This is an optimization exercise on Yosys and OpenROAD, whose aim is small area and a short achievable clock period, not a production implementation.
RTL that was checked went through simulation tests only; none was proved equivalent to the original.
Not every run is shown, and edits may drop behaviour that the tests do not exercise.
For runs 4 and 10, only the layout was checked, not whether the RTL still works.
The flow treats the clock pin as an ideal source, which a real chip does not have.

**Run 1: floorplan with the power grid**

The bar under the picture is 100 um long. Pins as bars on the die edge.
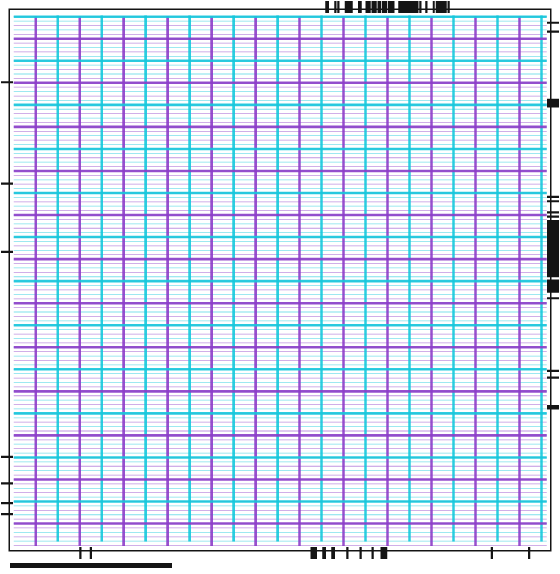
**Run 1: placement by cell class**

The bar under the picture is 100 um long. Fill, decap, tap and diode cells in grey.
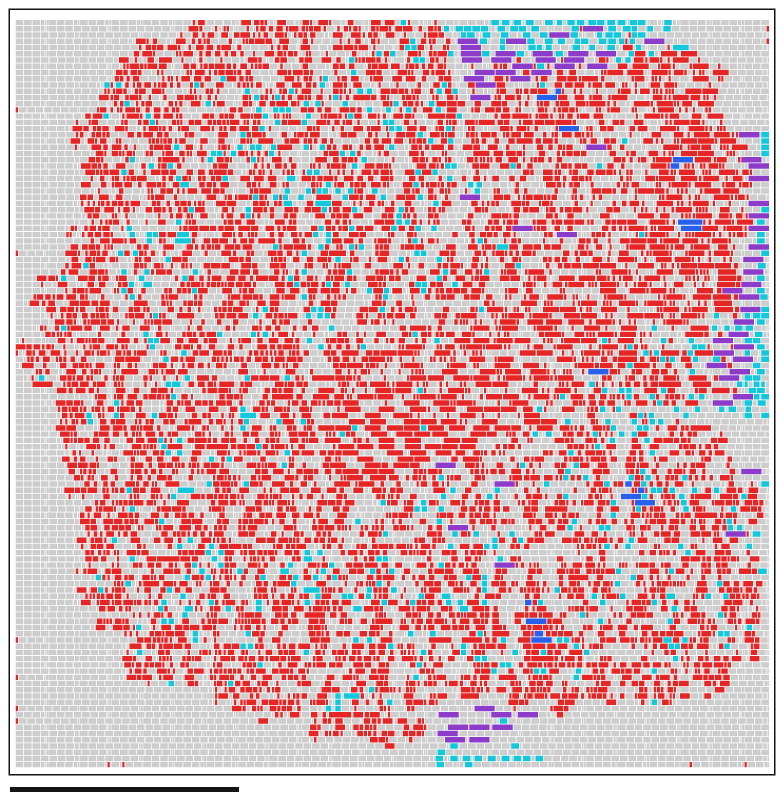
**Run 1: clock distribution**

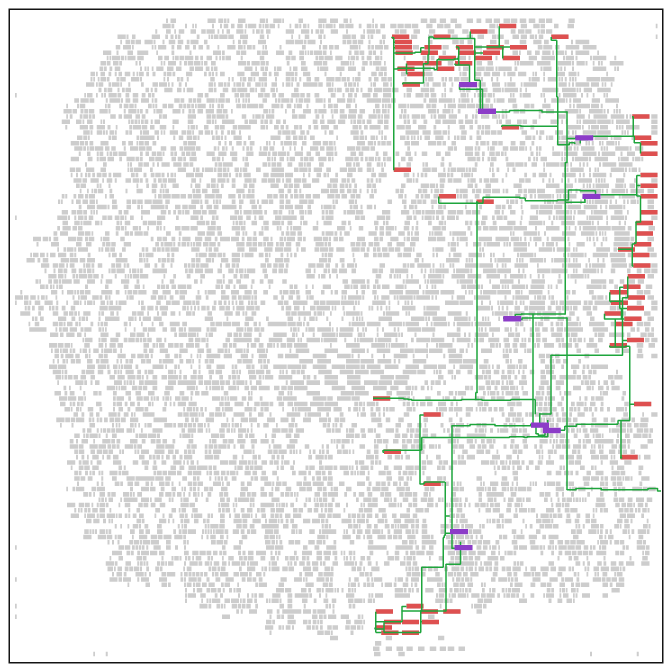
[design/flow/design.v]
module decoder(
input [1:0]alu_fn,
output reg arith_enable,cmp_enable,logic_enable,shift_enable
);
always @(*) begin
        arith_enable=0;
        logic_enable=0;
        cmp_enable=0;
        shift_enable=0;
    case (alu_fn)
       2'b00: arith_enable=1;
       2'b01: logic_enable=1;
       2'b10: cmp_enable=1;
       2'b11: shift_enable=1;
    endcase
end
endmodule
module arith_unit#(parameter in_data_width=16,out_data_width=32)(
input signed [in_data_width-1:0]A,B,
input clk,rst,arith_enable,
input [1:0]alu_fn,
output  carry_out,
output reg arith_flag,
output reg signed[out_data_width-1:0]arith_out
);
assign carry_out=arith_out[in_data_width];
always @(posedge clk , negedge rst) begin
    if(!rst)begin
        arith_flag<=0;
        arith_out<=0;
    end
    else if(arith_enable) begin
        arith_flag<=1;
    case (alu_fn)
        2'b00: arith_out<=A + B;
        2'b01: arith_out<=A - B;
        2'b10: arith_out<=A * B;
        2'b11: arith_out<=(B == 0) ? 0 : A / B;
    endcase
    end
    else begin
        arith_flag<=0;
        arith_out<=0;
    end
end
endmodule
module logic_unit#(parameter in_data_width=16,out_data_width=16)(
input signed[in_data_width-1:0]  A,B,
input clk,rst,logic_enable,
input [1:0]alu_fn,
output reg logic_flag,
output reg [out_data_width-1:0]logic_out
);
reg logic_flag_next;
reg [out_data_width-1:0]logic_out_next;
always @(posedge clk , negedge rst) begin
    if(!rst)begin
        logic_out<=0;
        logic_flag<=0;
    end
    else begin
        logic_out<=logic_out_next;
        logic_flag<=logic_flag_next;
    end    
end
always @(*) begin
    if(logic_enable) begin
        logic_flag_next=1;
    case (alu_fn)
        2'b00: logic_out_next= A & B;
        2'b01: logic_out_next= A | B;
        2'b10: logic_out_next=~(A & B);
        2'b11: logic_out_next=~(A | B);
    endcase
    end
    else begin
        logic_flag_next=0;
        logic_out_next=0;
    end
end
endmodule
module cmp_unit#(parameter in_data_width=16,out_data_width=16)(
input [in_data_width-1:0]A,B,
input clk,rst,cmp_enable,
input [1:0]alu_fn,
output reg cmp_flag,
output reg [out_data_width-1:0]cmp_out
);
always @(posedge clk , negedge rst) begin
    if(!rst)begin
        cmp_out<=0;
        cmp_flag<=0;
    end
    else if(cmp_enable) begin
        cmp_flag<=1;
    case (alu_fn)
        2'b00: cmp_out<=0;
        2'b01: cmp_out<=(A==B)?1:0;
        2'b10: cmp_out<=(A>B)?2:0;
        2'b11: cmp_out<=(A<B)?3:0;
    endcase
    end
    else begin
        cmp_out<=0;
        cmp_flag<=0;
    end
end
endmodule
module shift_unit#(parameter in_data_width=16,out_data_width=16)(
input [in_data_width-1:0]A,B,
input clk,rst,shift_enable,
input [1:0]alu_fn,
output reg shift_flag,
output reg [out_data_width-1:0]shift_out
);
always @(posedge clk , negedge rst) begin
    if(!rst)begin
        shift_flag<=0;
        shift_out<=0;
    end
    else if(shift_enable) begin
        shift_flag<=1;
    case (alu_fn)
        2'b00: shift_out<=A>>1;
        2'b01: shift_out<=A<<1;
        2'b10: shift_out<=B>>1;
        2'b11: shift_out<=B<<1;
    endcase
    end
    else begin
        shift_flag<=0;
        shift_out<=0;
    end
end
endmodule
module parameterized_signed_alu #(parameter in_data_width=16,out_data_width=16,arith_out_data_width=32)(
input signed [in_data_width-1:0]A,B,
input clk,rst,
input [3:0]alu_fn,
output shift_flag,arith_flag,logic_flag,cmp_flag,carry_out,
output [out_data_width-1:0]shift_out,logic_out,cmp_out,
output signed[arith_out_data_width-1:0] arith_out
);
wire arith_enable,shift_enable,logic_enable,cmp_enable;
arith_unit dut0(
.A(A),
.B(B),
.clk(clk),
.rst(rst),
.arith_enable(arith_enable),
.alu_fn(alu_fn[1:0]),
.carry_out(carry_out),
.arith_flag(arith_flag),
.arith_out(arith_out)
);
logic_unit dut1(
.A(A),
.B(B),
.clk(clk),
.rst(rst),
.logic_enable(logic_enable),
.alu_fn(alu_fn[1:0]),
.logic_flag(logic_flag),
.logic_out(logic_out)
);
cmp_unit   dut2(
.A(A),
.B(B),
.clk(clk),
.rst(rst),
.cmp_enable(cmp_enable),
.alu_fn(alu_fn[1:0]),
.cmp_flag(cmp_flag),
.cmp_out(cmp_out)
);
shift_unit dut3(
.A(A),
.B(B),
.clk(clk),
.rst(rst),
.shift_enable(shift_enable),
.alu_fn(alu_fn[1:0]),
.shift_flag(shift_flag),
.shift_out(shift_out)
);
decoder dut4(
.alu_fn(alu_fn[3:2]),
.arith_enable(arith_enable),
.cmp_enable(cmp_enable),
.logic_enable(logic_enable),
.shift_enable(shift_enable)
);
endmodule
[design/flow/run.sh]
#!/bin/bash
# synth_recipe.tcl (not shown) runs the flow's synth.tcl, then flattens the netlist and writes it again
# the make line also repeats each setting of config.mk as NAME=value (left out here)
make -C /OpenROAD-flow-scripts/flow DESIGN_CONFIG=/design/flow/config.mk WORK_HOME=/design/flow/orfs CLKGATE_MAP_FILE= SYNTH_SCRIPT=/design/flow/synth_recipe.tcl finish
[design/flow/config.mk]
export PLATFORM = sky130hd
export DESIGN_NAME = parameterized_signed_alu
export DESIGN_NICKNAME = parameterized_signed_alu
export VERILOG_FILES = /design/flow/design.v
export SDC_FILE = /design/flow/constraint.sdc
export NUM_CORES = 4
export LEC_CHECK = 0
export CAP_MARGIN = 20
export CORE_MARGIN = 2
export CORE_UTILIZATION = 40
export SLEW_MARGIN = 20
[design/flow/constraint.sdc]
create_clock -name core_clock -period 85.0 [get_ports {clk}]
set_input_delay 17.0000 -clock core_clock [delete_from_list [all_inputs] [get_ports {clk}]]
set_output_delay 17.0000 -clock core_clock [all_outputs]
set_load 0.01 [all_outputs]
==> impl_metrics.py, run 1 <==
metrics = {
    "outcome": {
        "status": "no timing/DRC/antenna violations",
    },
    "sta": {
        "fmax_mhz": 12.2,
        "post-route-period-util": 0.964,
        "worst_pin_slew_ns": 1.03,
        "hold_slack_ns": 16.63,
        "relSlewSlack": 0.314,
    },
    "global_route": {
        "grt.met3_usage": 0.0348,
        "antenna_found_initial": 4,
        "grt_pass1_vias": 44400,
        "use_met2": 0.502,
    },
    "worst_setup_path": {
        "setup.worst_path.start_class": "input pin",
        "path_class": "in -> reg",
        "end_kind": "flop",
        "cp_slowest_cell": "or4_4",
        "crit_family": "compound AO/OA/AOI/OAI gates",
        "cp_max_fo": 23,
    },
    "cells_and_area": {
        "num-fill-cells": 10800,
        "multi_input_area_share": 0.789,
        "final_nets": 7424,
        "diodes": 2,
        "fin_cells": 7870,
        "largest_reg_flops": 32,
        "nonClkBufAreaFrac": 0.102,
        "reg_top3": "dut0.arith_out: 32 flops, dut1.logic_out: 16 flops, dut3.shift_out: 16 flops",
        "inverters": 494,
        "clk_share": 0.00599,
        "drive_above_1_share": 0.159,
        "final_cell_mix": "ha_1, nand2_1, nor2_1",
        "postLayoutCoreUtil": 0.484,
    },
    "floorplan": {
        "io_pins": 123,
        "die_area_um2": 111000,
        "start_util": 0.404,
        "die_x_um": 333,
    },
    "yosys": {
        "synth_edf_count": 0,
        "synth_cell_types": 107,
        "seq_area_frac_synth": 0.0404,
        "syn_avg_cell_area_um2": 7.40,
        "synth_top_area_frac": 0.191,
        "ys.flop_type": "dfrtp_1",
        "ys_ff_latch": 70,
        "yosysTopAreaCell": "ha_1",
        "syn_inst": 5857,
    },
    "clock_network": {
        "cts_tree": "built",
        "ctsLongestPathBuffers": 2,
        "post-cts-setup-buffers": 8,
        "cts.reportedPaths.clkPinSlew_ns": 0.09,
    },
    "detailed_routing": {
        "via_count": 46500,
        "highest_layer": "met5",
        "wl_per_cell_um": 22.4,
        "drc_errors": 0,
    },
    "hold_path": {
        "hold_path.class": "in -> async",
    },
    "place": {
        "port_buffers": 108,
    },
    "job": {
        "maxCapViolCount": 0,
    },
}
Back to the opening pictures, 'floorplan with the power grid':
Purple stands for VSS. Cyan stands for VDD.
The core has 120 rows. 24 straps on met5.
Die H: 333 um

Back to the opening pictures, 'placement by cell class':
Cyan stands for remaining buffers and delay cells, cells 652. Purple stands for sequential cells, cells 70. Blue stands for clock drivers and dummy loads, cells 16. Red stands for combinational and other logic, cells 5727.
num rows: 120
sequential share of cell area: 0.0337
final instance area: 52000 um^2
Placeable Area: 107000 um^2

Back to the opening pictures, 'clock distribution':
Purple stands for clock drivers, count 9. Red stands for flip-flops, count 70. Green stands for clock wires, length 2120 um.
There are 10 routed clock nets.

==> run 1: worst max-delay path by stage <==
stage / end / cells past startpoint
floorplan: dut0.arith_out[28] / 337
global placement: dut0.arith_out[10] / 307
detailed placement: dut0.arith_out[10] / 304
CTS: dut0.arith_out[9] / 315
global route: dut0.arith_out[11] / 314
finish: dut0.arith_out[11] / 315
==> run 1: metrics by stage <==
step           setup WS, ns  setup TNS, ns  area, um^2
2_1_floorplan        0.0643              0       44100
3_3_place_gp          -2.68         -67.21       49700
3_5_place_dp          -3.54         -96.39       49700
4_1_cts              0.0405              0       50500
5_1_grt              -0.366          -6.43       52000
6_report               3.04              0       52000
==> run 1: logic make-up (layout without fill, tap and decap cells) <==
group	Yosys count	in the layout	synth area share
AOI/OAI and AO/OA	1618	1618	0.250
xor gates and xnor gates	429	429	0.0866
adders and majority gates	926	926	0.313
buffers and inverters	718	1162	0.0643
DFF	70	70	0.0404
muxes	121	121	0.0341
other	2	168	0.000173
and+or+nand+nor	1973	1973	0.212
## Run 2: files that changed since run 1, shown whole
==> design/flow/design.v <==
module decoder(
input [1:0]alu_fn,
output arith_enable,cmp_enable,logic_enable,shift_enable
);
assign arith_enable = (alu_fn == 2'b00);
assign logic_enable = (alu_fn == 2'b01);
assign cmp_enable   = (alu_fn == 2'b10);
assign shift_enable = (alu_fn == 2'b11);
endmodule
module alu_fa (input a, input b, input c, output s, output co);
  assign s  = a ^ b ^ c;
  assign co = (a & b) | (a & c) | (b & c);
endmodule
module alu_ha (input a, input b, output s, output co);
  assign s  = a ^ b;
  assign co = a & b;
endmodule
module alu_addsub (
  input  [15:0] a,
  input  [15:0] b,
  input         sub,
  output [16:0] y,
  output        co
);
  wire [16:0] c;
  wire [15:0] bb = b ^ {16{sub}};
  assign c[0] = sub;
  genvar i;
  generate for (i = 0; i < 16; i = i + 1) begin : bt
    alu_fa u_fa (.a(a[i]), .b(bb[i]), .c(c[i]), .s(y[i]), .co(c[i+1]));
  end endgenerate
  assign y[16] = a[15] ^ bb[15] ^ c[16];
  assign co = c[16];
endmodule
module alu_abs (input [15:0] x, output [15:0] y);
  wire [15:0] lo;
  assign lo[0] = 1'b0;
  genvar i;
  generate for (i = 1; i < 16; i = i + 1) begin : pre
    assign lo[i] = lo[i-1] | x[i-1];
  end endgenerate
  assign y = x ^ ({16{x[15]}} & lo);
endmodule
module alu_udiv_rows #(parameter KHI = 15, parameter KLO = 0) (
  input  [15:0] rin,
  input  [15:0] a,
  input  [15:0] d,
  input  [16:0] nzab,
  output [15:0] q,
  output [15:0] rout
);
  wire [16*17-1:0] rr;
  assign rr[(KHI+1)*16 +: 16] = rin;
  genvar k, i;
  generate for (k = KHI; k >= KLO; k = k - 1) begin : row
    localparam W = 16 - k;
    wire [W:0] xx = {rr[(k+1)*16 +: W], a[k]};
    wire [W-1:0] x = xx[W-1:0];
    wire [W:0] c;
    wire [W-1:0] s;
    assign c[0] = 1'b1;
    for (i = 0; i < W; i = i + 1) begin : col
      alu_fa u_fa (.a(x[i]), .b(~d[i]), .c(c[i]), .s(s[i]), .co(c[i+1]));
    end
    assign q[k] = c[W] & ~nzab[W];
    wire [W-1:0] r = q[k] ? s : x;
    if (W < 16) begin : ext
      assign rr[k*16 +: 16] = {{(16-W){1'b0}}, r};
    end else begin : noext
      assign rr[k*16 +: 16] = r;
    end
  end endgenerate
  generate if (KHI < 15) begin : qh
    assign q[15:KHI+1] = 0;
  end endgenerate
  generate if (KLO > 0) begin : ql
    assign q[KLO-1:0] = 0;
  end endgenerate
  assign rout = rr[KLO*16 +: 16];
endmodule
module alu_nzab (input [15:0] d, output [16:0] nzab);
  assign nzab[16] = 1'b0;
  genvar w;
  generate for (w = 15; w >= 0; w = w - 1) begin : orw
    assign nzab[w] = nzab[w+1] | d[w];
  end endgenerate
endmodule
module alu_mul (
  input  [15:0] a,
  input  [15:0] b,
  output [31:0] p
);
  wire [16:0] bx = {b, 1'b0};
  wire [7:0] one, two, neg;
  wire [16:0] pp0;
  wire [16:0] pp1;
  wire [16:0] pp2;
  wire [16:0] pp3;
  wire [16:0] pp4;
  wire [16:0] pp5;
  wire [16:0] pp6;
  wire [16:0] pp7;
  genvar i, j;
  generate for (i = 0; i < 8; i = i + 1) begin : enc
    assign one[i] = bx[2*i+1] ^ bx[2*i];
    assign two[i] = (bx[2*i+2] & ~bx[2*i+1] & ~bx[2*i]) | (~bx[2*i+2] & bx[2*i+1] & bx[2*i]);
    assign neg[i] = bx[2*i+2];
  end endgenerate
  wire [16:0] ax = {a[15], a};
  wire [17:0] ax2 = {a[15], a, 1'b0};
  assign pp0 = ({17{one[0]}} & ax | {17{two[0]}} & ax2[16:0]) ^ {17{neg[0]}};
  assign pp1 = ({17{one[1]}} & ax | {17{two[1]}} & ax2[16:0]) ^ {17{neg[1]}};
  assign pp2 = ({17{one[2]}} & ax | {17{two[2]}} & ax2[16:0]) ^ {17{neg[2]}};
  assign pp3 = ({17{one[3]}} & ax | {17{two[3]}} & ax2[16:0]) ^ {17{neg[3]}};
  assign pp4 = ({17{one[4]}} & ax | {17{two[4]}} & ax2[16:0]) ^ {17{neg[4]}};
  assign pp5 = ({17{one[5]}} & ax | {17{two[5]}} & ax2[16:0]) ^ {17{neg[5]}};
  assign pp6 = ({17{one[6]}} & ax | {17{two[6]}} & ax2[16:0]) ^ {17{neg[6]}};
  assign pp7 = ({17{one[7]}} & ax | {17{two[7]}} & ax2[16:0]) ^ {17{neg[7]}};
  wire s1, c2;
  alu_ha u_s1 (.a(pp0[10]), .b(pp1[8]), .s(s1), .co(c2));
  wire s3, c4;
  alu_ha u_s3 (.a(pp0[11]), .b(pp1[9]), .s(s3), .co(c4));
  wire s5, c6;
  alu_fa u_s5 (.a(pp0[12]), .b(pp1[10]), .c(pp2[8]), .s(s5), .co(c6));
  wire s7, c8;
  alu_ha u_s7 (.a(pp3[6]), .b(pp4[4]), .s(s7), .co(c8));
  wire s9, c10;
  alu_fa u_s9 (.a(pp0[13]), .b(pp1[11]), .c(pp2[9]), .s(s9), .co(c10));
  wire s11, c12;
  alu_ha u_s11 (.a(pp3[7]), .b(pp4[5]), .s(s11), .co(c12));
  wire s13, c14;
  alu_fa u_s13 (.a(pp0[14]), .b(pp1[12]), .c(pp2[10]), .s(s13), .co(c14));
  wire s15, c16;
  alu_fa u_s15 (.a(pp3[8]), .b(pp4[6]), .c(pp5[4]), .s(s15), .co(c16));
  wire s17, c18;
  alu_ha u_s17 (.a(pp6[2]), .b(pp7[0]), .s(s17), .co(c18));
  wire s19, c20;
  alu_fa u_s19 (.a(pp0[15]), .b(pp1[13]), .c(pp2[11]), .s(s19), .co(c20));
  wire s21, c22;
  alu_fa u_s21 (.a(pp3[9]), .b(pp4[7]), .c(pp5[5]), .s(s21), .co(c22));
  wire s23, c24;
  alu_ha u_s23 (.a(pp6[3]), .b(pp7[1]), .s(s23), .co(c24));
  wire s25, c26;
  alu_fa u_s25 (.a(~pp0[16]), .b(pp1[14]), .c(pp2[12]), .s(s25), .co(c26));
  wire s27, c28;
  alu_fa u_s27 (.a(pp3[10]), .b(pp4[8]), .c(pp5[6]), .s(s27), .co(c28));
  wire s29, c30;
  alu_ha u_s29 (.a(pp6[4]), .b(~pp7[2]), .s(s29), .co(c30));
  wire s31, c32;
  alu_fa u_s31 (.a(pp1[15]), .b(pp2[13]), .c(pp3[11]), .s(s31), .co(c32));
  wire s33, c34;
  alu_fa u_s33 (.a(pp4[9]), .b(pp5[7]), .c(pp6[5]), .s(s33), .co(c34));
  wire s35, c36;
  alu_ha u_s35 (.a(pp7[3]), .b(~pp7[2]), .s(s35), .co(c36));
  wire s37, c38;
  alu_fa u_s37 (.a(~pp1[16]), .b(pp2[14]), .c(pp3[12]), .s(s37), .co(c38));
  wire s39, c40;
  alu_fa u_s39 (.a(pp4[10]), .b(pp5[8]), .c(pp6[6]), .s(s39), .co(c40));
  wire s41, c42;
  alu_ha u_s41 (.a(pp7[4]), .b(pp7[2]), .s(s41), .co(c42));
  wire s43, c44;
  alu_fa u_s43 (.a(pp2[15]), .b(pp3[13]), .c(pp4[11]), .s(s43), .co(c44));
  wire s45, c46;
  alu_ha u_s45 (.a(pp5[9]), .b(pp6[7]), .s(s45), .co(c46));
  wire s47, c48;
  alu_fa u_s47 (.a(~pp2[16]), .b(pp3[14]), .c(pp4[12]), .s(s47), .co(c48));
  wire s49, c50;
  alu_ha u_s49 (.a(pp5[10]), .b(pp6[8]), .s(s49), .co(c50));
  wire s51, c52;
  alu_ha u_s51 (.a(pp3[15]), .b(pp4[13]), .s(s51), .co(c52));
  wire s53, c54;
  alu_ha u_s53 (.a(~pp3[16]), .b(pp4[14]), .s(s53), .co(c54));
  wire s55, c56;
  alu_ha u_s55 (.a(pp0[6]), .b(pp1[4]), .s(s55), .co(c56));
  wire s57, c58;
  alu_ha u_s57 (.a(pp0[7]), .b(pp1[5]), .s(s57), .co(c58));
  wire s59, c60;
  alu_fa u_s59 (.a(pp0[8]), .b(pp1[6]), .c(pp2[4]), .s(s59), .co(c60));
  wire s61, c62;
  alu_ha u_s61 (.a(pp3[2]), .b(pp4[0]), .s(s61), .co(c62));
  wire s63, c64;
  alu_fa u_s63 (.a(pp0[9]), .b(pp1[7]), .c(pp2[5]), .s(s63), .co(c64));
  wire s65, c66;
  alu_ha u_s65 (.a(pp3[3]), .b(pp4[1]), .s(s65), .co(c66));
  wire s67, c68;
  alu_fa u_s67 (.a(s1), .b(pp2[6]), .c(pp3[4]), .s(s67), .co(c68));
  wire s69, c70;
  alu_fa u_s69 (.a(pp4[2]), .b(pp5[0]), .c(neg[5]), .s(s69), .co(c70));
  wire s71, c72;
  alu_fa u_s71 (.a(s3), .b(pp2[7]), .c(pp3[5]), .s(s71), .co(c72));
  wire s73, c74;
  alu_fa u_s73 (.a(pp4[3]), .b(pp5[1]), .c(c2), .s(s73), .co(c74));
  wire s75, c76;
  alu_fa u_s75 (.a(s5), .b(s7), .c(pp5[2]), .s(s75), .co(c76));
  wire s77, c78;
  alu_fa u_s77 (.a(pp6[0]), .b(neg[6]), .c(c4), .s(s77), .co(c78));
  wire s79, c80;
  alu_fa u_s79 (.a(s9), .b(s11), .c(pp5[3]), .s(s79), .co(c80));
  wire s81, c82;
  alu_fa u_s81 (.a(pp6[1]), .b(c6), .c(c8), .s(s81), .co(c82));
  wire s83, c84;
  alu_fa u_s83 (.a(s13), .b(s15), .c(s17), .s(s83), .co(c84));
  wire s85, c86;
  alu_fa u_s85 (.a(neg[7]), .b(c10), .c(c12), .s(s85), .co(c86));
  wire s87, c88;
  alu_fa u_s87 (.a(s19), .b(s21), .c(s23), .s(s87), .co(c88));
  wire s89, c90;
  alu_fa u_s89 (.a(c14), .b(c16), .c(c18), .s(s89), .co(c90));
  wire s91, c92;
  alu_fa u_s91 (.a(s25), .b(s27), .c(s29), .s(s91), .co(c92));
  wire s93, c94;
  alu_fa u_s93 (.a(c20), .b(c22), .c(c24), .s(s93), .co(c94));
  wire s95, c96;
  alu_fa u_s95 (.a(s31), .b(s33), .c(s35), .s(s95), .co(c96));
  wire s97, c98;
  alu_fa u_s97 (.a(c26), .b(c28), .c(c30), .s(s97), .co(c98));
  wire s99, c100;
  alu_fa u_s99 (.a(s37), .b(s39), .c(s41), .s(s99), .co(c100));
  wire s101, c102;
  alu_fa u_s101 (.a(c32), .b(c34), .c(c36), .s(s101), .co(c102));
  wire s103, c104;
  alu_fa u_s103 (.a(s43), .b(s45), .c(~pp7[5]), .s(s103), .co(c104));
  wire s105, c106;
  alu_fa u_s105 (.a(c38), .b(c40), .c(c42), .s(s105), .co(c106));
  wire s107, c108;
  alu_fa u_s107 (.a(s47), .b(s49), .c(pp7[6]), .s(s107), .co(c108));
  wire s109, c110;
  alu_fa u_s109 (.a(pp7[5]), .b(c44), .c(c46), .s(s109), .co(c110));
  wire s111, c112;
  alu_fa u_s111 (.a(s51), .b(pp5[11]), .c(pp6[9]), .s(s111), .co(c112));
  wire s113, c114;
  alu_fa u_s113 (.a(~pp7[7]), .b(c48), .c(c50), .s(s113), .co(c114));
  wire s115, c116;
  alu_fa u_s115 (.a(s53), .b(pp5[12]), .c(pp6[10]), .s(s115), .co(c116));
  wire s117, c118;
  alu_fa u_s117 (.a(pp7[8]), .b(pp7[7]), .c(c52), .s(s117), .co(c118));
  wire s119, c120;
  alu_fa u_s119 (.a(pp4[15]), .b(pp5[13]), .c(pp6[11]), .s(s119), .co(c120));
  wire s121, c122;
  alu_ha u_s121 (.a(~pp7[9]), .b(c54), .s(s121), .co(c122));
  wire s123, c124;
  alu_fa u_s123 (.a(~pp4[16]), .b(pp5[14]), .c(pp6[12]), .s(s123), .co(c124));
  wire s125, c126;
  alu_ha u_s125 (.a(pp7[10]), .b(pp7[9]), .s(s125), .co(c126));
  wire s127, c128;
  alu_ha u_s127 (.a(pp5[15]), .b(pp6[13]), .s(s127), .co(c128));
  wire s129, c130;
  alu_ha u_s129 (.a(~pp5[16]), .b(pp6[14]), .s(s129), .co(c130));
  wire s131, c132;
  alu_ha u_s131 (.a(pp0[4]), .b(pp1[2]), .s(s131), .co(c132));
  wire s133, c134;
  alu_ha u_s133 (.a(pp0[5]), .b(pp1[3]), .s(s133), .co(c134));
  wire s135, c136;
  alu_fa u_s135 (.a(s55), .b(pp2[2]), .c(pp3[0]), .s(s135), .co(c136));
  wire s137, c138;
  alu_fa u_s137 (.a(s57), .b(pp2[3]), .c(pp3[1]), .s(s137), .co(c138));
  wire s139, c140;
  alu_fa u_s139 (.a(s59), .b(s61), .c(neg[4]), .s(s139), .co(c140));
  wire s141, c142;
  alu_fa u_s141 (.a(s63), .b(s65), .c(c60), .s(s141), .co(c142));
  wire s143, c144;
  alu_fa u_s143 (.a(s67), .b(s69), .c(c64), .s(s143), .co(c144));
  wire s145, c146;
  alu_fa u_s145 (.a(s71), .b(s73), .c(c68), .s(s145), .co(c146));
  wire s147, c148;
  alu_fa u_s147 (.a(s75), .b(s77), .c(c72), .s(s147), .co(c148));
  wire s149, c150;
  alu_fa u_s149 (.a(s79), .b(s81), .c(c76), .s(s149), .co(c150));
  wire s151, c152;
  alu_fa u_s151 (.a(s83), .b(s85), .c(c80), .s(s151), .co(c152));
  wire s153, c154;
  alu_fa u_s153 (.a(s87), .b(s89), .c(c84), .s(s153), .co(c154));
  wire s155, c156;
  alu_fa u_s155 (.a(s91), .b(s93), .c(c88), .s(s155), .co(c156));
  wire s157, c158;
  alu_fa u_s157 (.a(s95), .b(s97), .c(c92), .s(s157), .co(c158));
  wire s159, c160;
  alu_fa u_s159 (.a(s99), .b(s101), .c(c96), .s(s159), .co(c160));
  wire s161, c162;
  alu_fa u_s161 (.a(s103), .b(s105), .c(c100), .s(s161), .co(c162));
  wire s163, c164;
  alu_fa u_s163 (.a(s107), .b(s109), .c(c104), .s(s163), .co(c164));
  wire s165, c166;
  alu_fa u_s165 (.a(s111), .b(s113), .c(c108), .s(s165), .co(c166));
  wire s167, c168;
  alu_fa u_s167 (.a(s115), .b(s117), .c(c112), .s(s167), .co(c168));
  wire s169, c170;
  alu_fa u_s169 (.a(s119), .b(s121), .c(c116), .s(s169), .co(c170));
  wire s171, c172;
  alu_fa u_s171 (.a(s123), .b(s125), .c(c120), .s(s171), .co(c172));
  wire s173, c174;
  alu_fa u_s173 (.a(s127), .b(~pp7[11]), .c(c124), .s(s173), .co(c174));
  wire s175, c176;
  alu_fa u_s175 (.a(s129), .b(pp7[12]), .c(pp7[11]), .s(s175), .co(c176));
  wire s177, c178;
  alu_ha u_s177 (.a(pp6[15]), .b(~pp7[13]), .s(s177), .co(c178));
  wire s179, c180;
  alu_ha u_s179 (.a(~pp6[16]), .b(pp7[14]), .s(s179), .co(c180));
  wire s181, c182;
  alu_ha u_s181 (.a(pp0[2]), .b(pp1[0]), .s(s181), .co(c182));
  wire s183, c184;
  alu_ha u_s183 (.a(pp0[3]), .b(pp1[1]), .s(s183), .co(c184));
  wire s185, c186;
  alu_fa u_s185 (.a(s131), .b(pp2[0]), .c(neg[2]), .s(s185), .co(c186));
  wire s187, c188;
  alu_fa u_s187 (.a(s133), .b(pp2[1]), .c(c132), .s(s187), .co(c188));
  wire s189, c190;
  alu_fa u_s189 (.a(s135), .b(neg[3]), .c(c134), .s(s189), .co(c190));
  wire s191, c192;
  alu_fa u_s191 (.a(s137), .b(c56), .c(c136), .s(s191), .co(c192));
  wire s193, c194;
  alu_fa u_s193 (.a(s139), .b(c58), .c(c138), .s(s193), .co(c194));
  wire s195, c196;
  alu_fa u_s195 (.a(s141), .b(c62), .c(c140), .s(s195), .co(c196));
  wire s197, c198;
  alu_fa u_s197 (.a(s143), .b(c66), .c(c142), .s(s197), .co(c198));
  wire s199, c200;
  alu_fa u_s199 (.a(s145), .b(c70), .c(c144), .s(s199), .co(c200));
  wire s201, c202;
  alu_fa u_s201 (.a(s147), .b(c74), .c(c146), .s(s201), .co(c202));
  wire s203, c204;
  alu_fa u_s203 (.a(s149), .b(c78), .c(c148), .s(s203), .co(c204));
  wire s205, c206;
  alu_fa u_s205 (.a(s151), .b(c82), .c(c150), .s(s205), .co(c206));
  wire s207, c208;
  alu_fa u_s207 (.a(s153), .b(c86), .c(c152), .s(s207), .co(c208));
  wire s209, c210;
  alu_fa u_s209 (.a(s155), .b(c90), .c(c154), .s(s209), .co(c210));
  wire s211, c212;
  alu_fa u_s211 (.a(s157), .b(c94), .c(c156), .s(s211), .co(c212));
  wire s213, c214;
  alu_fa u_s213 (.a(s159), .b(c98), .c(c158), .s(s213), .co(c214));
  wire s215, c216;
  alu_fa u_s215 (.a(s161), .b(c102), .c(c160), .s(s215), .co(c216));
  wire s217, c218;
  alu_fa u_s217 (.a(s163), .b(c106), .c(c162), .s(s217), .co(c218));
  wire s219, c220;
  alu_fa u_s219 (.a(s165), .b(c110), .c(c164), .s(s219), .co(c220));
  wire s221, c222;
  alu_fa u_s221 (.a(s167), .b(c114), .c(c166), .s(s221), .co(c222));
  wire s223, c224;
  alu_fa u_s223 (.a(s169), .b(c118), .c(c168), .s(s223), .co(c224));
  wire s225, c226;
  alu_fa u_s225 (.a(s171), .b(c122), .c(c170), .s(s225), .co(c226));
  wire s227, c228;
  alu_fa u_s227 (.a(s173), .b(c126), .c(c172), .s(s227), .co(c228));
  wire s229, c230;
  alu_fa u_s229 (.a(s175), .b(c128), .c(c174), .s(s229), .co(c230));
  wire s231, c232;
  alu_fa u_s231 (.a(s177), .b(c130), .c(c176), .s(s231), .co(c232));
  wire s233, c234;
  alu_fa u_s233 (.a(s179), .b(pp7[13]), .c(c178), .s(s233), .co(c234));
  wire s235, c236;
  alu_ha u_s235 (.a(~pp7[15]), .b(c180), .s(s235), .co(c236));
  wire s237, c238;
  alu_ha u_s237 (.a(~pp7[16]), .b(pp7[15]), .s(s237), .co(c238));
  wire s239, c240;
  alu_ha u_s239 (.a(pp0[0]), .b(neg[0]), .s(s239), .co(c240));
  wire s241, c242;
  alu_ha u_s241 (.a(pp0[1]), .b(c240), .s(s241), .co(c242));
  wire s243, c244;
  alu_fa u_s243 (.a(s181), .b(neg[1]), .c(c242), .s(s243), .co(c244));
  wire s245, c246;
  alu_fa u_s245 (.a(s183), .b(c182), .c(c244), .s(s245), .co(c246));
  wire s247, c248;
  alu_fa u_s247 (.a(s185), .b(c184), .c(c246), .s(s247), .co(c248));
  wire s249, c250;
  alu_fa u_s249 (.a(s187), .b(c186), .c(c248), .s(s249), .co(c250));
  wire s251, c252;
  alu_fa u_s251 (.a(s189), .b(c188), .c(c250), .s(s251), .co(c252));
  wire s253, c254;
  alu_fa u_s253 (.a(s191), .b(c190), .c(c252), .s(s253), .co(c254));
  wire s255, c256;
  alu_fa u_s255 (.a(s193), .b(c192), .c(c254), .s(s255), .co(c256));
  wire s257, c258;
  alu_fa u_s257 (.a(s195), .b(c194), .c(c256), .s(s257), .co(c258));
  wire s259, c260;
  alu_fa u_s259 (.a(s197), .b(c196), .c(c258), .s(s259), .co(c260));
  wire s261, c262;
  alu_fa u_s261 (.a(s199), .b(c198), .c(c260), .s(s261), .co(c262));
  wire s263, c264;
  alu_fa u_s263 (.a(s201), .b(c200), .c(c262), .s(s263), .co(c264));
  wire s265, c266;
  alu_fa u_s265 (.a(s203), .b(c202), .c(c264), .s(s265), .co(c266));
  wire s267, c268;
  alu_fa u_s267 (.a(s205), .b(c204), .c(c266), .s(s267), .co(c268));
  wire s269, c270;
  alu_fa u_s269 (.a(s207), .b(c206), .c(c268), .s(s269), .co(c270));
  wire s271, c272;
  alu_fa u_s271 (.a(s209), .b(c208), .c(c270), .s(s271), .co(c272));
  wire s273, c274;
  alu_fa u_s273 (.a(s211), .b(c210), .c(c272), .s(s273), .co(c274));
  wire s275, c276;
  alu_fa u_s275 (.a(s213), .b(c212), .c(c274), .s(s275), .co(c276));
  wire s277, c278;
  alu_fa u_s277 (.a(s215), .b(c214), .c(c276), .s(s277), .co(c278));
  wire s279, c280;
  alu_fa u_s279 (.a(s217), .b(c216), .c(c278), .s(s279), .co(c280));
  wire s281, c282;
  alu_fa u_s281 (.a(s219), .b(c218), .c(c280), .s(s281), .co(c282));
  wire s283, c284;
  alu_fa u_s283 (.a(s221), .b(c220), .c(c282), .s(s283), .co(c284));
  wire s285, c286;
  alu_fa u_s285 (.a(s223), .b(c222), .c(c284), .s(s285), .co(c286));
  wire s287, c288;
  alu_fa u_s287 (.a(s225), .b(c224), .c(c286), .s(s287), .co(c288));
  wire s289, c290;
  alu_fa u_s289 (.a(s227), .b(c226), .c(c288), .s(s289), .co(c290));
  wire s291, c292;
  alu_fa u_s291 (.a(s229), .b(c228), .c(c290), .s(s291), .co(c292));
  wire s293, c294;
  alu_fa u_s293 (.a(s231), .b(c230), .c(c292), .s(s293), .co(c294));
  wire s295, c296;
  alu_fa u_s295 (.a(s233), .b(c232), .c(c294), .s(s295), .co(c296));
  wire s297, c298;
  alu_fa u_s297 (.a(s235), .b(c234), .c(c296), .s(s297), .co(c298));
  wire s299, c300;
  alu_fa u_s299 (.a(s237), .b(c236), .c(c298), .s(s299), .co(c300));
  assign p = {(1'b1 ^ c238 ^ c300), s299, s297, s295, s293, s291, s289, s287, s285, s283, s281, s279, s277, s275, s273, s271, s269, s267, s265, s263, s261, s259, s257, s255, s253, s251, s249, s247, s245, s243, s241, s239};
endmodule
module logic_unit(
input [15:0] A,B,
input [1:0] alu_fn,
output [15:0] y
);
wire [15:0] t = alu_fn[0] ? (A | B) : (A & B);
assign y = t ^ {16{alu_fn[1]}};
endmodule
module cmp_unit(
input ge, diff_zero,
input [1:0] alu_fn,
output [1:0] y
);
wire eq = diff_zero;
wire gt = ge & ~diff_zero;
wire lt = ~ge;
assign y = (alu_fn == 2'b01) ? {1'b0, eq} :
           (alu_fn == 2'b10) ? {gt, 1'b0} :
           (alu_fn == 2'b11) ? {lt, lt}   : 2'b00;
endmodule
module shift_unit(
input [15:0] A,B,
input [1:0] alu_fn,
output [15:0] y
);
wire [15:0] x = alu_fn[1] ? B : A;
assign y = alu_fn[0] ? {x[14:0], 1'b0} : {1'b0, x[15:1]};
endmodule
module parameterized_signed_alu #(parameter in_data_width=16,out_data_width=16,arith_out_data_width=32)(
input signed [in_data_width-1:0]A,B,
input clk,rst,
input [3:0]alu_fn,
output shift_flag,arith_flag,logic_flag,cmp_flag,carry_out,
output [out_data_width-1:0]shift_out,logic_out,cmp_out,
output signed[arith_out_data_width-1:0] arith_out
);
localparam K0 = 5;               
localparam RW = 16 - K0;         
localparam DSW = 1 + 16 + RW + RW + K0;    
localparam WW = (DSW > 32) ? DSW : 32;
wire arith_en, logic_en, cmp_en, shift_en;
decoder dut4(.alu_fn(alu_fn[3:2]), .arith_enable(arith_en), .cmp_enable(cmp_en),
             .logic_enable(logic_en), .shift_enable(shift_en));
wire [16:0] sum;
wire ge;
alu_addsub u_add(.a(A), .b(B), .sub(alu_fn[0] | alu_fn[3]), .y(sum), .co(ge));
wire [31:0] prod;
alu_mul u_mul(.a(A), .b(B), .p(prod));
wire [15:0] ua, ub;
alu_abs u_absa(.x(A), .y(ua));
alu_abs u_absb(.x(B), .y(ub));
wire [16:0] nzab1;
alu_nzab u_nz1(.d(ub), .nzab(nzab1));
wire b_nz = nzab1[0];
wire [15:0] q1, r1;
alu_udiv_rows #(.KHI(15), .KLO(K0)) u_div1(.rin(16'd0), .a(ua), .d(ub), .nzab(nzab1),
                                          .q(q1), .rout(r1));
wire [DSW-1:0] ds = {A[15] ^ B[15], ub, r1[RW-1:0], q1[15:K0], ua[K0-1:0]};
wire [15:0] lres, sres;
wire [1:0]  cres;
logic_unit dut1(.A(A), .B(B), .alu_fn(alu_fn[1:0]), .y(lres));
shift_unit dut3(.A(A), .B(B), .alu_fn(alu_fn[1:0]), .y(sres));
cmp_unit   dut2(.ge(ge), .diff_zero(sum[15:0] == 16'd0), .alu_fn(alu_fn[1:0]), .y(cres));
reg [31:0] aval;
always @(*) begin
    case (alu_fn[1:0])
        2'b00, 2'b01: aval = {{15{sum[16]}}, sum};
        2'b10:        aval = prod;
        default:      aval = ds[31:0] & {32{b_nz}};
    endcase
end
wire [15:0] olo = alu_fn[3] ? {sres[15:2], (alu_fn[2] ? sres[1:0] : cres)}
                            : (alu_fn[2] ? lres : aval[15:0]);
wire [WW-1:0] w_d;
generate if (WW > 32) begin : wx
    assign w_d = {ds[WW-1:32], aval[31:16], olo};
end else begin : wn
    assign w_d = {aval[31:16], olo};
end endgenerate
wire div_sel = arith_en & (alu_fn[1:0] == 2'b11) & b_nz;
reg [WW-1:0] w;
reg f_an, f_div, f_logic, f_cmp, f_shift;
always @(posedge clk) w <= w_d;
always @(posedge clk, negedge rst) begin
    if (!rst) begin
        f_an <= 1'b0; f_div <= 1'b0; f_logic <= 1'b0; f_cmp <= 1'b0; f_shift <= 1'b0;
    end else begin
        f_an    <= arith_en & ~div_sel;
        f_div   <= div_sel;
        f_logic <= logic_en;
        f_cmp   <= cmp_en;
        f_shift <= shift_en;
    end
end
wire [DSW-1:0] dr = w[DSW-1:0];
wire        d_sgn = dr[DSW-1];
wire [15:0] d_d   = dr[DSW-2 -: 16];
wire [RW-1:0] d_r = dr[2*RW+K0-1 -: RW];
wire [RW-1:0] d_q = dr[RW+K0-1 -: RW];
wire [K0-1:0] d_a = dr[K0-1:0];
wire [16:0] nzab2;
alu_nzab u_nz2(.d(d_d), .nzab(nzab2));
wire [15:0] q2, r2;
alu_udiv_rows #(.KHI(K0-1), .KLO(0)) u_div2(.rin({{(16-RW){1'b0}}, d_r}), .a({{(16-K0){1'b0}}, d_a}),
                                           .d(d_d), .nzab(nzab2), .q(q2), .rout(r2));
wire [15:0] quo = {d_q, q2[K0-1:0]};
wire [15:0] qlo;
assign qlo[0] = 1'b0;
genvar gi;
generate for (gi = 1; gi < 16; gi = gi + 1) begin : neg
    assign qlo[gi] = qlo[gi-1] | quo[gi-1];
end endgenerate
wire [15:0] dq = quo ^ ({16{d_sgn}} & qlo);
wire dneg = d_sgn & (qlo[15] | quo[15]);
wire [31:0] divres = {{16{dneg}}, dq};
assign arith_out = ({32{f_an}} & w[31:0]) | ({32{f_div}} & divres);
assign carry_out = arith_out[16];
assign arith_flag = f_an | f_div;
assign logic_flag = f_logic;
assign cmp_flag = f_cmp;
assign shift_flag = f_shift;
assign logic_out = {16{f_logic}} & w[15:0];
assign shift_out = {16{f_shift}} & w[15:0];
assign cmp_out = {14'd0, {2{f_cmp}} & w[1:0]};
endmodule
==> run 2 against run 1 <==
Still clean on timing, DRC and antenna. Routed wire length is 63% lower. Non-clock buffer count is 481 lower. Setup slack better by 34 ns. First-iteration DRC count is 58% lower. Fmax is 71% higher. Core utilization is 4.6 points lower.
==> impl_metrics.py, run 2 <==
metrics = {
    "outcome": {
        "status": "no timing/DRC/antenna violations",
    },
    "yosys": {
        "synth_edf_count": 0,
        "syn_inst": 2305,
        "yosysTopAreaCell": "fa_1",
        "ys_ff_latch": 49,
    },
    "floorplan": {
        "die_h_um": 214,
        "die_area_um2": 45700,
        "start_util": 0.407,
        "coreArea_um2": 43300,
    },
    "cells_and_area": {
        "fin_cells": 2826,
        "final_nets": 2565,
        "largest_reg_flops": 44,
        "final_cell_mix": "fa_1, inv_1, nor2_1",
        "drive_above_1_share": 0.0687,
    },
    "sta": {
        "relSlewSlack": 0.341,
        "tns_ns": 0,
    },
    "worst_setup_path": {
        "crit_family": "adder cells",
        "cp_slowest_cell": "or4_1",
    },
    "hold_path": {
        "hold_path.class": "in -> async",
    },
    "place": {
        "port_buffers": 108,
        "placed_area_um2": 18800,
    },
    "global_route": {
        "use_met2": 0.477,
        "grt_pass1_vias": 16600,
    },
    "detailed_routing": {
        "highest_layer": "met5",
        "drc_errors": 0,
    },
}
[run 2: worst max path at each step]
stage	from	to	slack (ns)	cells after the start
global route	A[2]	w[23]	35.37	95
CTS	B[3]	w[23]	37.15	94
finish	B[3]	w[23]	37.05	94
global placement	B[6]	w[23]	37.50	94
floorplan	B[15]	w[23]	39.92	95
detailed placement	B[3]	w[23]	36.84	94
[run 2: cell type report]
cell class / count / area, um^2
Sequential cell: 49 / 1010
Tap cell: 585 / 732
Inverter: 232 / 871
Multi-Input combinational cell: 1781 / 14700
Timing Repair Buffer: 171 / 1490
Clock inverter: 3 / 28.8
Clock buffer: 5 / 125
Fill cell: 4396 / 24300
[run 2: cells by family (layout without fill, tap and decap cells)]
group,count (synthesis),after routing,share of synthesized area
muxes,61,61,0.0425
DFF,49,49,0.0571
other,1,14,0.000213
xor gates and xnor gates,92,92,0.0468
AOI/OAI and AO/OA,702,702,0.264
buffers and inverters,488,411,0.112
and+or+nand+nor,605,605,0.161
adders and majority gates,307,307,0.316
[run 2: stage by stage]
stage	setup WS, ns
global route	35.37
detailed placement	36.84
finish	37.05
global placement	37.50
floorplan	39.92
CTS	37.15
**Run 2: routing congestion**

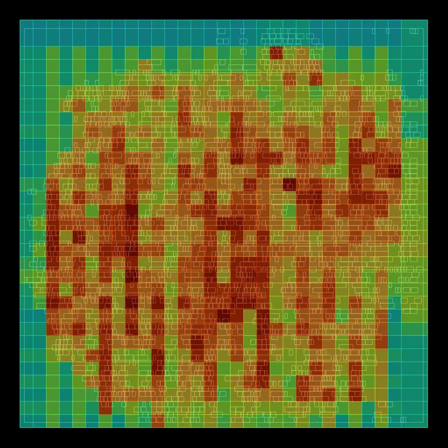
Tot GR Track Use: 0.283
drt wl/cell: 22.8 um
GR Util met1: 0.371
GR peak layer: met2
final core utilization: 0.438

**Run 2: wires after detailed routing**

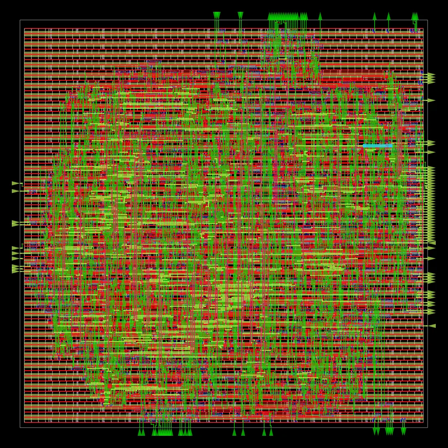
Detailed Route WL: 64300 um
DR WL met2: 30800 um

**Run 2: routed metal, one colour a layer**

The bar under the picture is 50 um long.
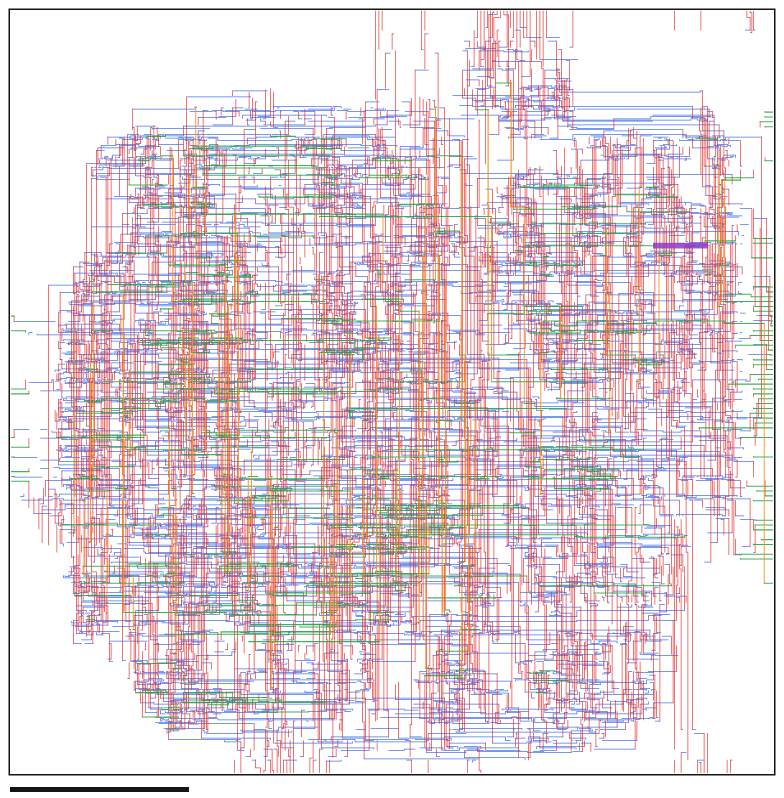
Orange stands for metal 4, wire length 3050 um. Green stands for metal 3, wire length 4650 um. Blue stands for metal 1, wire length 25.7 mm. Purple stands for metal 5, wire length 13.8 um. Red stands for metal 2, wire length 30.8 mm.
routed vias: 17200

==> run 2 -> run 3 <==
--- a/design/flow/design.v
+++ b/design/flow/design.v
@@ -17,9 +17,41 @@
 endmodule
-module alu_addsub (
-  input  [15:0] a,
-  input  [15:0] b,
-  input         sub,
-  output [16:0] y,
-  output        co
-);
+module alu_benc (input b2, input b1, input b0, output one, output two, output neg);
+  assign one = b1 ^ b0;
+  assign two = (b2 & ~b1 & ~b0) | (~b2 & b1 & b0);
+  assign neg = b2;
+endmodule
+module alu_bsel (input one, input two, input neg, input a, input ap, output p);
+  assign p = ((one & a) | (two & ap)) ^ neg;
+endmodule
+module alu_dpe (input x, input d, output h, output g);
+  assign h = ~(x ^ d);
+  assign g = x & ~d;
+endmodule
+module alu_dpo (input x, input d, output t, output gn);
+  assign t  = x ^ d;
+  assign gn = ~x | d;
+endmodule
+module alu_dce (input h, input c, input g, output cn);
+  assign cn = ~((h & c) | g);
+endmodule
+module alu_dco (input t, input cn, input gn, output c);
+  assign c = ~((t | cn) & gn);
+endmodule
+module alu_dsm (input p, input c, input x, input q, output r);
+  assign r = q ? (p ^ c) : x;
+endmodule
+module alu_db0 (input x, input d, input q, output cn, output r);
+  assign cn = ~x & d;
+  assign r  = x ^ (q & d);
+endmodule
+module alu_db0c (input x, input d, output cn);
+  assign cn = ~x & d;
+endmodule
+module alu_dqt (input c, input nz, output q);
+  assign q = c & ~nz;
+endmodule
+module alu_dqn (input cn, input nz, output q);
+  assign q = ~(cn | nz);
+endmodule
+module alu_addsub (input [15:0] a, input [15:0] b, input sub, output [16:0] y, output co);
   wire [16:0] c;
@@ -43,39 +75,2 @@
 endmodule
-module alu_udiv_rows #(parameter KHI = 15, parameter KLO = 0) (
-  input  [15:0] rin,
-  input  [15:0] a,
-  input  [15:0] d,
-  input  [16:0] nzab,
-  output [15:0] q,
-  output [15:0] rout
-);
-  wire [16*17-1:0] rr;
-  assign rr[(KHI+1)*16 +: 16] = rin;
-  genvar k, i;
-  generate for (k = KHI; k >= KLO; k = k - 1) begin : row
-    localparam W = 16 - k;
-    wire [W:0] xx = {rr[(k+1)*16 +: W], a[k]};
-    wire [W-1:0] x = xx[W-1:0];
-    wire [W:0] c;
-    wire [W-1:0] s;
-    assign c[0] = 1'b1;
-    for (i = 0; i < W; i = i + 1) begin : col
-      alu_fa u_fa (.a(x[i]), .b(~d[i]), .c(c[i]), .s(s[i]), .co(c[i+1]));
-    end
-    assign q[k] = c[W] & ~nzab[W];
-    wire [W-1:0] r = q[k] ? s : x;
-    if (W < 16) begin : ext
-      assign rr[k*16 +: 16] = {{(16-W){1'b0}}, r};
-    end else begin : noext
-      assign rr[k*16 +: 16] = r;
-    end
-  end endgenerate
-  generate if (KHI < 15) begin : qh
-    assign q[15:KHI+1] = 0;
-  end endgenerate
-  generate if (KLO > 0) begin : ql
-    assign q[KLO-1:0] = 0;
-  end endgenerate
-  assign rout = rr[KLO*16 +: 16];
-endmodule
 module alu_nzab (input [15:0] d, output [16:0] nzab);
@@ -87,7 +82,20 @@
 endmodule
-module alu_mul (
-  input  [15:0] a,
-  input  [15:0] b,
-  output [31:0] p
-);
+module alu_qfix (input [15:0] q, input neg, output [31:0] y);
+  wire [16:0] lo;
+  assign lo[1] = 1'b0;
+  genvar i;
+  generate for (i = 2; i < 17; i = i + 1) begin : pre
+    assign lo[i] = lo[i-1] | q[i-1];
+  end endgenerate
+  assign y[0] = q[0];
+  generate for (i = 1; i < 16; i = i + 1) begin : fx
+    alu_qbit u_b (.q(q[i]), .q0(q[0]), .lo(lo[i]), .neg(neg), .y(y[i]));
+  end endgenerate
+  wire hi = neg & (q[0] | lo[16]);
+  assign y[31:16] = {16{hi}};
+endmodule
+module alu_qbit (input q, input q0, input lo, input neg, output y);
+  assign y = q ^ (neg & (q0 | lo));
+endmodule
+module alu_mul (input [15:0] a, input [15:0] b, output [31:0] p);
   wire [16:0] bx = {b, 1'b0};
@@ -95,25 +103,47 @@
   wire [16:0] pp0;
+  wire ppn0 = ~pp0[16];
   wire [16:0] pp1;
+  wire ppn1 = ~pp1[16];
   wire [16:0] pp2;
+  wire ppn2 = ~pp2[16];
   wire [16:0] pp3;
+  wire ppn3 = ~pp3[16];
   wire [16:0] pp4;
+  wire ppn4 = ~pp4[16];
   wire [16:0] pp5;
+  wire ppn5 = ~pp5[16];
   wire [16:0] pp6;
+  wire ppn6 = ~pp6[16];
   wire [16:0] pp7;
-  genvar i, j;
-  generate for (i = 0; i < 8; i = i + 1) begin : enc
-    assign one[i] = bx[2*i+1] ^ bx[2*i];
-    assign two[i] = (bx[2*i+2] & ~bx[2*i+1] & ~bx[2*i]) | (~bx[2*i+2] & bx[2*i+1] & bx[2*i]);
-    assign neg[i] = bx[2*i+2];
-  end endgenerate
+  wire ppn7 = ~pp7[16];
   wire [16:0] ax = {a[15], a};
   wire [17:0] ax2 = {a[15], a, 1'b0};
-  assign pp0 = ({17{one[0]}} & ax | {17{two[0]}} & ax2[16:0]) ^ {17{neg[0]}};
-  assign pp1 = ({17{one[1]}} & ax | {17{two[1]}} & ax2[16:0]) ^ {17{neg[1]}};
-  assign pp2 = ({17{one[2]}} & ax | {17{two[2]}} & ax2[16:0]) ^ {17{neg[2]}};
-  assign pp3 = ({17{one[3]}} & ax | {17{two[3]}} & ax2[16:0]) ^ {17{neg[3]}};
-  assign pp4 = ({17{one[4]}} & ax | {17{two[4]}} & ax2[16:0]) ^ {17{neg[4]}};
-  assign pp5 = ({17{one[5]}} & ax | {17{two[5]}} & ax2[16:0]) ^ {17{neg[5]}};
-  assign pp6 = ({17{one[6]}} & ax | {17{two[6]}} & ax2[16:0]) ^ {17{neg[6]}};
-  assign pp7 = ({17{one[7]}} & ax | {17{two[7]}} & ax2[16:0]) ^ {17{neg[7]}};
+  genvar i, j;
+  generate for (i = 0; i < 8; i = i + 1) begin : row
+    alu_benc u_enc (.b2(bx[2*i+2]), .b1(bx[2*i+1]), .b0(bx[2*i]), .one(one[i]), .two(two[i]), .neg(neg[i]));
+  end endgenerate
+  generate for (j = 0; j < 17; j = j + 1) begin : sel0
+    alu_bsel u_sel (.one(one[0]), .two(two[0]), .neg(neg[0]), .a(ax[j]), .ap(ax2[j]), .p(pp0[j]));
+  end endgenerate
+  generate for (j = 0; j < 17; j = j + 1) begin : sel1
+    alu_bsel u_sel (.one(one[1]), .two(two[1]), .neg(neg[1]), .a(ax[j]), .ap(ax2[j]), .p(pp1[j]));
+  end endgenerate
+  generate for (j = 0; j < 17; j = j + 1) begin : sel2
+    alu_bsel u_sel (.one(one[2]), .two(two[2]), .neg(neg[2]), .a(ax[j]), .ap(ax2[j]), .p(pp2[j]));
+  end endgenerate
+  generate for (j = 0; j < 17; j = j + 1) begin : sel3
+    alu_bsel u_sel (.one(one[3]), .two(two[3]), .neg(neg[3]), .a(ax[j]), .ap(ax2[j]), .p(pp3[j]));
+  end endgenerate
+  generate for (j = 0; j < 17; j = j + 1) begin : sel4
+    alu_bsel u_sel (.one(one[4]), .two(two[4]), .neg(neg[4]), .a(ax[j]), .ap(ax2[j]), .p(pp4[j]));
+  end endgenerate
+  generate for (j = 0; j < 17; j = j + 1) begin : sel5
+    alu_bsel u_sel (.one(one[5]), .two(two[5]), .neg(neg[5]), .a(ax[j]), .ap(ax2[j]), .p(pp5[j]));
+  end endgenerate
+  generate for (j = 0; j < 17; j = j + 1) begin : sel6
+    alu_bsel u_sel (.one(one[6]), .two(two[6]), .neg(neg[6]), .a(ax[j]), .ap(ax2[j]), .p(pp6[j]));
+  end endgenerate
+  generate for (j = 0; j < 17; j = j + 1) begin : sel7
+    alu_bsel u_sel (.one(one[7]), .two(two[7]), .neg(neg[7]), .a(ax[j]), .ap(ax2[j]), .p(pp7[j]));
+  end endgenerate
   wire s1, c2;
@@ -143,3 +173,3 @@
   wire s25, c26;
-  alu_fa u_s25 (.a(~pp0[16]), .b(pp1[14]), .c(pp2[12]), .s(s25), .co(c26));
+  alu_fa u_s25 (.a(ppn0), .b(pp1[14]), .c(pp2[12]), .s(s25), .co(c26));
   wire s27, c28;
@@ -155,3 +185,3 @@
   wire s37, c38;
-  alu_fa u_s37 (.a(~pp1[16]), .b(pp2[14]), .c(pp3[12]), .s(s37), .co(c38));
+  alu_fa u_s37 (.a(ppn1), .b(pp2[14]), .c(pp3[12]), .s(s37), .co(c38));
   wire s39, c40;
@@ -165,3 +195,3 @@
   wire s47, c48;
-  alu_fa u_s47 (.a(~pp2[16]), .b(pp3[14]), .c(pp4[12]), .s(s47), .co(c48));
+  alu_fa u_s47 (.a(ppn2), .b(pp3[14]), .c(pp4[12]), .s(s47), .co(c48));
   wire s49, c50;
@@ -171,3 +201,3 @@
   wire s53, c54;
-  alu_ha u_s53 (.a(~pp3[16]), .b(pp4[14]), .s(s53), .co(c54));
+  alu_ha u_s53 (.a(ppn3), .b(pp4[14]), .s(s53), .co(c54));
   wire s55, c56;
@@ -241,3 +271,3 @@
   wire s123, c124;
-  alu_fa u_s123 (.a(~pp4[16]), .b(pp5[14]), .c(pp6[12]), .s(s123), .co(c124));
+  alu_fa u_s123 (.a(ppn4), .b(pp5[14]), .c(pp6[12]), .s(s123), .co(c124));
   wire s125, c126;
@@ -247,3 +277,3 @@
   wire s129, c130;
-  alu_ha u_s129 (.a(~pp5[16]), .b(pp6[14]), .s(s129), .co(c130));
+  alu_ha u_s129 (.a(ppn5), .b(pp6[14]), .s(s129), .co(c130));
   wire s131, c132;
@@ -297,3 +327,3 @@
   wire s179, c180;
-  alu_ha u_s179 (.a(~pp6[16]), .b(pp7[14]), .s(s179), .co(c180));
+  alu_ha u_s179 (.a(ppn6), .b(pp7[14]), .s(s179), .co(c180));
   wire s181, c182;
@@ -355,3 +385,3 @@
   wire s237, c238;
-  alu_ha u_s237 (.a(~pp7[16]), .b(pp7[15]), .s(s237), .co(c238));
+  alu_ha u_s237 (.a(ppn7), .b(pp7[15]), .s(s237), .co(c238));
   wire s239, c240;
@@ -420,2 +450,101 @@
 endmodule
+module alu_div_hi (
+  input  [15:0] a,
+  input  [15:0] d,
+  input  [16:0] nzab,
+  output [15:6] q,
+  output [9:0] rout
+);
+  wire [15:0] nd = ~d;
+  wire [0:0] x15 = {a[15]};
+  wire [1:0] c15;
+  assign c15[0] = 1'b1;
+  assign c15[1:1] = (x15 & nd[0:0]) | ((x15 | nd[0:0]) & c15[0:0]);
+  assign q[15] = c15[1] & ~nzab[1];
+  wire [1:0] x14 = {x15 ^ ({1{q[15]}} & (nd[0:0] ^ c15[0:0])), a[14]};
+  wire [2:0] c14;
+  assign c14[0] = 1'b1;
+  assign c14[2:1] = (x14 & nd[1:0]) | ((x14 | nd[1:0]) & c14[1:0]);
+  assign q[14] = c14[2] & ~nzab[2];
+  wire [2:0] x13 = {x14 ^ ({2{q[14]}} & (nd[1:0] ^ c14[1:0])), a[13]};
+  wire [3:0] c13;
+  assign c13[0] = 1'b1;
+  assign c13[3:1] = (x13 & nd[2:0]) | ((x13 | nd[2:0]) & c13[2:0]);
+  assign q[13] = c13[3] & ~nzab[3];
+  wire [3:0] x12 = {x13 ^ ({3{q[13]}} & (nd[2:0] ^ c13[2:0])), a[12]};
+  wire [4:0] c12;
+  assign c12[0] = 1'b1;
+  assign c12[4:1] = (x12 & nd[3:0]) | ((x12 | nd[3:0]) & c12[3:0]);
+  assign q[12] = c12[4] & ~nzab[4];
+  wire [4:0] x11 = {x12 ^ ({4{q[12]}} & (nd[3:0] ^ c12[3:0])), a[11]};
+  wire [5:0] c11;
+  assign c11[0] = 1'b1;
+  assign c11[5:1] = (x11 & nd[4:0]) | ((x11 | nd[4:0]) & c11[4:0]);
+  assign q[11] = c11[5] & ~nzab[5];
+  wire [5:0] x10 = {x11 ^ ({5{q[11]}} & (nd[4:0] ^ c11[4:0])), a[10]};
+  wire [6:0] c10;
+  assign c10[0] = 1'b1;
+  assign c10[6:1] = (x10 & nd[5:0]) | ((x10 | nd[5:0]) & c10[5:0]);
+  assign q[10] = c10[6] & ~nzab[6];
+  wire [6:0] x9 = {x10 ^ ({6{q[10]}} & (nd[5:0] ^ c10[5:0])), a[9]};
+  wire [7:0] c9;
+  assign c9[0] = 1'b1;
+  assign c9[7:1] = (x9 & nd[6:0]) | ((x9 | nd[6:0]) & c9[6:0]);
+  assign q[9] = c9[7] & ~nzab[7];
+  wire [7:0] x8 = {x9 ^ ({7{q[9]}} & (nd[6:0] ^ c9[6:0])), a[8]};
+  wire [8:0] c8;
+  assign c8[0] = 1'b1;
+  assign c8[8:1] = (x8 & nd[7:0]) | ((x8 | nd[7:0]) & c8[7:0]);
+  assign q[8] = c8[8] & ~nzab[8];
+  wire [8:0] x7 = {x8 ^ ({8{q[8]}} & (nd[7:0] ^ c8[7:0])), a[7]};
+  wire [9:0] c7;
+  assign c7[0] = 1'b1;
+  assign c7[9:1] = (x7 & nd[8:0]) | ((x7 | nd[8:0]) & c7[8:0]);
+  assign q[7] = c7[9] & ~nzab[9];
+  wire [9:0] x6 = {x7 ^ ({9{q[7]}} & (nd[8:0] ^ c7[8:0])), a[6]};
+  wire [10:0] c6;
+  assign c6[0] = 1'b1;
+  assign c6[10:1] = (x6 & nd[9:0]) | ((x6 | nd[9:0]) & c6[9:0]);
+  assign q[6] = c6[10] & ~nzab[10];
+  assign rout = x6 ^ ({10{q[6]}} & (nd[9:0] ^ c6[9:0]));
+endmodule
+module alu_div_lo (
+  input  [9:0] rin,
+  input  [15:0] a,
+  input  [15:0] d,
+  input  [16:0] nzab,
+  output [5:0] q
+);
+  wire [15:0] nd = ~d;
+  wire [10:0] x5 = {rin, a[5]};
+  wire [11:0] c5;
+  assign c5[0] = 1'b1;
+  assign c5[11:1] = (x5 & nd[10:0]) | ((x5 | nd[10:0]) & c5[10:0]);
+  assign q[5] = c5[11] & ~nzab[11];
+  wire [11:0] x4 = {x5 ^ ({11{q[5]}} & (nd[10:0] ^ c5[10:0])), a[4]};
+  wire [12:0] c4;
+  assign c4[0] = 1'b1;
+  assign c4[12:1] = (x4 & nd[11:0]) | ((x4 | nd[11:0]) & c4[11:0]);
+  assign q[4] = c4[12] & ~nzab[12];
+  wire [12:0] x3 = {x4 ^ ({12{q[4]}} & (nd[11:0] ^ c4[11:0])), a[3]};
+  wire [13:0] c3;
+  assign c3[0] = 1'b1;
+  assign c3[13:1] = (x3 & nd[12:0]) | ((x3 | nd[12:0]) & c3[12:0]);
+  assign q[3] = c3[13] & ~nzab[13];
+  wire [13:0] x2 = {x3 ^ ({13{q[3]}} & (nd[12:0] ^ c3[12:0])), a[2]};
+  wire [14:0] c2;
+  assign c2[0] = 1'b1;
+  assign c2[14:1] = (x2 & nd[13:0]) | ((x2 | nd[13:0]) & c2[13:0]);
+  assign q[2] = c2[14] & ~nzab[14];
+  wire [14:0] x1 = {x2 ^ ({14{q[2]}} & (nd[13:0] ^ c2[13:0])), a[1]};
+  wire [15:0] c1;
+  assign c1[0] = 1'b1;
+  assign c1[15:1] = (x1 & nd[14:0]) | ((x1 | nd[14:0]) & c1[14:0]);
+  assign q[1] = c1[15] & ~nzab[15];
+  wire [15:0] x0 = {x1 ^ ({15{q[1]}} & (nd[14:0] ^ c1[14:0])), a[0]};
+  wire [16:0] c0;
+  assign c0[0] = 1'b1;
+  assign c0[16:1] = (x0 & nd[15:0]) | ((x0 | nd[15:0]) & c0[15:0]);
+  assign q[0] = c0[16] & ~nzab[16];
+endmodule
 module logic_unit(
@@ -456,3 +585,3 @@
 );
-localparam K0 = 5;               
+localparam K0 = 6;               
 localparam RW = 16 - K0;         
@@ -474,6 +603,6 @@
 wire b_nz = nzab1[0];
-wire [15:0] q1, r1;
-alu_udiv_rows #(.KHI(15), .KLO(K0)) u_div1(.rin(16'd0), .a(ua), .d(ub), .nzab(nzab1),
-                                          .q(q1), .rout(r1));
-wire [DSW-1:0] ds = {A[15] ^ B[15], ub, r1[RW-1:0], q1[15:K0], ua[K0-1:0]};
+wire [15:K0] q1;
+wire [RW-1:0] r1;
+alu_div_hi u_div1(.a(ua), .d(ub), .nzab(nzab1), .q(q1), .rout(r1));
+wire [DSW-1:0] ds = {A[15] ^ B[15], ub, r1, q1, ua[K0-1:0]};
 wire [15:0] lres, sres;
@@ -522,15 +651,6 @@
 alu_nzab u_nz2(.d(d_d), .nzab(nzab2));
-wire [15:0] q2, r2;
-alu_udiv_rows #(.KHI(K0-1), .KLO(0)) u_div2(.rin({{(16-RW){1'b0}}, d_r}), .a({{(16-K0){1'b0}}, d_a}),
-                                           .d(d_d), .nzab(nzab2), .q(q2), .rout(r2));
-wire [15:0] quo = {d_q, q2[K0-1:0]};
-wire [15:0] qlo;
-assign qlo[0] = 1'b0;
-genvar gi;
-generate for (gi = 1; gi < 16; gi = gi + 1) begin : neg
-    assign qlo[gi] = qlo[gi-1] | quo[gi-1];
-end endgenerate
-wire [15:0] dq = quo ^ ({16{d_sgn}} & qlo);
-wire dneg = d_sgn & (qlo[15] | quo[15]);
-wire [31:0] divres = {{16{dneg}}, dq};
+wire [K0-1:0] q2;
+alu_div_lo u_div2(.rin(d_r), .a({{(16-K0){1'b0}}, d_a}), .d(d_d), .nzab(nzab2), .q(q2));
+wire [31:0] divres;
+alu_qfix u_fix(.q({d_q, q2}), .neg(d_sgn), .y(divres));
 assign arith_out = ({32{f_an}} & w[31:0]) | ({32{f_div}} & divres);
--- a/design/flow/config.mk
+++ b/design/flow/config.mk
@@ -7,2 +7,3 @@
 export LEC_CHECK = 0
+export ABC_AREA = 1
 export CAP_MARGIN = 20
==> run 3 against run 2 <==
Die area down 4.3%. Sequential cell count shrank 1. Sequential share of layout area grew 0.10 points. Synthesized cell count grew 19%. Count of clock-buffer cells in the layout did not move. Non-clock buffer count fell by 34. Critical path depth fell by 55. Highest routed layer unchanged. Synthesized area is 4.3% lower. First-iteration DRC count is 4.9% lower. Via count rose by 2.8%. Fmax grew 51%.
==> impl_metrics.py, run 3 <==
metrics = {
    "outcome": {
        "status": "no timing/DRC/antenna violations",
    },
    "yosys": {
        "yosysTopAreaCell": "nand2_1",
        "synth_edf_count": 0,
        "syn_avg_cell_area_um2": 6.13,
        "ys.flop_type": "dfxtp_1",
    },
    "global_route": {
        "use_met2": 0.472,
        "busiest_layer": "met2",
        "grtUsageMet1": 0.343,
    },
    "cells_and_area": {
        "diodes": 0,
        "regArea_um2": 987,
        "fin_area_um2": 18300,
        "drive_above_1_share": 0.0677,
        "n_clock_buffer": 5,
        "fin_cells": 3286,
        "final_nets": 2951,
        "nMultiInputCombCells": 2081,
        "final_cell_mix": "nand2_1, inv_1, nand3_1",
        "postLayoutCoreUtil": 0.437,
        "clk_share": 0.0106,
    },
    "detailed_routing": {
        "highest_layer": "met5",
        "drc_errors": 0,
    },
    "hold_path": {
        "hold_path.class": "in -> async",
    },
    "floorplan": {
        "io_pins": 123,
        "start_util": 0.404,
        "taps": 539,
    },
    "sta": {
        "worst_pin_slew_ns": 1.09,
        "hold_slack_ns": 16.93,
    },
    "worst_setup_path": {
        "setup.worst_path.start_class": "input pin",
    },
    "job": {
        "maxCapViolCount": 0,
    },
    "place": {
        "place_ws_ns": 52.84,
    },
}
-- run 3: worst max-delay path: cells and delay by family --
family                   cells  cell delay [ns]
buffers and inverters        6             2.15
adder cells (fa/ha/maj)     28            11.25
XOR/XNOR                     2             0.35
AO/OA/AOI/OAI                3             1.05
-- run 3: logic make-up after synthesis --
logic type / after synthesis / share of synthesized area
simple gates: 1329 / 0.357
buf+inv: 635 / 0.154
compound gates: 310 / 0.110
xor+xnor: 259 / 0.136
fa+ha+maj: 167 / 0.183
flops: 48 / 0.0585
mux: 2 / 0.00119
other cells: 1 / 0.000222
-- run 3: worst paths after layout --
path	slack, ns	start	to
max	53.29	B[3]	w[31]
min	16.93	rst	f_cmp
max in group asynchronous	67.85	rst	f_an
min in group core_clock	17.54	alu_fn[1]	w[14]
**Run 3: wires after detailed routing**

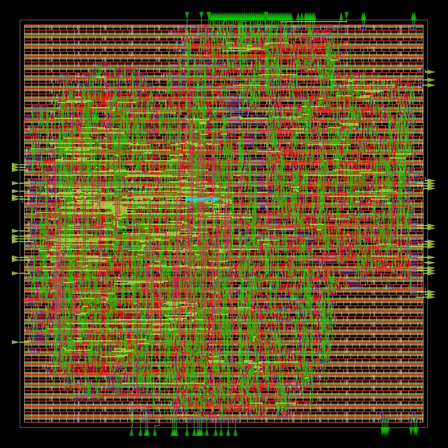
wl on met1: 24800 um
drt wl/cell: 18.2 um
DR WL met2: 28300 um

**Run 3: clock distribution**

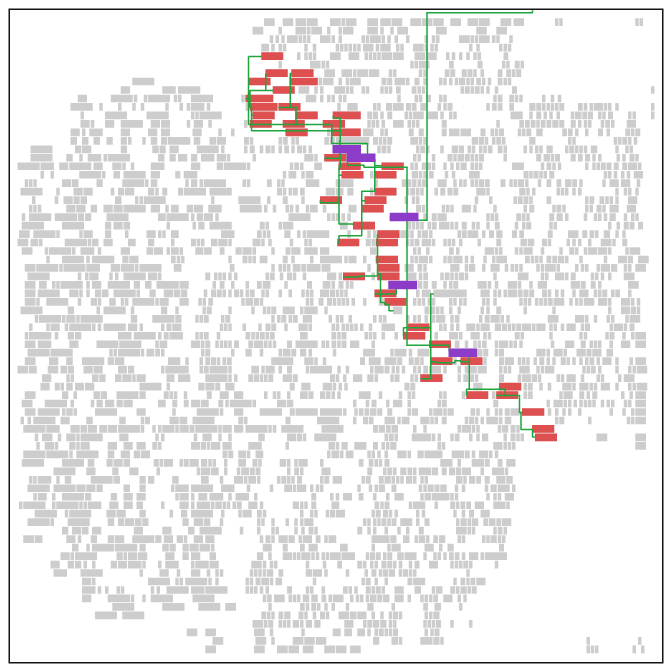
Purple stands for clock drivers, count 5. Red stands for flip-flops, count 48. Green stands for clock wires, length 648 um.
There are 6 routed clock nets.

**Run 3: floorplan with the power grid**

The bar under the picture is 50 um long. Pins as bars on the die edge.
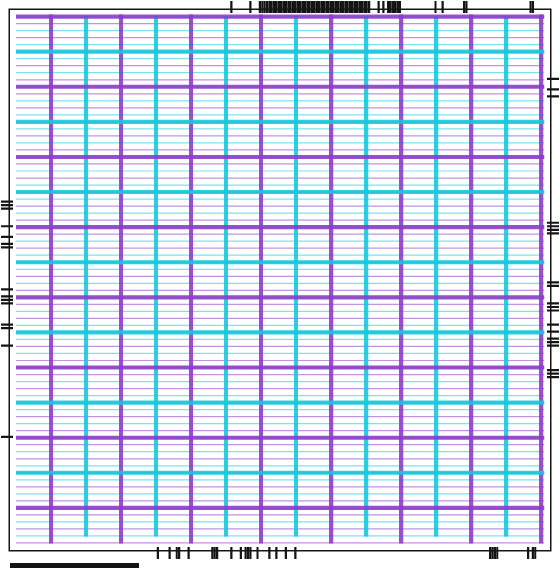
Cyan stands for VDD. Purple stands for VSS.
The core has 75 rows. 76 met1 rails follow the rows. 15 straps on met5. 15 straps on met4.
die width: 209 um
Placeable Area: 41800 um^2
Die H: 209 um

--- run 4: outline of the changes from run 3 ---
design/flow/design.v: 665 -> 1127 lines; modules unchanged: 24
  alu_div_hi: edited, 60 -> 239 lines
  alu_div_lo: edited, 39 -> 322 lines
**Run 4: clock distribution**

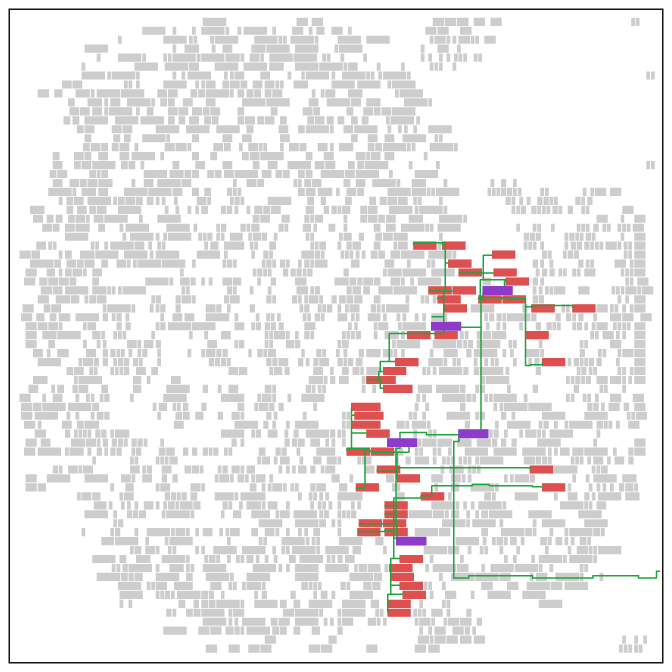
Purple stands for clock drivers, count 5. Red stands for flip-flops, count 48. Green stands for clock wires, length 672 um.
There are 6 routed clock nets.

**Run 4: routed metal, one colour a layer**

The bar under the picture is 50 um long.
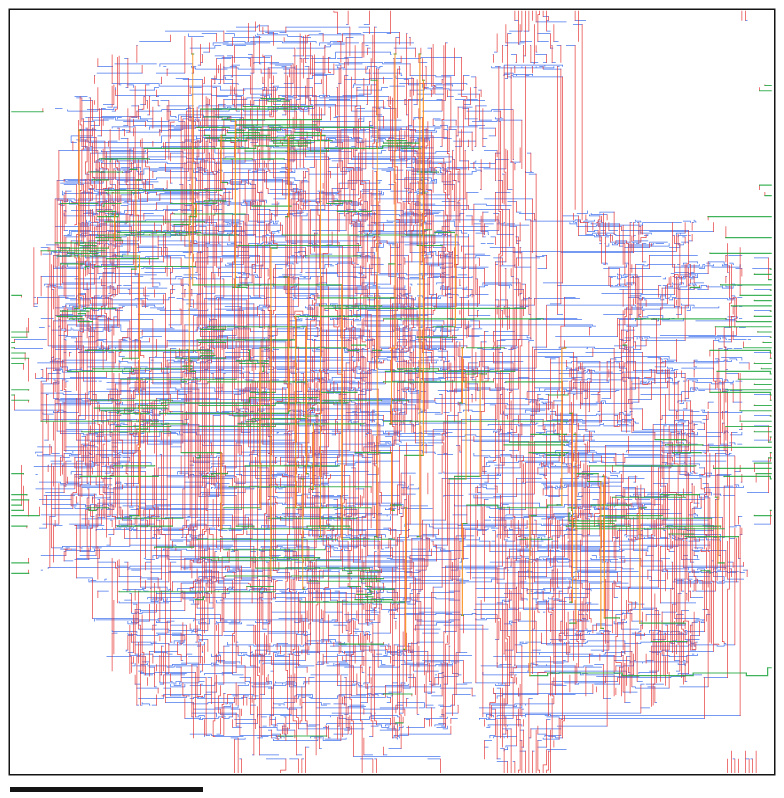
Green stands for metal 3, wire length 3450 um. Blue stands for metal 1, wire length 21.8 mm. Red stands for metal 2, wire length 24.4 mm. Orange stands for metal 4, wire length 1710 um.
routed vias: 13900
Tot GR Track Use: 0.271
Detailed Route WL: 51300 um
drt wl/cell: 19.8 um

**Run 4: floorplan with the power grid**

The bar under the picture is 50 um long. Pins as bars on the die edge.
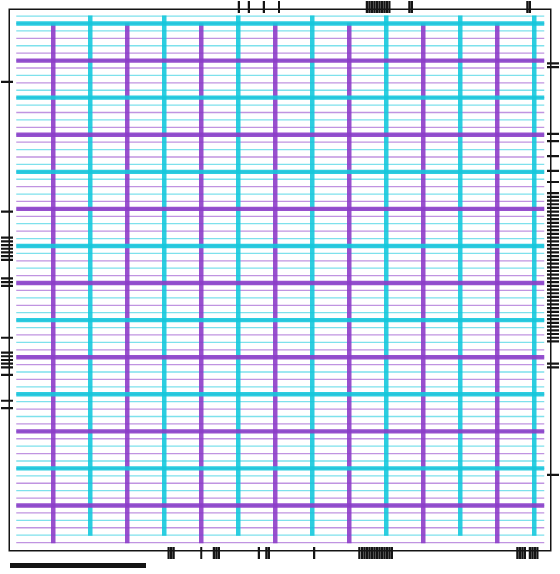
Purple stands for VSS. Cyan stands for VDD.
14 straps on met5. 72 met1 rails follow the rows.
Die H: 198 um
die width: 198 um
Placeable Area: 37400 um^2

==> run 4 against run 3 <==
Count of clock-buffer cells in the layout up 1. Sequential cell count unchanged. Global-route usage is 0.081 points lower. Synthesized cell count fell by 26%. Cell count is 21% lower. Via count shrank 22%. Critical path depth grew 72. Largest cell class unchanged.
==> impl_metrics.py, run 4 <==
metrics = {
    "sta": {
        "post-route-period-util": 0.601,
        "fmax_mhz": 19.6,
        "worst_pin_slew_ns": 1.01,
        "tns_ns": 0,
    },
    "global_route": {
        "busiest_layer": "met2",
        "grtUsageMet1": 0.370,
    },
    "cells_and_area": {
        "diodes": 0,
        "final_cell_mix": "nand2_1, inv_1, fa_1",
        "drive_above_1_share": 0.0528,
        "final_nets": 2406,
        "postLayoutCoreUtil": 0.447,
        "num-fill-cells": 3838,
    },
    "worst_setup_path": {
        "end_kind": "output pin",
        "setup.worst_path.start": "w[27]",
        "cp.depth": 111,
        "cp-endpoint": "arith_out[29]",
        "cp_slowest_cell": "nor2_1",
        "cp_max_fo": 23,
        "path_class": "reg -> out",
    },
    "detailed_routing": {
        "highest_layer": "met4",
        "drc_errors": 0,
        "routed-wl-met2_um": 24400,
    },
    "place": {
        "port_buffers": 108,
    },
    "yosys": {
        "ys_ff_latch": 48,
        "yosysTopAreaCell": "fa_1",
        "syn_avg_cell_area_um2": 7.36,
        "synth_top_area_frac": 0.315,
    },
    "job": {
        "maxCapViolCount": 0,
    },
    "clock_network": {
        "ctsLongestPathBuffers": 2,
        "cts_tree": "built",
    },
    "floorplan": {
        "start_util": 0.403,
    },
    "outcome": {
        "status": "no timing/DRC/antenna violations",
    },
}
==> run 4: cell families after synthesis <==
logic type / after synthesis / synth area share
AO/OA/AOI/OAI: 324 / 0.131
XOR/XNOR: 181 / 0.106
adder cells (fa/ha/maj): 287 / 0.356
buffers and inverters: 483 / 0.126
flip-flops: 48 / 0.0654
multiplexers: 15 / 0.00997
other: 1 / 0.000249
AND/OR/NAND/NOR: 707 / 0.205
==> run 4: layout make-up <==
class	count	area, um^2	area share
Multi-Input combinational cell	1528	12200	0.732
Timing Repair Buffer	150	1390	0.0832
Inverter	348	1310	0.0781
Sequential cell	48	986	0.0590
Tap cell	511	639	0.0382
Clock buffer	6	139	0.00831
Clock inverter	2	15.0	0.000898
==> run 4: through the flow <==
stage | cell area, um^2 | worst slack (ns) | hold WS [ns] | std cells
finish | 16700 | 33.93 | 16.97 | 2593
global route | 16700 | 31.79 | 16.98 | 2593
CTS | 16700 | 33.85 | 16.96 | 2593
detailed placement | 16600 | 34.20 | 17.28 | 2585
global placement | 16600 | 34.78 | 17.28 | 2585
floorplan | 15100 | 36.79 | 16.70 | 2059
--- run 5: outline of the changes from run 4 ---
design/flow/design.v: 1127 -> 584 lines; modules unchanged: 6
  parameterized_signed_alu: edited, 88 -> 539 lines
  removed: alu_benc, alu_bsel, alu_dpe, alu_dpo, alu_dce, alu_dco, alu_dsm, alu_db0, alu_db0c, alu_dqt, alu_dqn, alu_addsub, alu_abs, alu_nzab, alu_qfix, alu_qbit, alu_mul, alu_div_hi, alu_div_lo
--- a/design/flow/config.mk
+++ b/design/flow/config.mk
@@ -11,2 +11,4 @@
 export CORE_UTILIZATION = 40
 export SLEW_MARGIN = 20
+export SYNTH_HIERARCHICAL = 1
+export SYNTH_MINIMUM_KEEP_SIZE = 0
==> run 5 against run 4 <==
Worst hold slack improved by 0.015 ns. Critical path type unchanged. Count of clock-buffer cells in the layout decreased by 1. Global-route usage increased by 0.43 points. Routed wire length increased by 12%. Cell count increased by 20%. Critical endpoint is now arith_out[1]. Fmax increased by 63%. Synthesized area increased by 6.4%.
==> impl_metrics.py, run 5 <==
metrics = {
    "floorplan": {
        "start_util": 0.405,
        "die_area_um2": 41700,
    },
    "cells_and_area": {
        "multi_input_area_um2": 13200,
        "regArea_um2": 987,
        "diodes": 0,
        "final_cell_mix": "nand2_1, nand3_1, inv_1",
        "largest_reg_flops": 43,
        "num-fill-cells": 4254,
        "final_nets": 2793,
        "drive_above_1_share": 0.0638,
    },
    "hold_path": {
        "hold_path.class": "in -> async",
    },
    "detailed_routing": {
        "drc_errors": 0,
    },
    "yosys": {
        "synth_fa_ha_area_frac": 0.194,
        "synth_top_area_frac": 0.183,
        "ys_ff_latch": 48,
        "synth_edf_count": 0,
        "syn_avg_cell_area_um2": 6.22,
        "ys.flop_type": "dfxtp_1",
        "synth_top_family_by_area": "simple AND/OR/NAND/NOR gates",
        "yosysTopAreaCell": "nand2_1",
        "synthMuxAreaShare": 0,
    },
    "outcome": {
        "status": "no timing/DRC/antenna violations",
    },
    "global_route": {
        "antenna_found_initial": 0,
        "grtUsageTotal": 0.275,
        "grt_pass1_vias": 16400,
    },
    "sta": {
        "post-route-period-util": 0.369,
        "relSlewSlack": 0.278,
        "tns_ns": 0,
        "finalWorstSetupSlack_ns": 53.68,
        "worst_pin_slew_ns": 1.08,
    },
    "place": {
        "place_inst": 3105,
        "port_buffers": 108,
    },
    "worst_setup_path": {
        "cp_max_fo": 22,
        "end_kind": "output pin",
    },
    "clock_network": {
        "cts_tree": "built",
        "post-cts-setup-buffers": 0,
        "cts.reportedPaths.clkPinSlew_ns": 0.07,
        "ctsLongestPathBuffers": 2,
    },
    "job": {
        "maxCapViolCount": 0,
    },
}
==> run 5: layer usage <==
layer	vias to the layer above	wire, um	track usage
met3	135	3470	0.0271
met2	625	27300	0.471
li1	8200	-	-
met1	8130	24000	0.351
met4	0	2510	0.121
met5	-	0	0
==> run 5: layout make-up <==
cell class | count | share of cell area
clock buffers | 5 | 0.00712
clock inverters | 3 | 0.00391
inverters | 323 | 0.0690
multi-input cells | 2071 | 0.752
flip-flops and latches | 48 | 0.0562
well taps | 525 | 0.0374
repair buffers | 138 | 0.0740
==> run 5: final timing paths <==
path | start | end | depth (start not counted)
worst max-delay path | w[26] | arith_out[1] | 97
worst min-delay path | rst | f_cmp | 1
max in group asynchronous | rst | f_an | 1
min in group core_clock | alu_fn[1] | w[14] | 4
**Run 5: clock distribution**

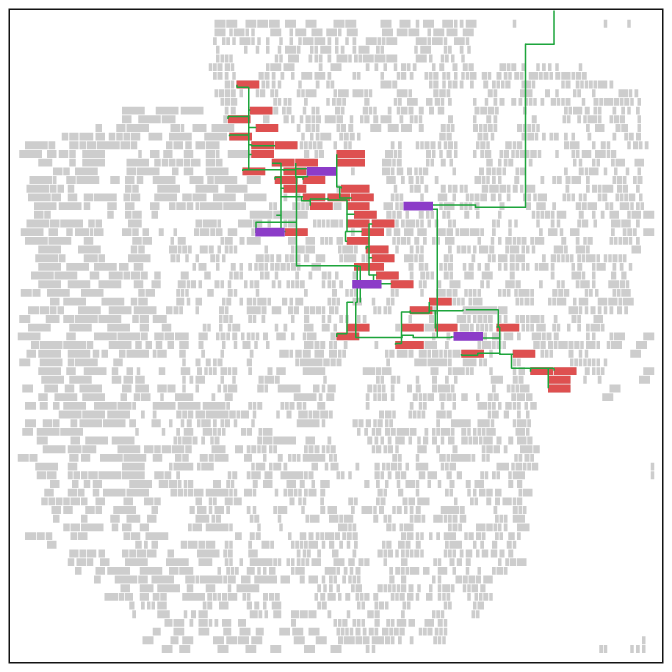
Red stands for flip-flops, count 48. Purple stands for clock drivers, count 5. Green stands for clock wires, length 638 um.
There are 6 routed clock nets.

**Run 5: placement by cell class**

The bar under the picture is 50 um long. Fill, decap, tap and diode cells in grey.
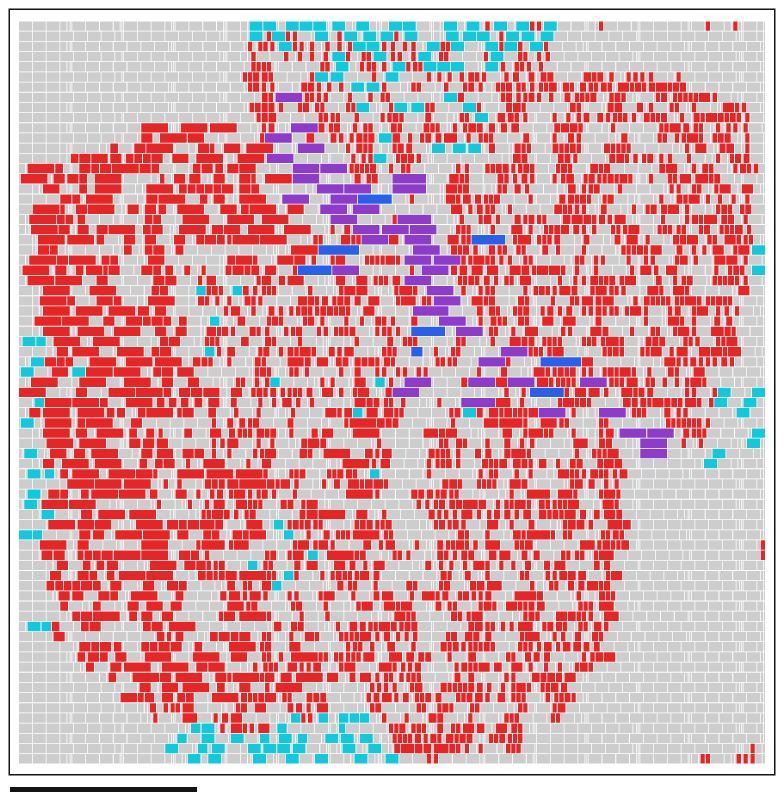
Blue stands for clock drivers and dummy loads, cells 8. Red stands for combinational and other logic, cells 2394. Purple stands for sequential cells, cells 48. Cyan stands for remaining buffers and delay cells, cells 138.
sequential share of cell area: 0.0562
final core utilization: 0.443
Placeable Area: 39600 um^2
num rows: 73
final instance area: 17600 um^2

**Run 5: routed metal, one colour a layer**

The bar under the picture is 50 um long.
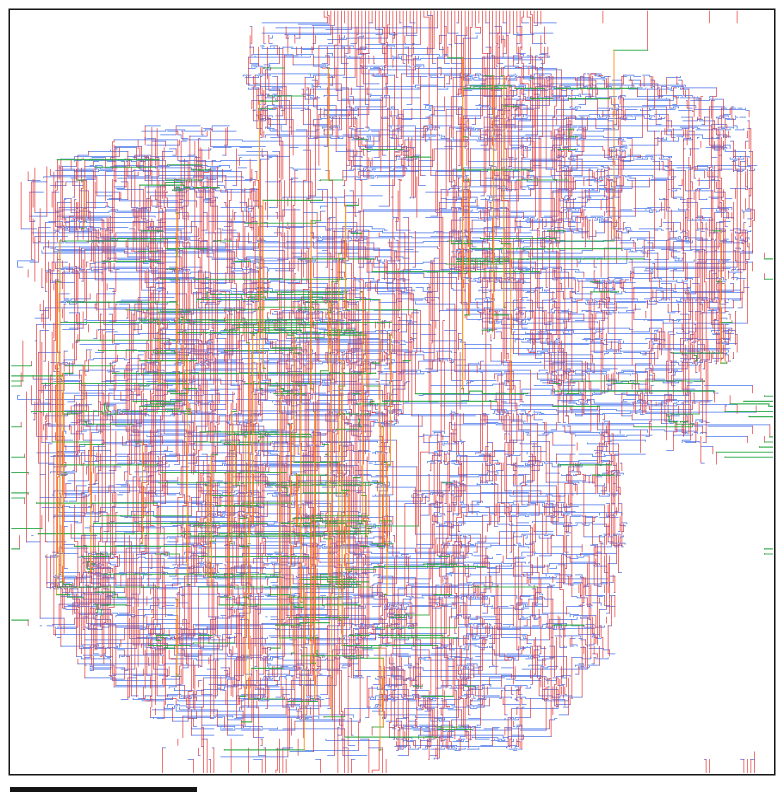
Red stands for metal 2, wire length 27.3 mm. Green stands for metal 3, wire length 3470 um. Orange stands for metal 4, wire length 2510 um. Blue stands for metal 1, wire length 24.0 mm.
drt wl/cell: 18.4 um
routed vias: 17100

==> run 5 -> run 6 <==
--- a/design/flow/config.mk
+++ b/design/flow/config.mk
@@ -10,3 +10,3 @@
 export CORE_MARGIN = 2
-export CORE_UTILIZATION = 40
+export CORE_UTILIZATION = 85
 export SLEW_MARGIN = 20
==> run 6 against run 5 <==
The flow now stops in 3_3_place_gp. Synthesized cell count did not move. Synthesized area did not move.
==> impl_metrics.py, run 6 <==
metrics = {
    "yosys": {
        "ys_warn_count": 7,
        "synth-xor-area-share": 0.150,
        "mappedNetlistArea_um2": 16000,
        "ys.flop_type": "dfxtp_1",
        "synth_compound_area_frac": 0.112,
        "synth_edf_count": 0,
        "synth_cell_types": 51,
        "synthMuxAreaShare": 0,
        "synth-simple-area-share": 0.365,
        "syn_inst": 2580,
        "syn_avg_cell_area_um2": 6.22,
        "netlist_top_cells_count": "nand2_1, nand3_1, inv_1",
        "yosysMostFrequentCell": "nand2_1",
        "synth_top_family_by_area": "simple AND/OR/NAND/NOR gates",
        "synth_fa_ha_area_frac": 0.194,
        "synth.area.top_cells": "nand2_1, fa_1, xor2_1",
        "seq_area_frac_synth": 0.0615,
        "yosysTopAreaCell": "nand2_1",
        "async_reset_ff_frac": 0.104,
        "synth_top_area_frac": 0.183,
        "ys_ff_latch": 48,
    },
    "floorplan": {
        "rows": 50,
        "die_x_um": 141,
        "io_pins": 123,
        "start_util": 0.863,
        "die_h_um": 141,
    },
    "outcome": {
        "error_line": "[ERROR GPL-0301] Utilization 102.293 % exceeds 100%.",
        "lastStage": "3_3_place_gp",
        "status": "aborted with a tool error",
    },
    "place": {
        "port_buffers": 108,
    },
}
==> run 6: cell counts after synthesis <==
No cell type changed its count.
==> run 6: cell families after synthesis <==
group | after synthesis
and+or+nand+nor | 1313
buffers and inverters | 474
AOI/OAI and AO/OA | 302
xor gates and xnor gates | 274
adders and majority gates | 168
DFF | 48
other | 1
==> run 6: per-module statistics from Yosys, one instance, submodules excluded <==
module,times used,area [um^2]
parameterized_signed_alu,1,12900
alu_fa,135,20.0
alu_ha,31,12.5
==> run 6 -> run 7 <==
--- a/design/flow/config.mk
+++ b/design/flow/config.mk
@@ -10,3 +10,3 @@
 export CORE_MARGIN = 2
-export CORE_UTILIZATION = 85
+export CORE_UTILIZATION = 70
 export SLEW_MARGIN = 20
**Run 7: wires after detailed routing**

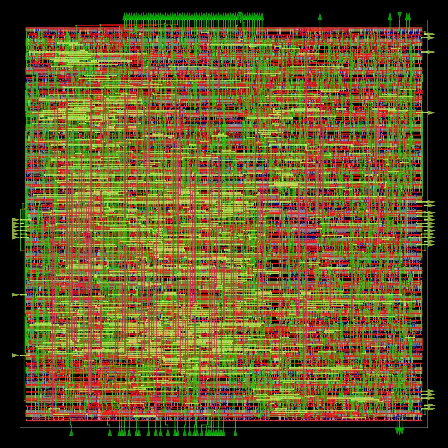
met3 wire length: 6570 um
drt wl/cell: 18.8 um
uppermost routed layer: met4

**Run 7: floorplan with the power grid**

The bar under the picture is 50 um long. Pins as bars on the die edge.
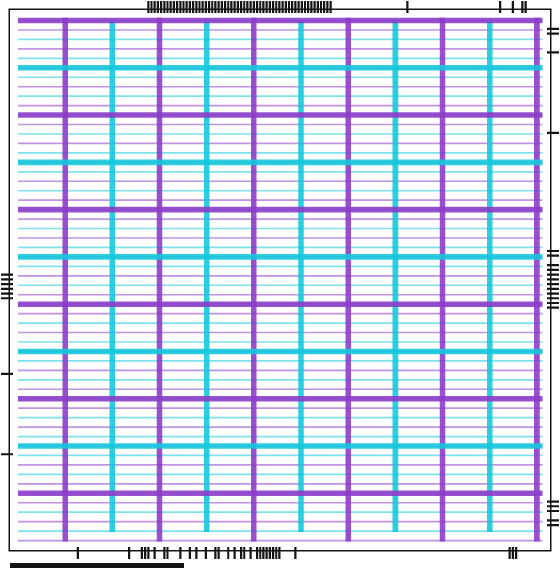
Cyan stands for VDD. Purple stands for VSS.
56 met1 rails follow the rows. The core has 55 rows. 11 straps on met4. 123 signal pins sit on the boundary.
die width: 155 um

**Run 7: routed metal, one colour a layer**

The bar under the picture is 50 um long.
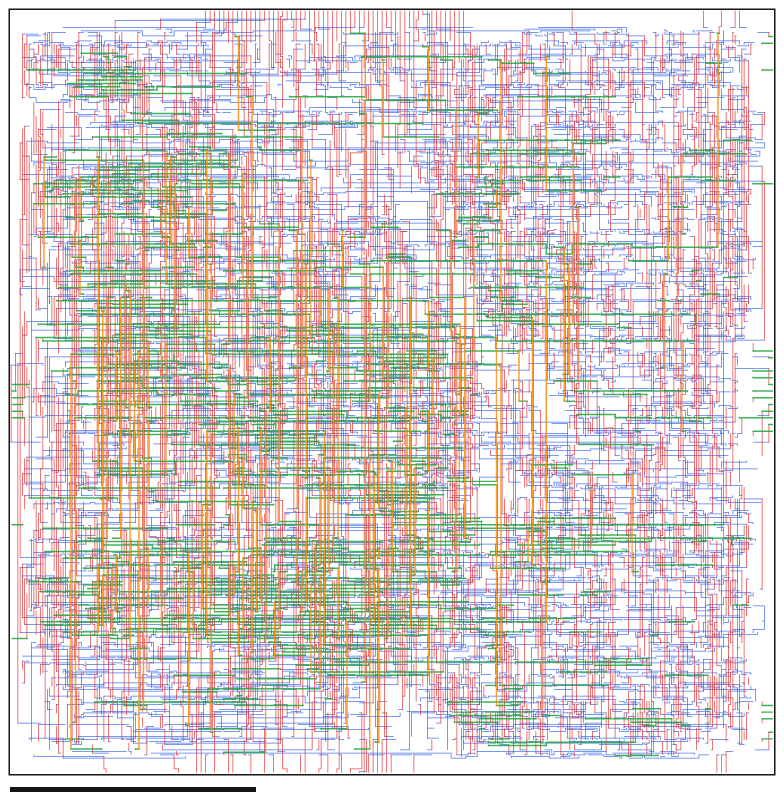
Red stands for metal 2, wire length 23.7 mm. Orange stands for metal 4, wire length 3780 um. Blue stands for metal 1, wire length 20000 um. Green stands for metal 3, wire length 6570 um.
routed vias: 17800
Detailed Route WL: 54000 um

==> run 7 against run 6 <==
The run now finishes clean. Synthesized cell count is the same. Synthesized area stayed put.
==> impl_metrics.py, run 7 <==
metrics = {
    "outcome": {
        "status": "no timing/DRC/antenna violations",
    },
    "detailed_routing": {
        "wl_met1_um": 20000,
        "routed-wl-met2_um": 23700,
    },
    "hold_path": {
        "hold_path.class": "in -> async",
    },
    "worst_setup_path": {
        "cp_max_fo": 26,
        "end_kind": "flop",
        "cp_slowest_cell": "o21ai_1",
        "path_class": "in -> reg",
        "crit_family": "adder cells",
        "cp-endpoint": "w[31]",
    },
    "yosys": {
        "synth_top_area_frac": 0.183,
        "synth_edf_count": 0,
        "netlist_top_cells_count": "nand2_1, nand3_1, inv_1",
        "synth-xor-area-share": 0.150,
        "yosysMostFrequentCell": "nand2_1",
        "async_reset_ff_frac": 0.104,
        "synthMuxAreaShare": 0,
        "ys_warn_count": 7,
        "synth.area.top_cells": "nand2_1, fa_1, xor2_1",
        "ys_ff_latch": 48,
        "synth_compound_area_frac": 0.112,
        "yosysTopAreaCell": "nand2_1",
        "synth_top_family_by_area": "simple AND/OR/NAND/NOR gates",
    },
    "cells_and_area": {
        "largest_reg_flops": 43,
        "final_cell_mix": "nand2_1, nand3_1, inv_1",
        "drive_above_1_share": 0.0641,
        "final_nets": 2793,
        "diodes": 0,
        "num-fill-cells": 1885,
    },
    "sta": {
        "fmax_mhz": 32.1,
        "post-route-period-util": 0.367,
        "finalWorstSetupSlack_ns": 53.81,
        "worst_pin_slew_ns": 1.05,
        "tns_ns": 0,
    },
    "global_route": {
        "grtUsageMet1": 0.560,
        "grt.met3_usage": 0.104,
        "grtUsageTotal": 0.447,
        "use_met2": 0.712,
    },
    "floorplan": {
        "die_area_um2": 24100,
        "coreArea_um2": 22600,
        "rows": 55,
        "io_pins": 123,
    },
    "job": {
        "maxCapViolCount": 0,
    },
    "clock_network": {
        "cts_tree": "built",
        "post-cts-setup-buffers": 0,
        "ctsLongestPathBuffers": 2,
    },
}
## run 7: cell counts after synthesis
No cell type changed its count.
## run 7: cell type report
cell class,count,area [um^2],share of cell area
clock buffers,5,125,0.00726
clock inverters,3,21.3,0.00123
inverters,323,1210,0.0704
multi-input cells,2071,13200,0.768
flip-flops and latches,48,988,0.0574
well taps,285,357,0.0207
repair buffers,138,1300,0.0755
## run 7: metrics by stage
step                      hold WS (ns)  instance area, um^2  instances   util
after floorplan                  16.70                16100       2593      -
after global placement           17.24                17100       2865  0.756
after detailed placement         17.24                17100       2865  0.757
after CTS                        16.92                17200       2873  0.763
after global routing             16.93                17200       2873  0.763
final                            16.92                17200       2873  0.763
## run 7: worst min path at each step
stage	endpoint	startpoint	cells after the start
6_report	f_shift	rst	1
4_1_cts	f_shift	rst	1
5_1_grt	f_logic	rst	1
3_3_place_gp	f_logic	rst	1
3_5_place_dp	f_shift	rst	1
2_1_floorplan	f_an	rst	0
## run 7: Yosys stat by module (local to each module, per instance)
module                    area, um^2  copies in the design  flip-flops and latches  cells
parameterized_signed_alu       12900                     1                      48   2414
alu_fa                          20.0                   135                       0      1
alu_ha                          12.5                    31                       0      1
**Run 7: placement by cell class**

The bar under the picture is 50 um long. Fill, decap, tap and diode cells in grey.
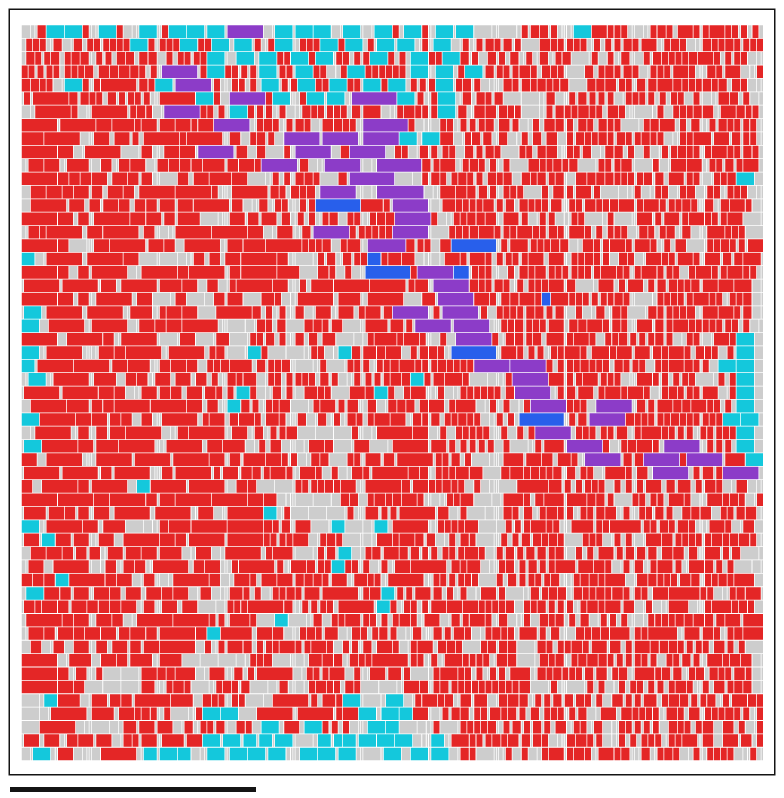

==> run 7 -> run 8 <==
==> design/flow/flow/run.sh (new file) <==
#!/bin/bash
export BUFFER_PORTS_ARGS="-buffer_cell sky130_fd_sc_hd__buf_2"
export PRE_CTS_TCL="$PWD/flow/tighten.tcl"
export TIGHT_PERIOD=29.0
bash standard.sh > standard.log 2>&1
==> design/flow/flow/tighten.tcl (new file) <==
# Runs at the start of the CTS step (PRE_CTS_TCL), on the placed design.
# Repair setup timing against a clock of TIGHT_PERIOD ns (same input/output delays),
# legalize, then restore the step's own constraints (the design's clock period).
set sdc_in $::env(RESULTS_DIR)/3_place.sdc
set f [open $sdc_in r]
set txt [read $f]
close $f
regsub -all -- {-period\s+[0-9.]+} $txt "-period $::env(TIGHT_PERIOD)" tight
set tight_sdc $::env(OBJECTS_DIR)/tight_clock.sdc
set f [open $tight_sdc w]
puts $f $tight
close $f

set_dont_use $::env(DONT_USE_CELLS)
read_sdc $tight_sdc
estimate_parasitics -placement
puts "tighten: worst slack at $::env(TIGHT_PERIOD) ns before repair: [sta::worst_slack_cmd max]"
repair_timing -setup -repair_tns 100 -verbose
detailed_placement
estimate_parasitics -placement
puts "tighten: worst slack at $::env(TIGHT_PERIOD) ns after repair: [sta::worst_slack_cmd max]"
read_sdc $sdc_in
puts "tighten: constraints restored from $sdc_in, worst slack [sta::worst_slack_cmd max]"
==> design/flow/standard.sh (new file) <==
#!/bin/bash
# synth_recipe.tcl (not shown) runs the flow's synth.tcl, then flattens the netlist and writes it again
# the make line also repeats each setting of config.mk as NAME=value (left out here)
make -C /OpenROAD-flow-scripts/flow DESIGN_CONFIG=/design/flow/config.mk WORK_HOME=/design/flow/orfs CLKGATE_MAP_FILE= SYNTH_SCRIPT=/design/flow/synth_recipe.tcl "${@:-finish}"
removed: design/flow/run.sh
**Run 8: placement by cell class**

The bar under the picture is 50 um long. Fill, decap, tap and diode cells in grey.
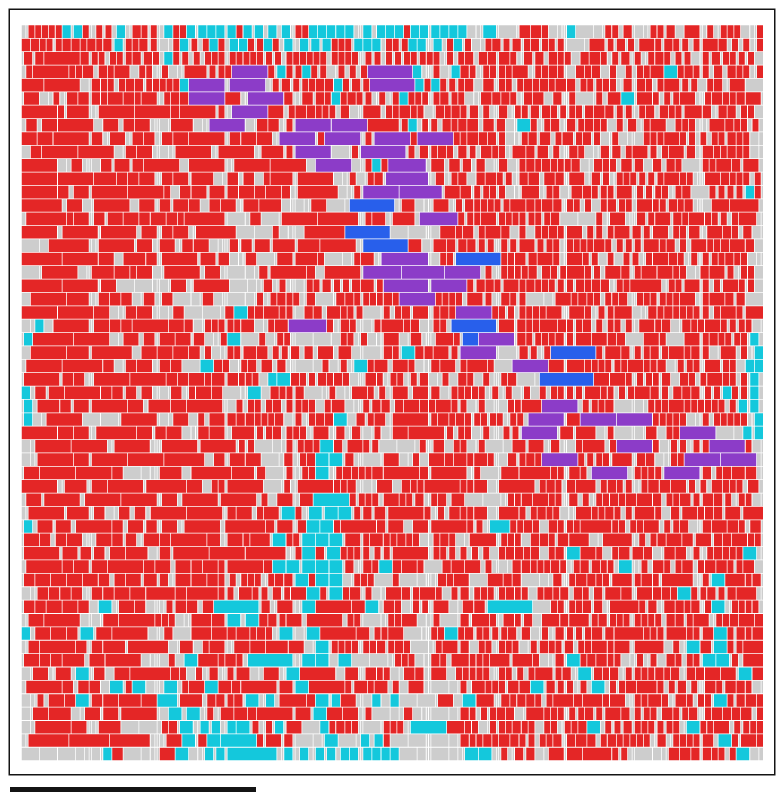
Blue stands for clock drivers and dummy loads, cells 8. Red stands for combinational and other logic, cells 2395. Purple stands for sequential cells, cells 48. Cyan stands for remaining buffers and delay cells, cells 209.
final instance area: 17700 um^2
sequential share of cell area: 0.0566
Placeable Area: 22600 um^2
num rows: 55
final core utilization: 0.785

**Run 8: wires after detailed routing**

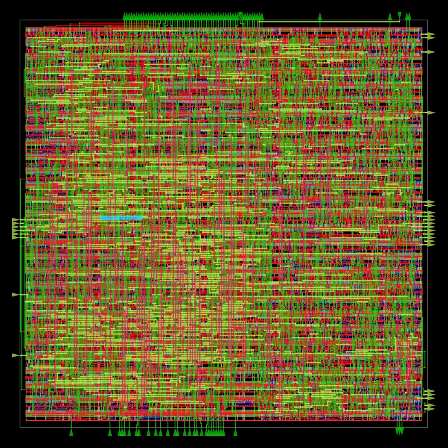
DR WL met2: 24900 um
drt wl/cell: 19.3 um

**Run 8: routing congestion**

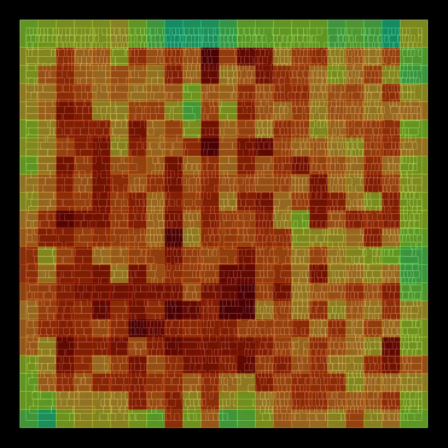
met3 Use GR: 0.128
met2 global-route usage: 0.748
Tot GR Track Use: 0.471
GR Util met1: 0.581

==> run 8 against run 7 <==
Highest routed layer is now met5. Critical path depth is 59 higher. Critical endpoint is now carry_out. Fmax increased by 5.3%. First-iteration DRC count up 30%. Non-clock buffer count rose by 71.
==> impl_metrics.py, run 8 <==
metrics = {
    "place": {
        "port_buffers": 108,
        "place_inst": 2856,
        "placed_area_um2": 16500,
    },
    "clock_network": {
        "cts_tree": "built",
        "cts.reportedPaths.clkPinSlew_ns": 0.07,
    },
    "cells_and_area": {
        "final_cell_mix": "nand2_1, nand3_1, inv_1",
    },
    "yosys": {
        "netlist_top_cells_count": "nand2_1, nand3_1, inv_1",
        "ys_warn_count": 7,
        "synth-simple-area-share": 0.365,
        "yosysTopAreaCell": "nand2_1",
        "synth_top_family_by_area": "simple AND/OR/NAND/NOR gates",
        "synth_cell_types": 51,
    },
    "detailed_routing": {
        "drc_errors": 0,
        "via_count": 18300,
    },
    "sta": {
        "tns_ns": 0,
        "fmax_mhz": 33.8,
    },
    "global_route": {
        "grt_pass1_vias": 17600,
    },
    "hold_path": {
        "hold_path.class": "in -> async",
    },
    "worst_setup_path": {
        "setup.worst_path.start_class": "flop",
        "worst-path-buf-inv": 11,
    },
    "floorplan": {
        "die_h_um": 155,
    },
    "outcome": {
        "status": "no timing/DRC/antenna violations",
    },
    "job": {
        "maxCapViolCount": 0,
    },
}
[run 8: cell counts after synthesis]
No cell type changed its count.
[run 8: routing by layer]
metal / GRT usage / vias up / wire length, um
met3: 0.128 / 331 / 7270
met4: 0.265 / 2 / 4050
met5: 0 / - / 13
li1: - / 8367 / -
met1: 0.581 / 8288 / 20700
met2: 0.748 / 1277 / 24900
[run 8: area by class of cell]
class                   instances  area, um^2
diodes                          1        2.50
clock buffers                   6         150
clock inverters                 2        38.8
fillers                      1791        4850
inverters                     323        1270
multi-input cells            2072       13500
flip-flops and latches         48        1000
well taps                     285         357
repair buffers                209        1430
[run 8: timing repair]
| action | in CTS | in global routing |
|---|---|---|
| buffers inserted | 76 | 0 |
| setup endpoints to repair | 39 | 0 |
| gates resized for setup | 114 | 0 |
[run 8: worst paths after layout]
path                       slack (ns)        end      start  depth (start not counted)
setup / recovery                55.37  carry_out       w[5]                         97
max in group asynchronous       68.33       f_an        rst                          1
min in group core_clock         17.04       f_an  alu_fn[3]                          2
hold / removal                  16.51    f_shift        rst                          1
[run 8: cells by family after synthesis]
group | Yosys count
simple gates | 1313
buf+inv | 474
compound gates | 302
xor+xnor | 274
fa+ha+maj | 168
flops | 48
other cells | 1
==> run 8 -> run 9 <==
==> design/flow/flow/run.sh (replaced) <==
#!/bin/bash
export BUFFER_PORTS_ARGS="-buffer_cell sky130_fd_sc_hd__buf_2"
export PRE_CTS_TCL="$PWD/flow/tighten.tcl"
export TIGHT_PERIOD=30.5
bash standard.sh > standard.log 2>&1
**Run 9: routing congestion**

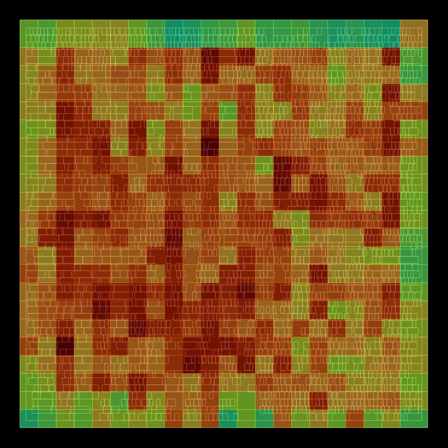
met3 Use GR: 0.0950
final core utilization: 0.739
Tot GR Track Use: 0.439

**Run 9: placement by cell class**

The bar under the picture is 50 um long. Fill, decap, tap and diode cells in grey.
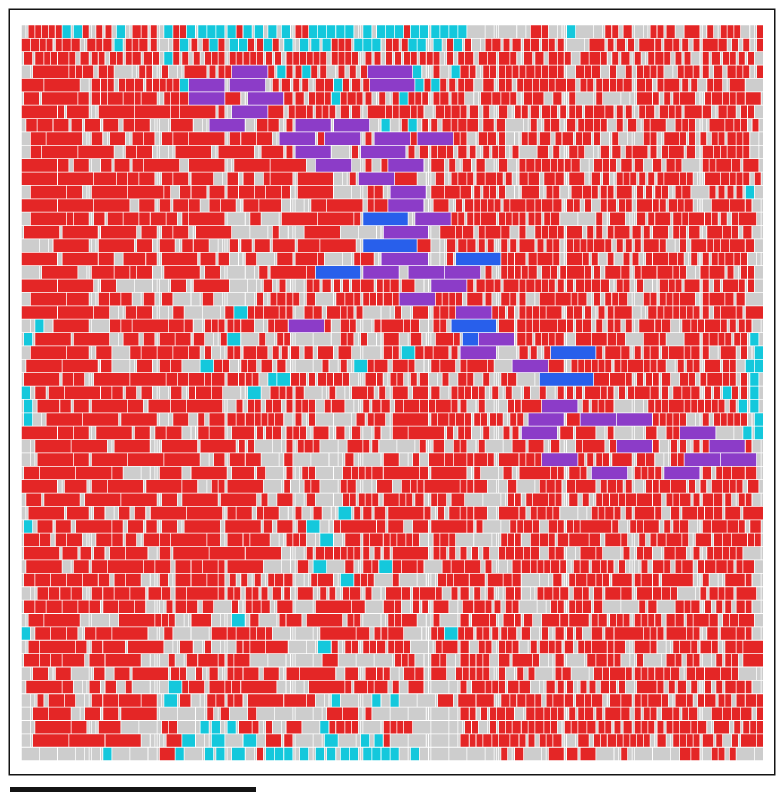
Cyan stands for remaining buffers and delay cells, cells 129. Blue stands for clock drivers and dummy loads, cells 8. Red stands for combinational and other logic, cells 2394. Purple stands for sequential cells, cells 48.
final instance area: 16700 um^2
sequential share of cell area: 0.0591

==> run 9 against run 8 <==
Still clean on timing, DRC and antenna. Via count shrank 4.1%. Global-route usage shrank 3.2 points. Worst hold slack lost 0.0040 ns. Count of clock-buffer cells in the layout shrank 1. Cell count shrank 2.8%. Core utilization shrank 4.6 points. Setup slack lost 1.1 ns. Fmax shrank 3.4%. Critical path depth shrank 4.
==> impl_metrics.py, run 9 <==
metrics = {
    "clock_network": {
        "cts-resized-gates": 7,
        "cts.reportedPaths.clkPinSlew_ns": 0.07,
    },
    "floorplan": {
        "rows": 55,
        "io_pins": 123,
        "start_util": 0.710,
        "die_area_um2": 24100,
    },
    "yosys": {
        "yosysMostFrequentCell": "nand2_1",
        "yosysTopAreaCell": "nand2_1",
        "synth_top_family_by_area": "simple AND/OR/NAND/NOR gates",
        "mappedNetlistArea_um2": 16000,
        "seq_area_frac_synth": 0.0615,
    },
    "detailed_routing": {
        "drc_errors": 0,
    },
    "cells_and_area": {
        "nonClkBufAreaFrac": 0.0421,
        "regArea_um2": 987,
        "nMultiInputCombCells": 2071,
        "diodes": 0,
        "multi_input_area_um2": 13200,
        "final_cell_mix": "nand2_1, nand3_1, inv_1",
    },
    "sta": {
        "finalWorstSetupSlack_ns": 54.32,
        "relSlewSlack": 0.291,
    },
    "outcome": {
        "status": "no timing/DRC/antenna violations",
    },
    "worst_setup_path": {
        "crit_family": "simple AND/OR/NAND/NOR gates",
        "setup.worst_path.start_class": "flop",
    },
    "place": {
        "placed_area_um2": 16500,
    },
}
**Run 9: routed metal, one colour a layer**

The bar under the picture is 50 um long.
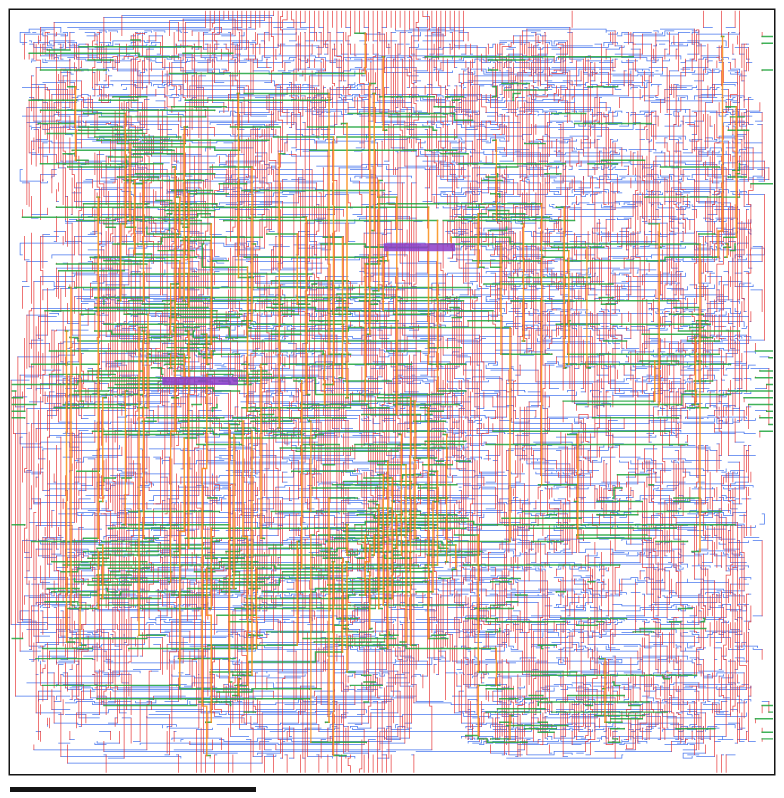
Green stands for metal 3, wire length 6180 um. Orange stands for metal 4, wire length 3070 um. Purple stands for metal 5, wire length 26.7 um. Blue stands for metal 1, wire length 20.0 mm. Red stands for metal 2, wire length 23.4 mm.
Detailed Route WL: 52700 um
drt wl/cell: 18.4 um
routed vias: 17500

## run 9: how the worst max path moves through the flow
stage | startpoint | endpoint
6_report | w[26] | carry_out
5_1_grt | w[26] | arith_out[16]
4_1_cts | w[26] | carry_out
3_5_place_dp | B[1] | w[31]
3_3_place_gp | B[1] | w[31]
2_1_floorplan | B[0] | w[31]
## run 9: layer usage
metal	GRT usage	up-vias	share of wire	wire length, um
met5	0	-	0.00049	26
met4	0.209	4	0.058	3070
met3	0.0950	256	0.12	6180
met2	0.704	1115	0.44	23400
met1	0.567	7954	0.38	20000
li1	-	8195	-	-
## run 9: metrics by stage
stage,utilization,hold slack [ns]
final,0.739,16.51
after global routing,0.739,16.51
after floorplan,-,16.70
after CTS,0.739,16.51
after detailed placement,0.729,16.82
after global placement,0.729,16.82
## run 9: Yosys stat by module (local to each module, per instance)
module / flops+latches / cells inside / area, um^2
alu_fa: 0 / 1 / 20.0
parameterized_signed_alu: 48 / 2414 / 12900
alu_ha: 0 / 1 / 12.5
--- run 10: outline of the changes from run 9 ---
design/flow/design.v: 584 -> 584 lines; modules unchanged: 6
  parameterized_signed_alu: edited, 539 -> 539 lines
==> design/flow/run.sh (new file) <==
#!/bin/bash
# synth_recipe.tcl (not shown) runs the flow's synth.tcl, then flattens the netlist and writes it again
# the make line also repeats each setting of config.mk as NAME=value (left out here)
make -C /OpenROAD-flow-scripts/flow DESIGN_CONFIG=/design/flow/config.mk WORK_HOME=/design/flow/orfs CLKGATE_MAP_FILE= SYNTH_SCRIPT=/design/flow/synth_recipe.tcl finish
removed: design/flow/flow/run.sh
removed: design/flow/flow/tighten.tcl
removed: design/flow/standard.sh
**Run 10: clock distribution**

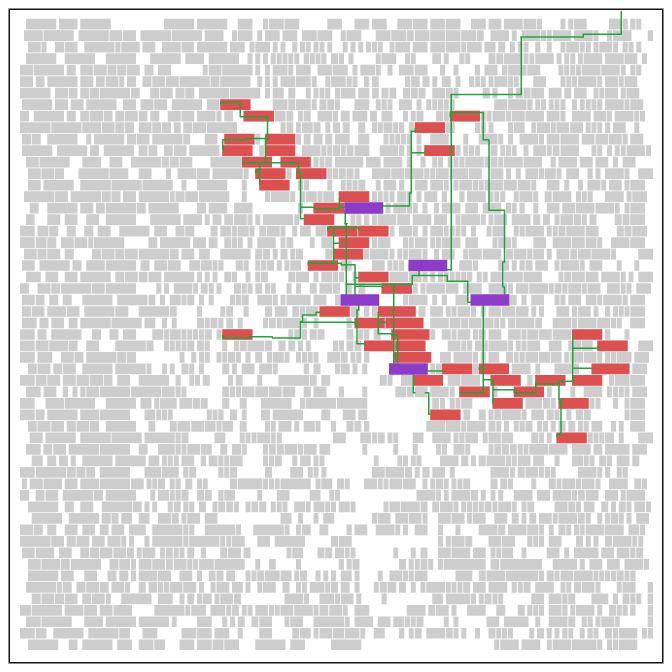
Green stands for clock wires, length 637 um. Red stands for flip-flops, count 48. Purple stands for clock drivers, count 5.
There are 6 routed clock nets.

**Run 10: placement by cell class**

The bar under the picture is 50 um long. Fill, decap, tap and diode cells in grey.
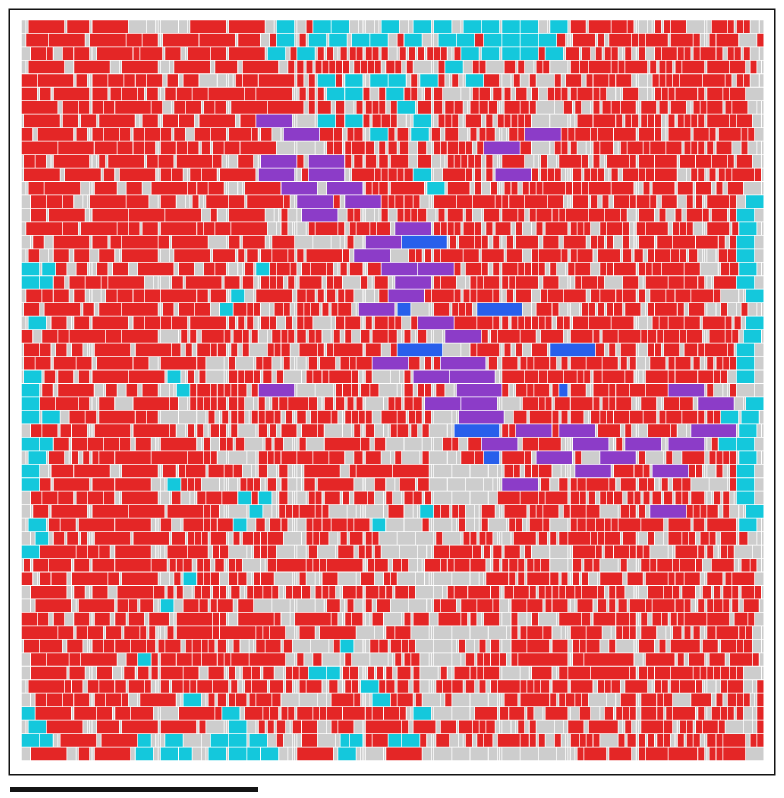
Cyan stands for remaining buffers and delay cells, cells 136. Blue stands for clock drivers and dummy loads, cells 8. Purple stands for sequential cells, cells 48. Red stands for combinational and other logic, cells 2077.
final core utilization: 0.762
Placeable Area: 22400 um^2

==> run 10 against run 9 <==
Die area decreased by 1.3%. Global-route usage decreased by 0.85 points. Worst hold slack improved by 0.45 ns. Still clean. Critical path depth increased by 21. Synthesized cell count decreased by 13%. Setup slack got worse by 7.7 ns. Via count decreased by 9.6%. Design area increased by 2.4%. Critical path type is now in -> reg.
==> impl_metrics.py, run 10 <==
metrics = {
    "sta": {
        "worst_pin_slew_ns": 1.14,
        "finalWorstSetupSlack_ns": 46.63,
        "hold_slack_ns": 16.95,
        "relSlewSlack": 0.242,
        "tns_ns": 0,
        "fmax_mhz": 26.1,
    },
    "cells_and_area": {
        "diodes": 0,
        "largest_reg_flops": 43,
        "final_nets": 2594,
        "fin_cells": 2554,
    },
    "worst_setup_path": {
        "cp-endpoint": "w[6]",
        "worst-path-buf-inv": 23,
        "cp_slowest_cell": "clkinv_1",
        "crit_family": "compound AO/OA/AOI/OAI gates",
    },
    "clock_network": {
        "cts_tree": "built",
        "post-cts-setup-buffers": 0,
        "cts-resized-gates": 0,
    },
    "yosys": {
        "synth_top_area_frac": 0.178,
        "yosysTopAreaCell": "xor2_1",
        "synth.area.top_cells": "xor2_1, fa_1, ha_1",
        "async_reset_ff_frac": 0.104,
        "seq_area_frac_synth": 0.0623,
    },
    "place": {
        "port_buffers": 108,
    },
    "floorplan": {
        "io_pins": 123,
        "die_area_um2": 23800,
        "start_util": 0.705,
    },
    "global_route": {
        "grt_pass1_vias": 15800,
        "grt.met3_usage": 0.0768,
        "use_met2": 0.717,
    },
    "job": {
        "maxCapViolCount": 0,
    },
    "detailed_routing": {
        "wl_met3_um": 5580,
    },
    "outcome": {
        "status": "no timing/DRC/antenna violations",
    },
    "hold_path": {
        "hold_path.class": "in -> async",
    },
}
**Run 10: routed metal, one colour a layer**

The bar under the picture is 50 um long.
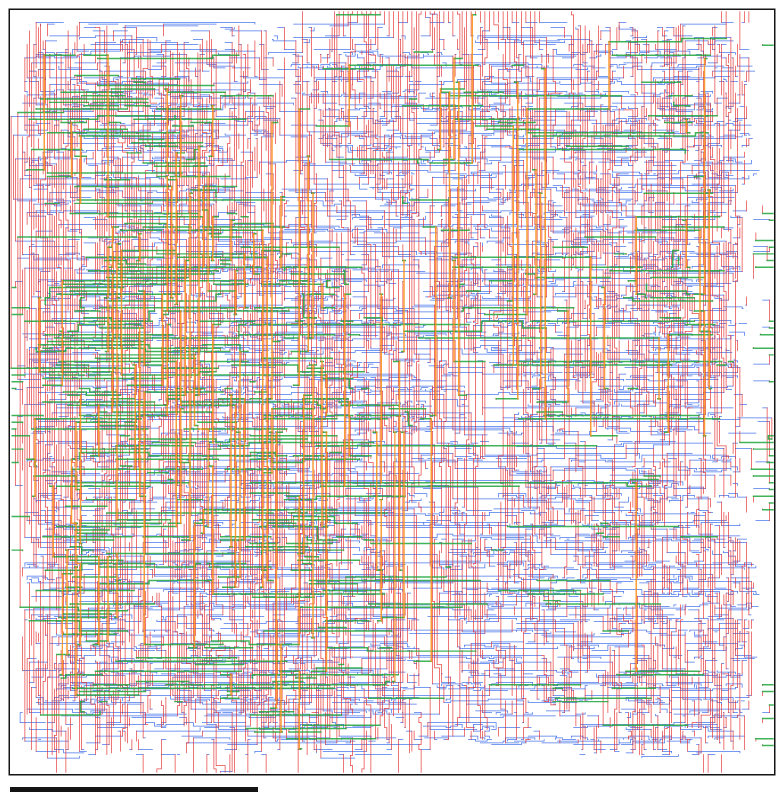
Blue stands for metal 1, wire length 19000 um. Orange stands for metal 4, wire length 3180 um. Green stands for metal 3, wire length 5580 um. Red stands for metal 2, wire length 23.7 mm.
routed vias: 15800
drt wl/cell: 20.2 um

## run 10: layout make-up
type | count | area share
tap | 285 | 0.0209
multi-input combinational | 1799 | 0.776
sequential | 48 | 0.0577
inverter | 278 | 0.0612
clock buffer | 5 | 0.00732
timing repair buffer | 136 | 0.0753
clock inverter | 3 | 0.00124
## run 10: worst min-delay path by stage
stage / startpoint / end / slack (ns) / depth (start not counted)
after detailed placement: rst / f_cmp / 17.26 / 1
after floorplan: rst / f_an / 16.70 / 0
after CTS: rst / f_cmp / 16.94 / 1
after global routing: rst / f_cmp / 16.96 / 1
final: rst / f_cmp / 16.95 / 1
after global placement: rst / f_cmp / 17.26 / 1
## run 10: logic make-up after synthesis
logic type,synth area share
and+or+nand+nor,0.204
DFF,0.0623
AOI/OAI and AO/OA,0.143
xor gates and xnor gates,0.196
adders and majority gates,0.292
buffers and inverters,0.103
other,0.000237

==> layout pictures side by side <==
Routing congestion.
image #1
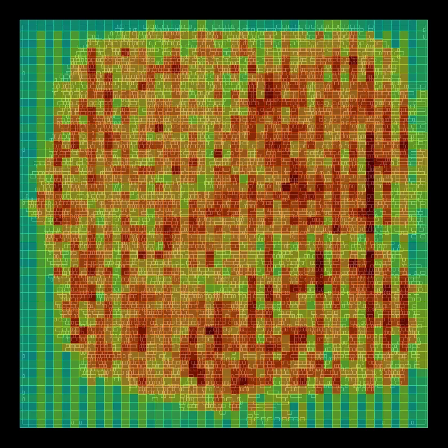
image #2
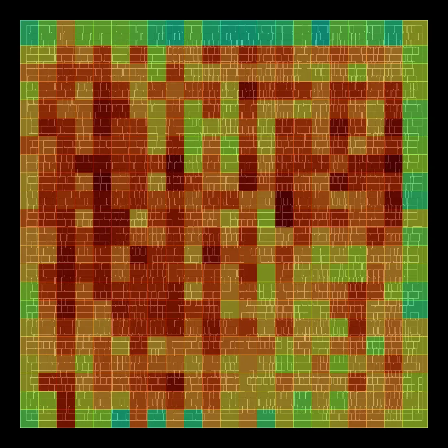
image #3
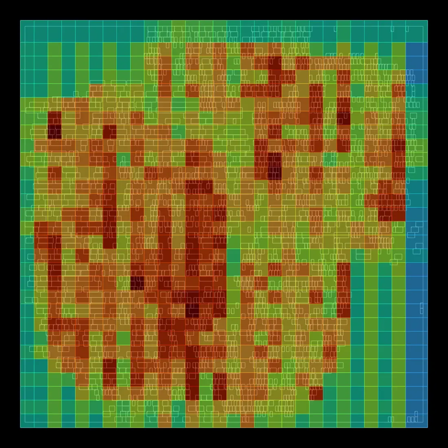
image #4
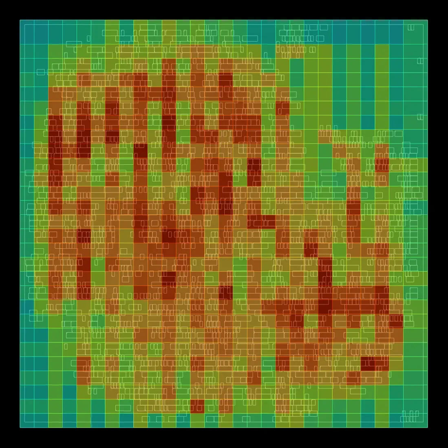
image #4 -> run 4
image #3 -> run 5
image #1 -> run 1
image #2 -> run 10
- highest utilization: image #2


==> gallery <==
Floorplan with the power grid.
The bar under the picture is 50 um long. Pins as bars on the die edge.
panel A
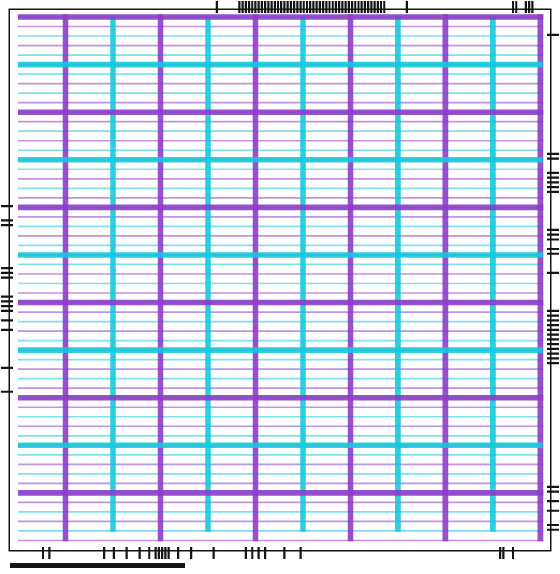
panel B
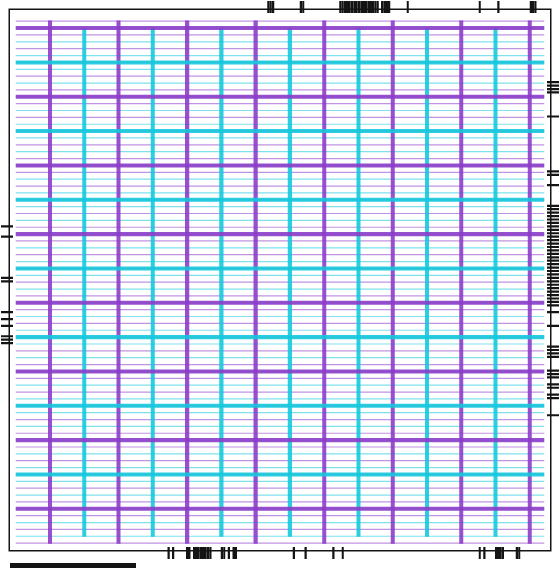
The one with the largest die is panel B.
| picture | from |
|---|---|
| panel A | run 10 |
| panel B | run 2 |

## afterwards: timing with drivers on the ports
How much do the figures lean on ideal ports? The routed layouts below were timed once more, with nothing changed but the port constraints. Step 1, drivers: a clkbuf_16 drives clk and a buf_2 each remaining input, both assumed. Step 2 adds t to the input delays and takes it off the output delays; t is the mean of the earliest and latest rising clock arrival at the registers after step 1. Input paths then give back, and output paths get back, about the clock's delay inside the block. a / b / c = no drivers / after step 1 / after step 2; a / b = the first two.
run | shift t [ns] | setup WS [ns] | pins driven straight from the clock port
run 1 | 0.449 | 3.041 / 3.057 / 2.609 | 1
run 2 | 0.339 | 37.052 / 37.074 / 36.735 | 1
run 3 | 0.332 | 53.289 / 53.308 / 52.976 | 1
run 4 | 0.333 | 33.928 / 33.886 / 34.219 | 1
run 5 | 0.340 | 53.677 / 53.635 / 53.638 | 1
run 7 | 0.335 | 53.812 / 53.835 / 53.500 | 1
run 8 | 0.326 | 55.374 / 55.335 / 55.120 | 1
run 9 | 0.334 | 54.321 / 54.278 / 54.399 | 1
run 10 | 0.331 | 46.628 / 46.650 / 46.319 | 1
After both steps setup and hold are still met in every run listed. For run 1, which loses most, drivers alone change the setup slack by +0.016 ns; drivers and shift together by -0.432 ns.
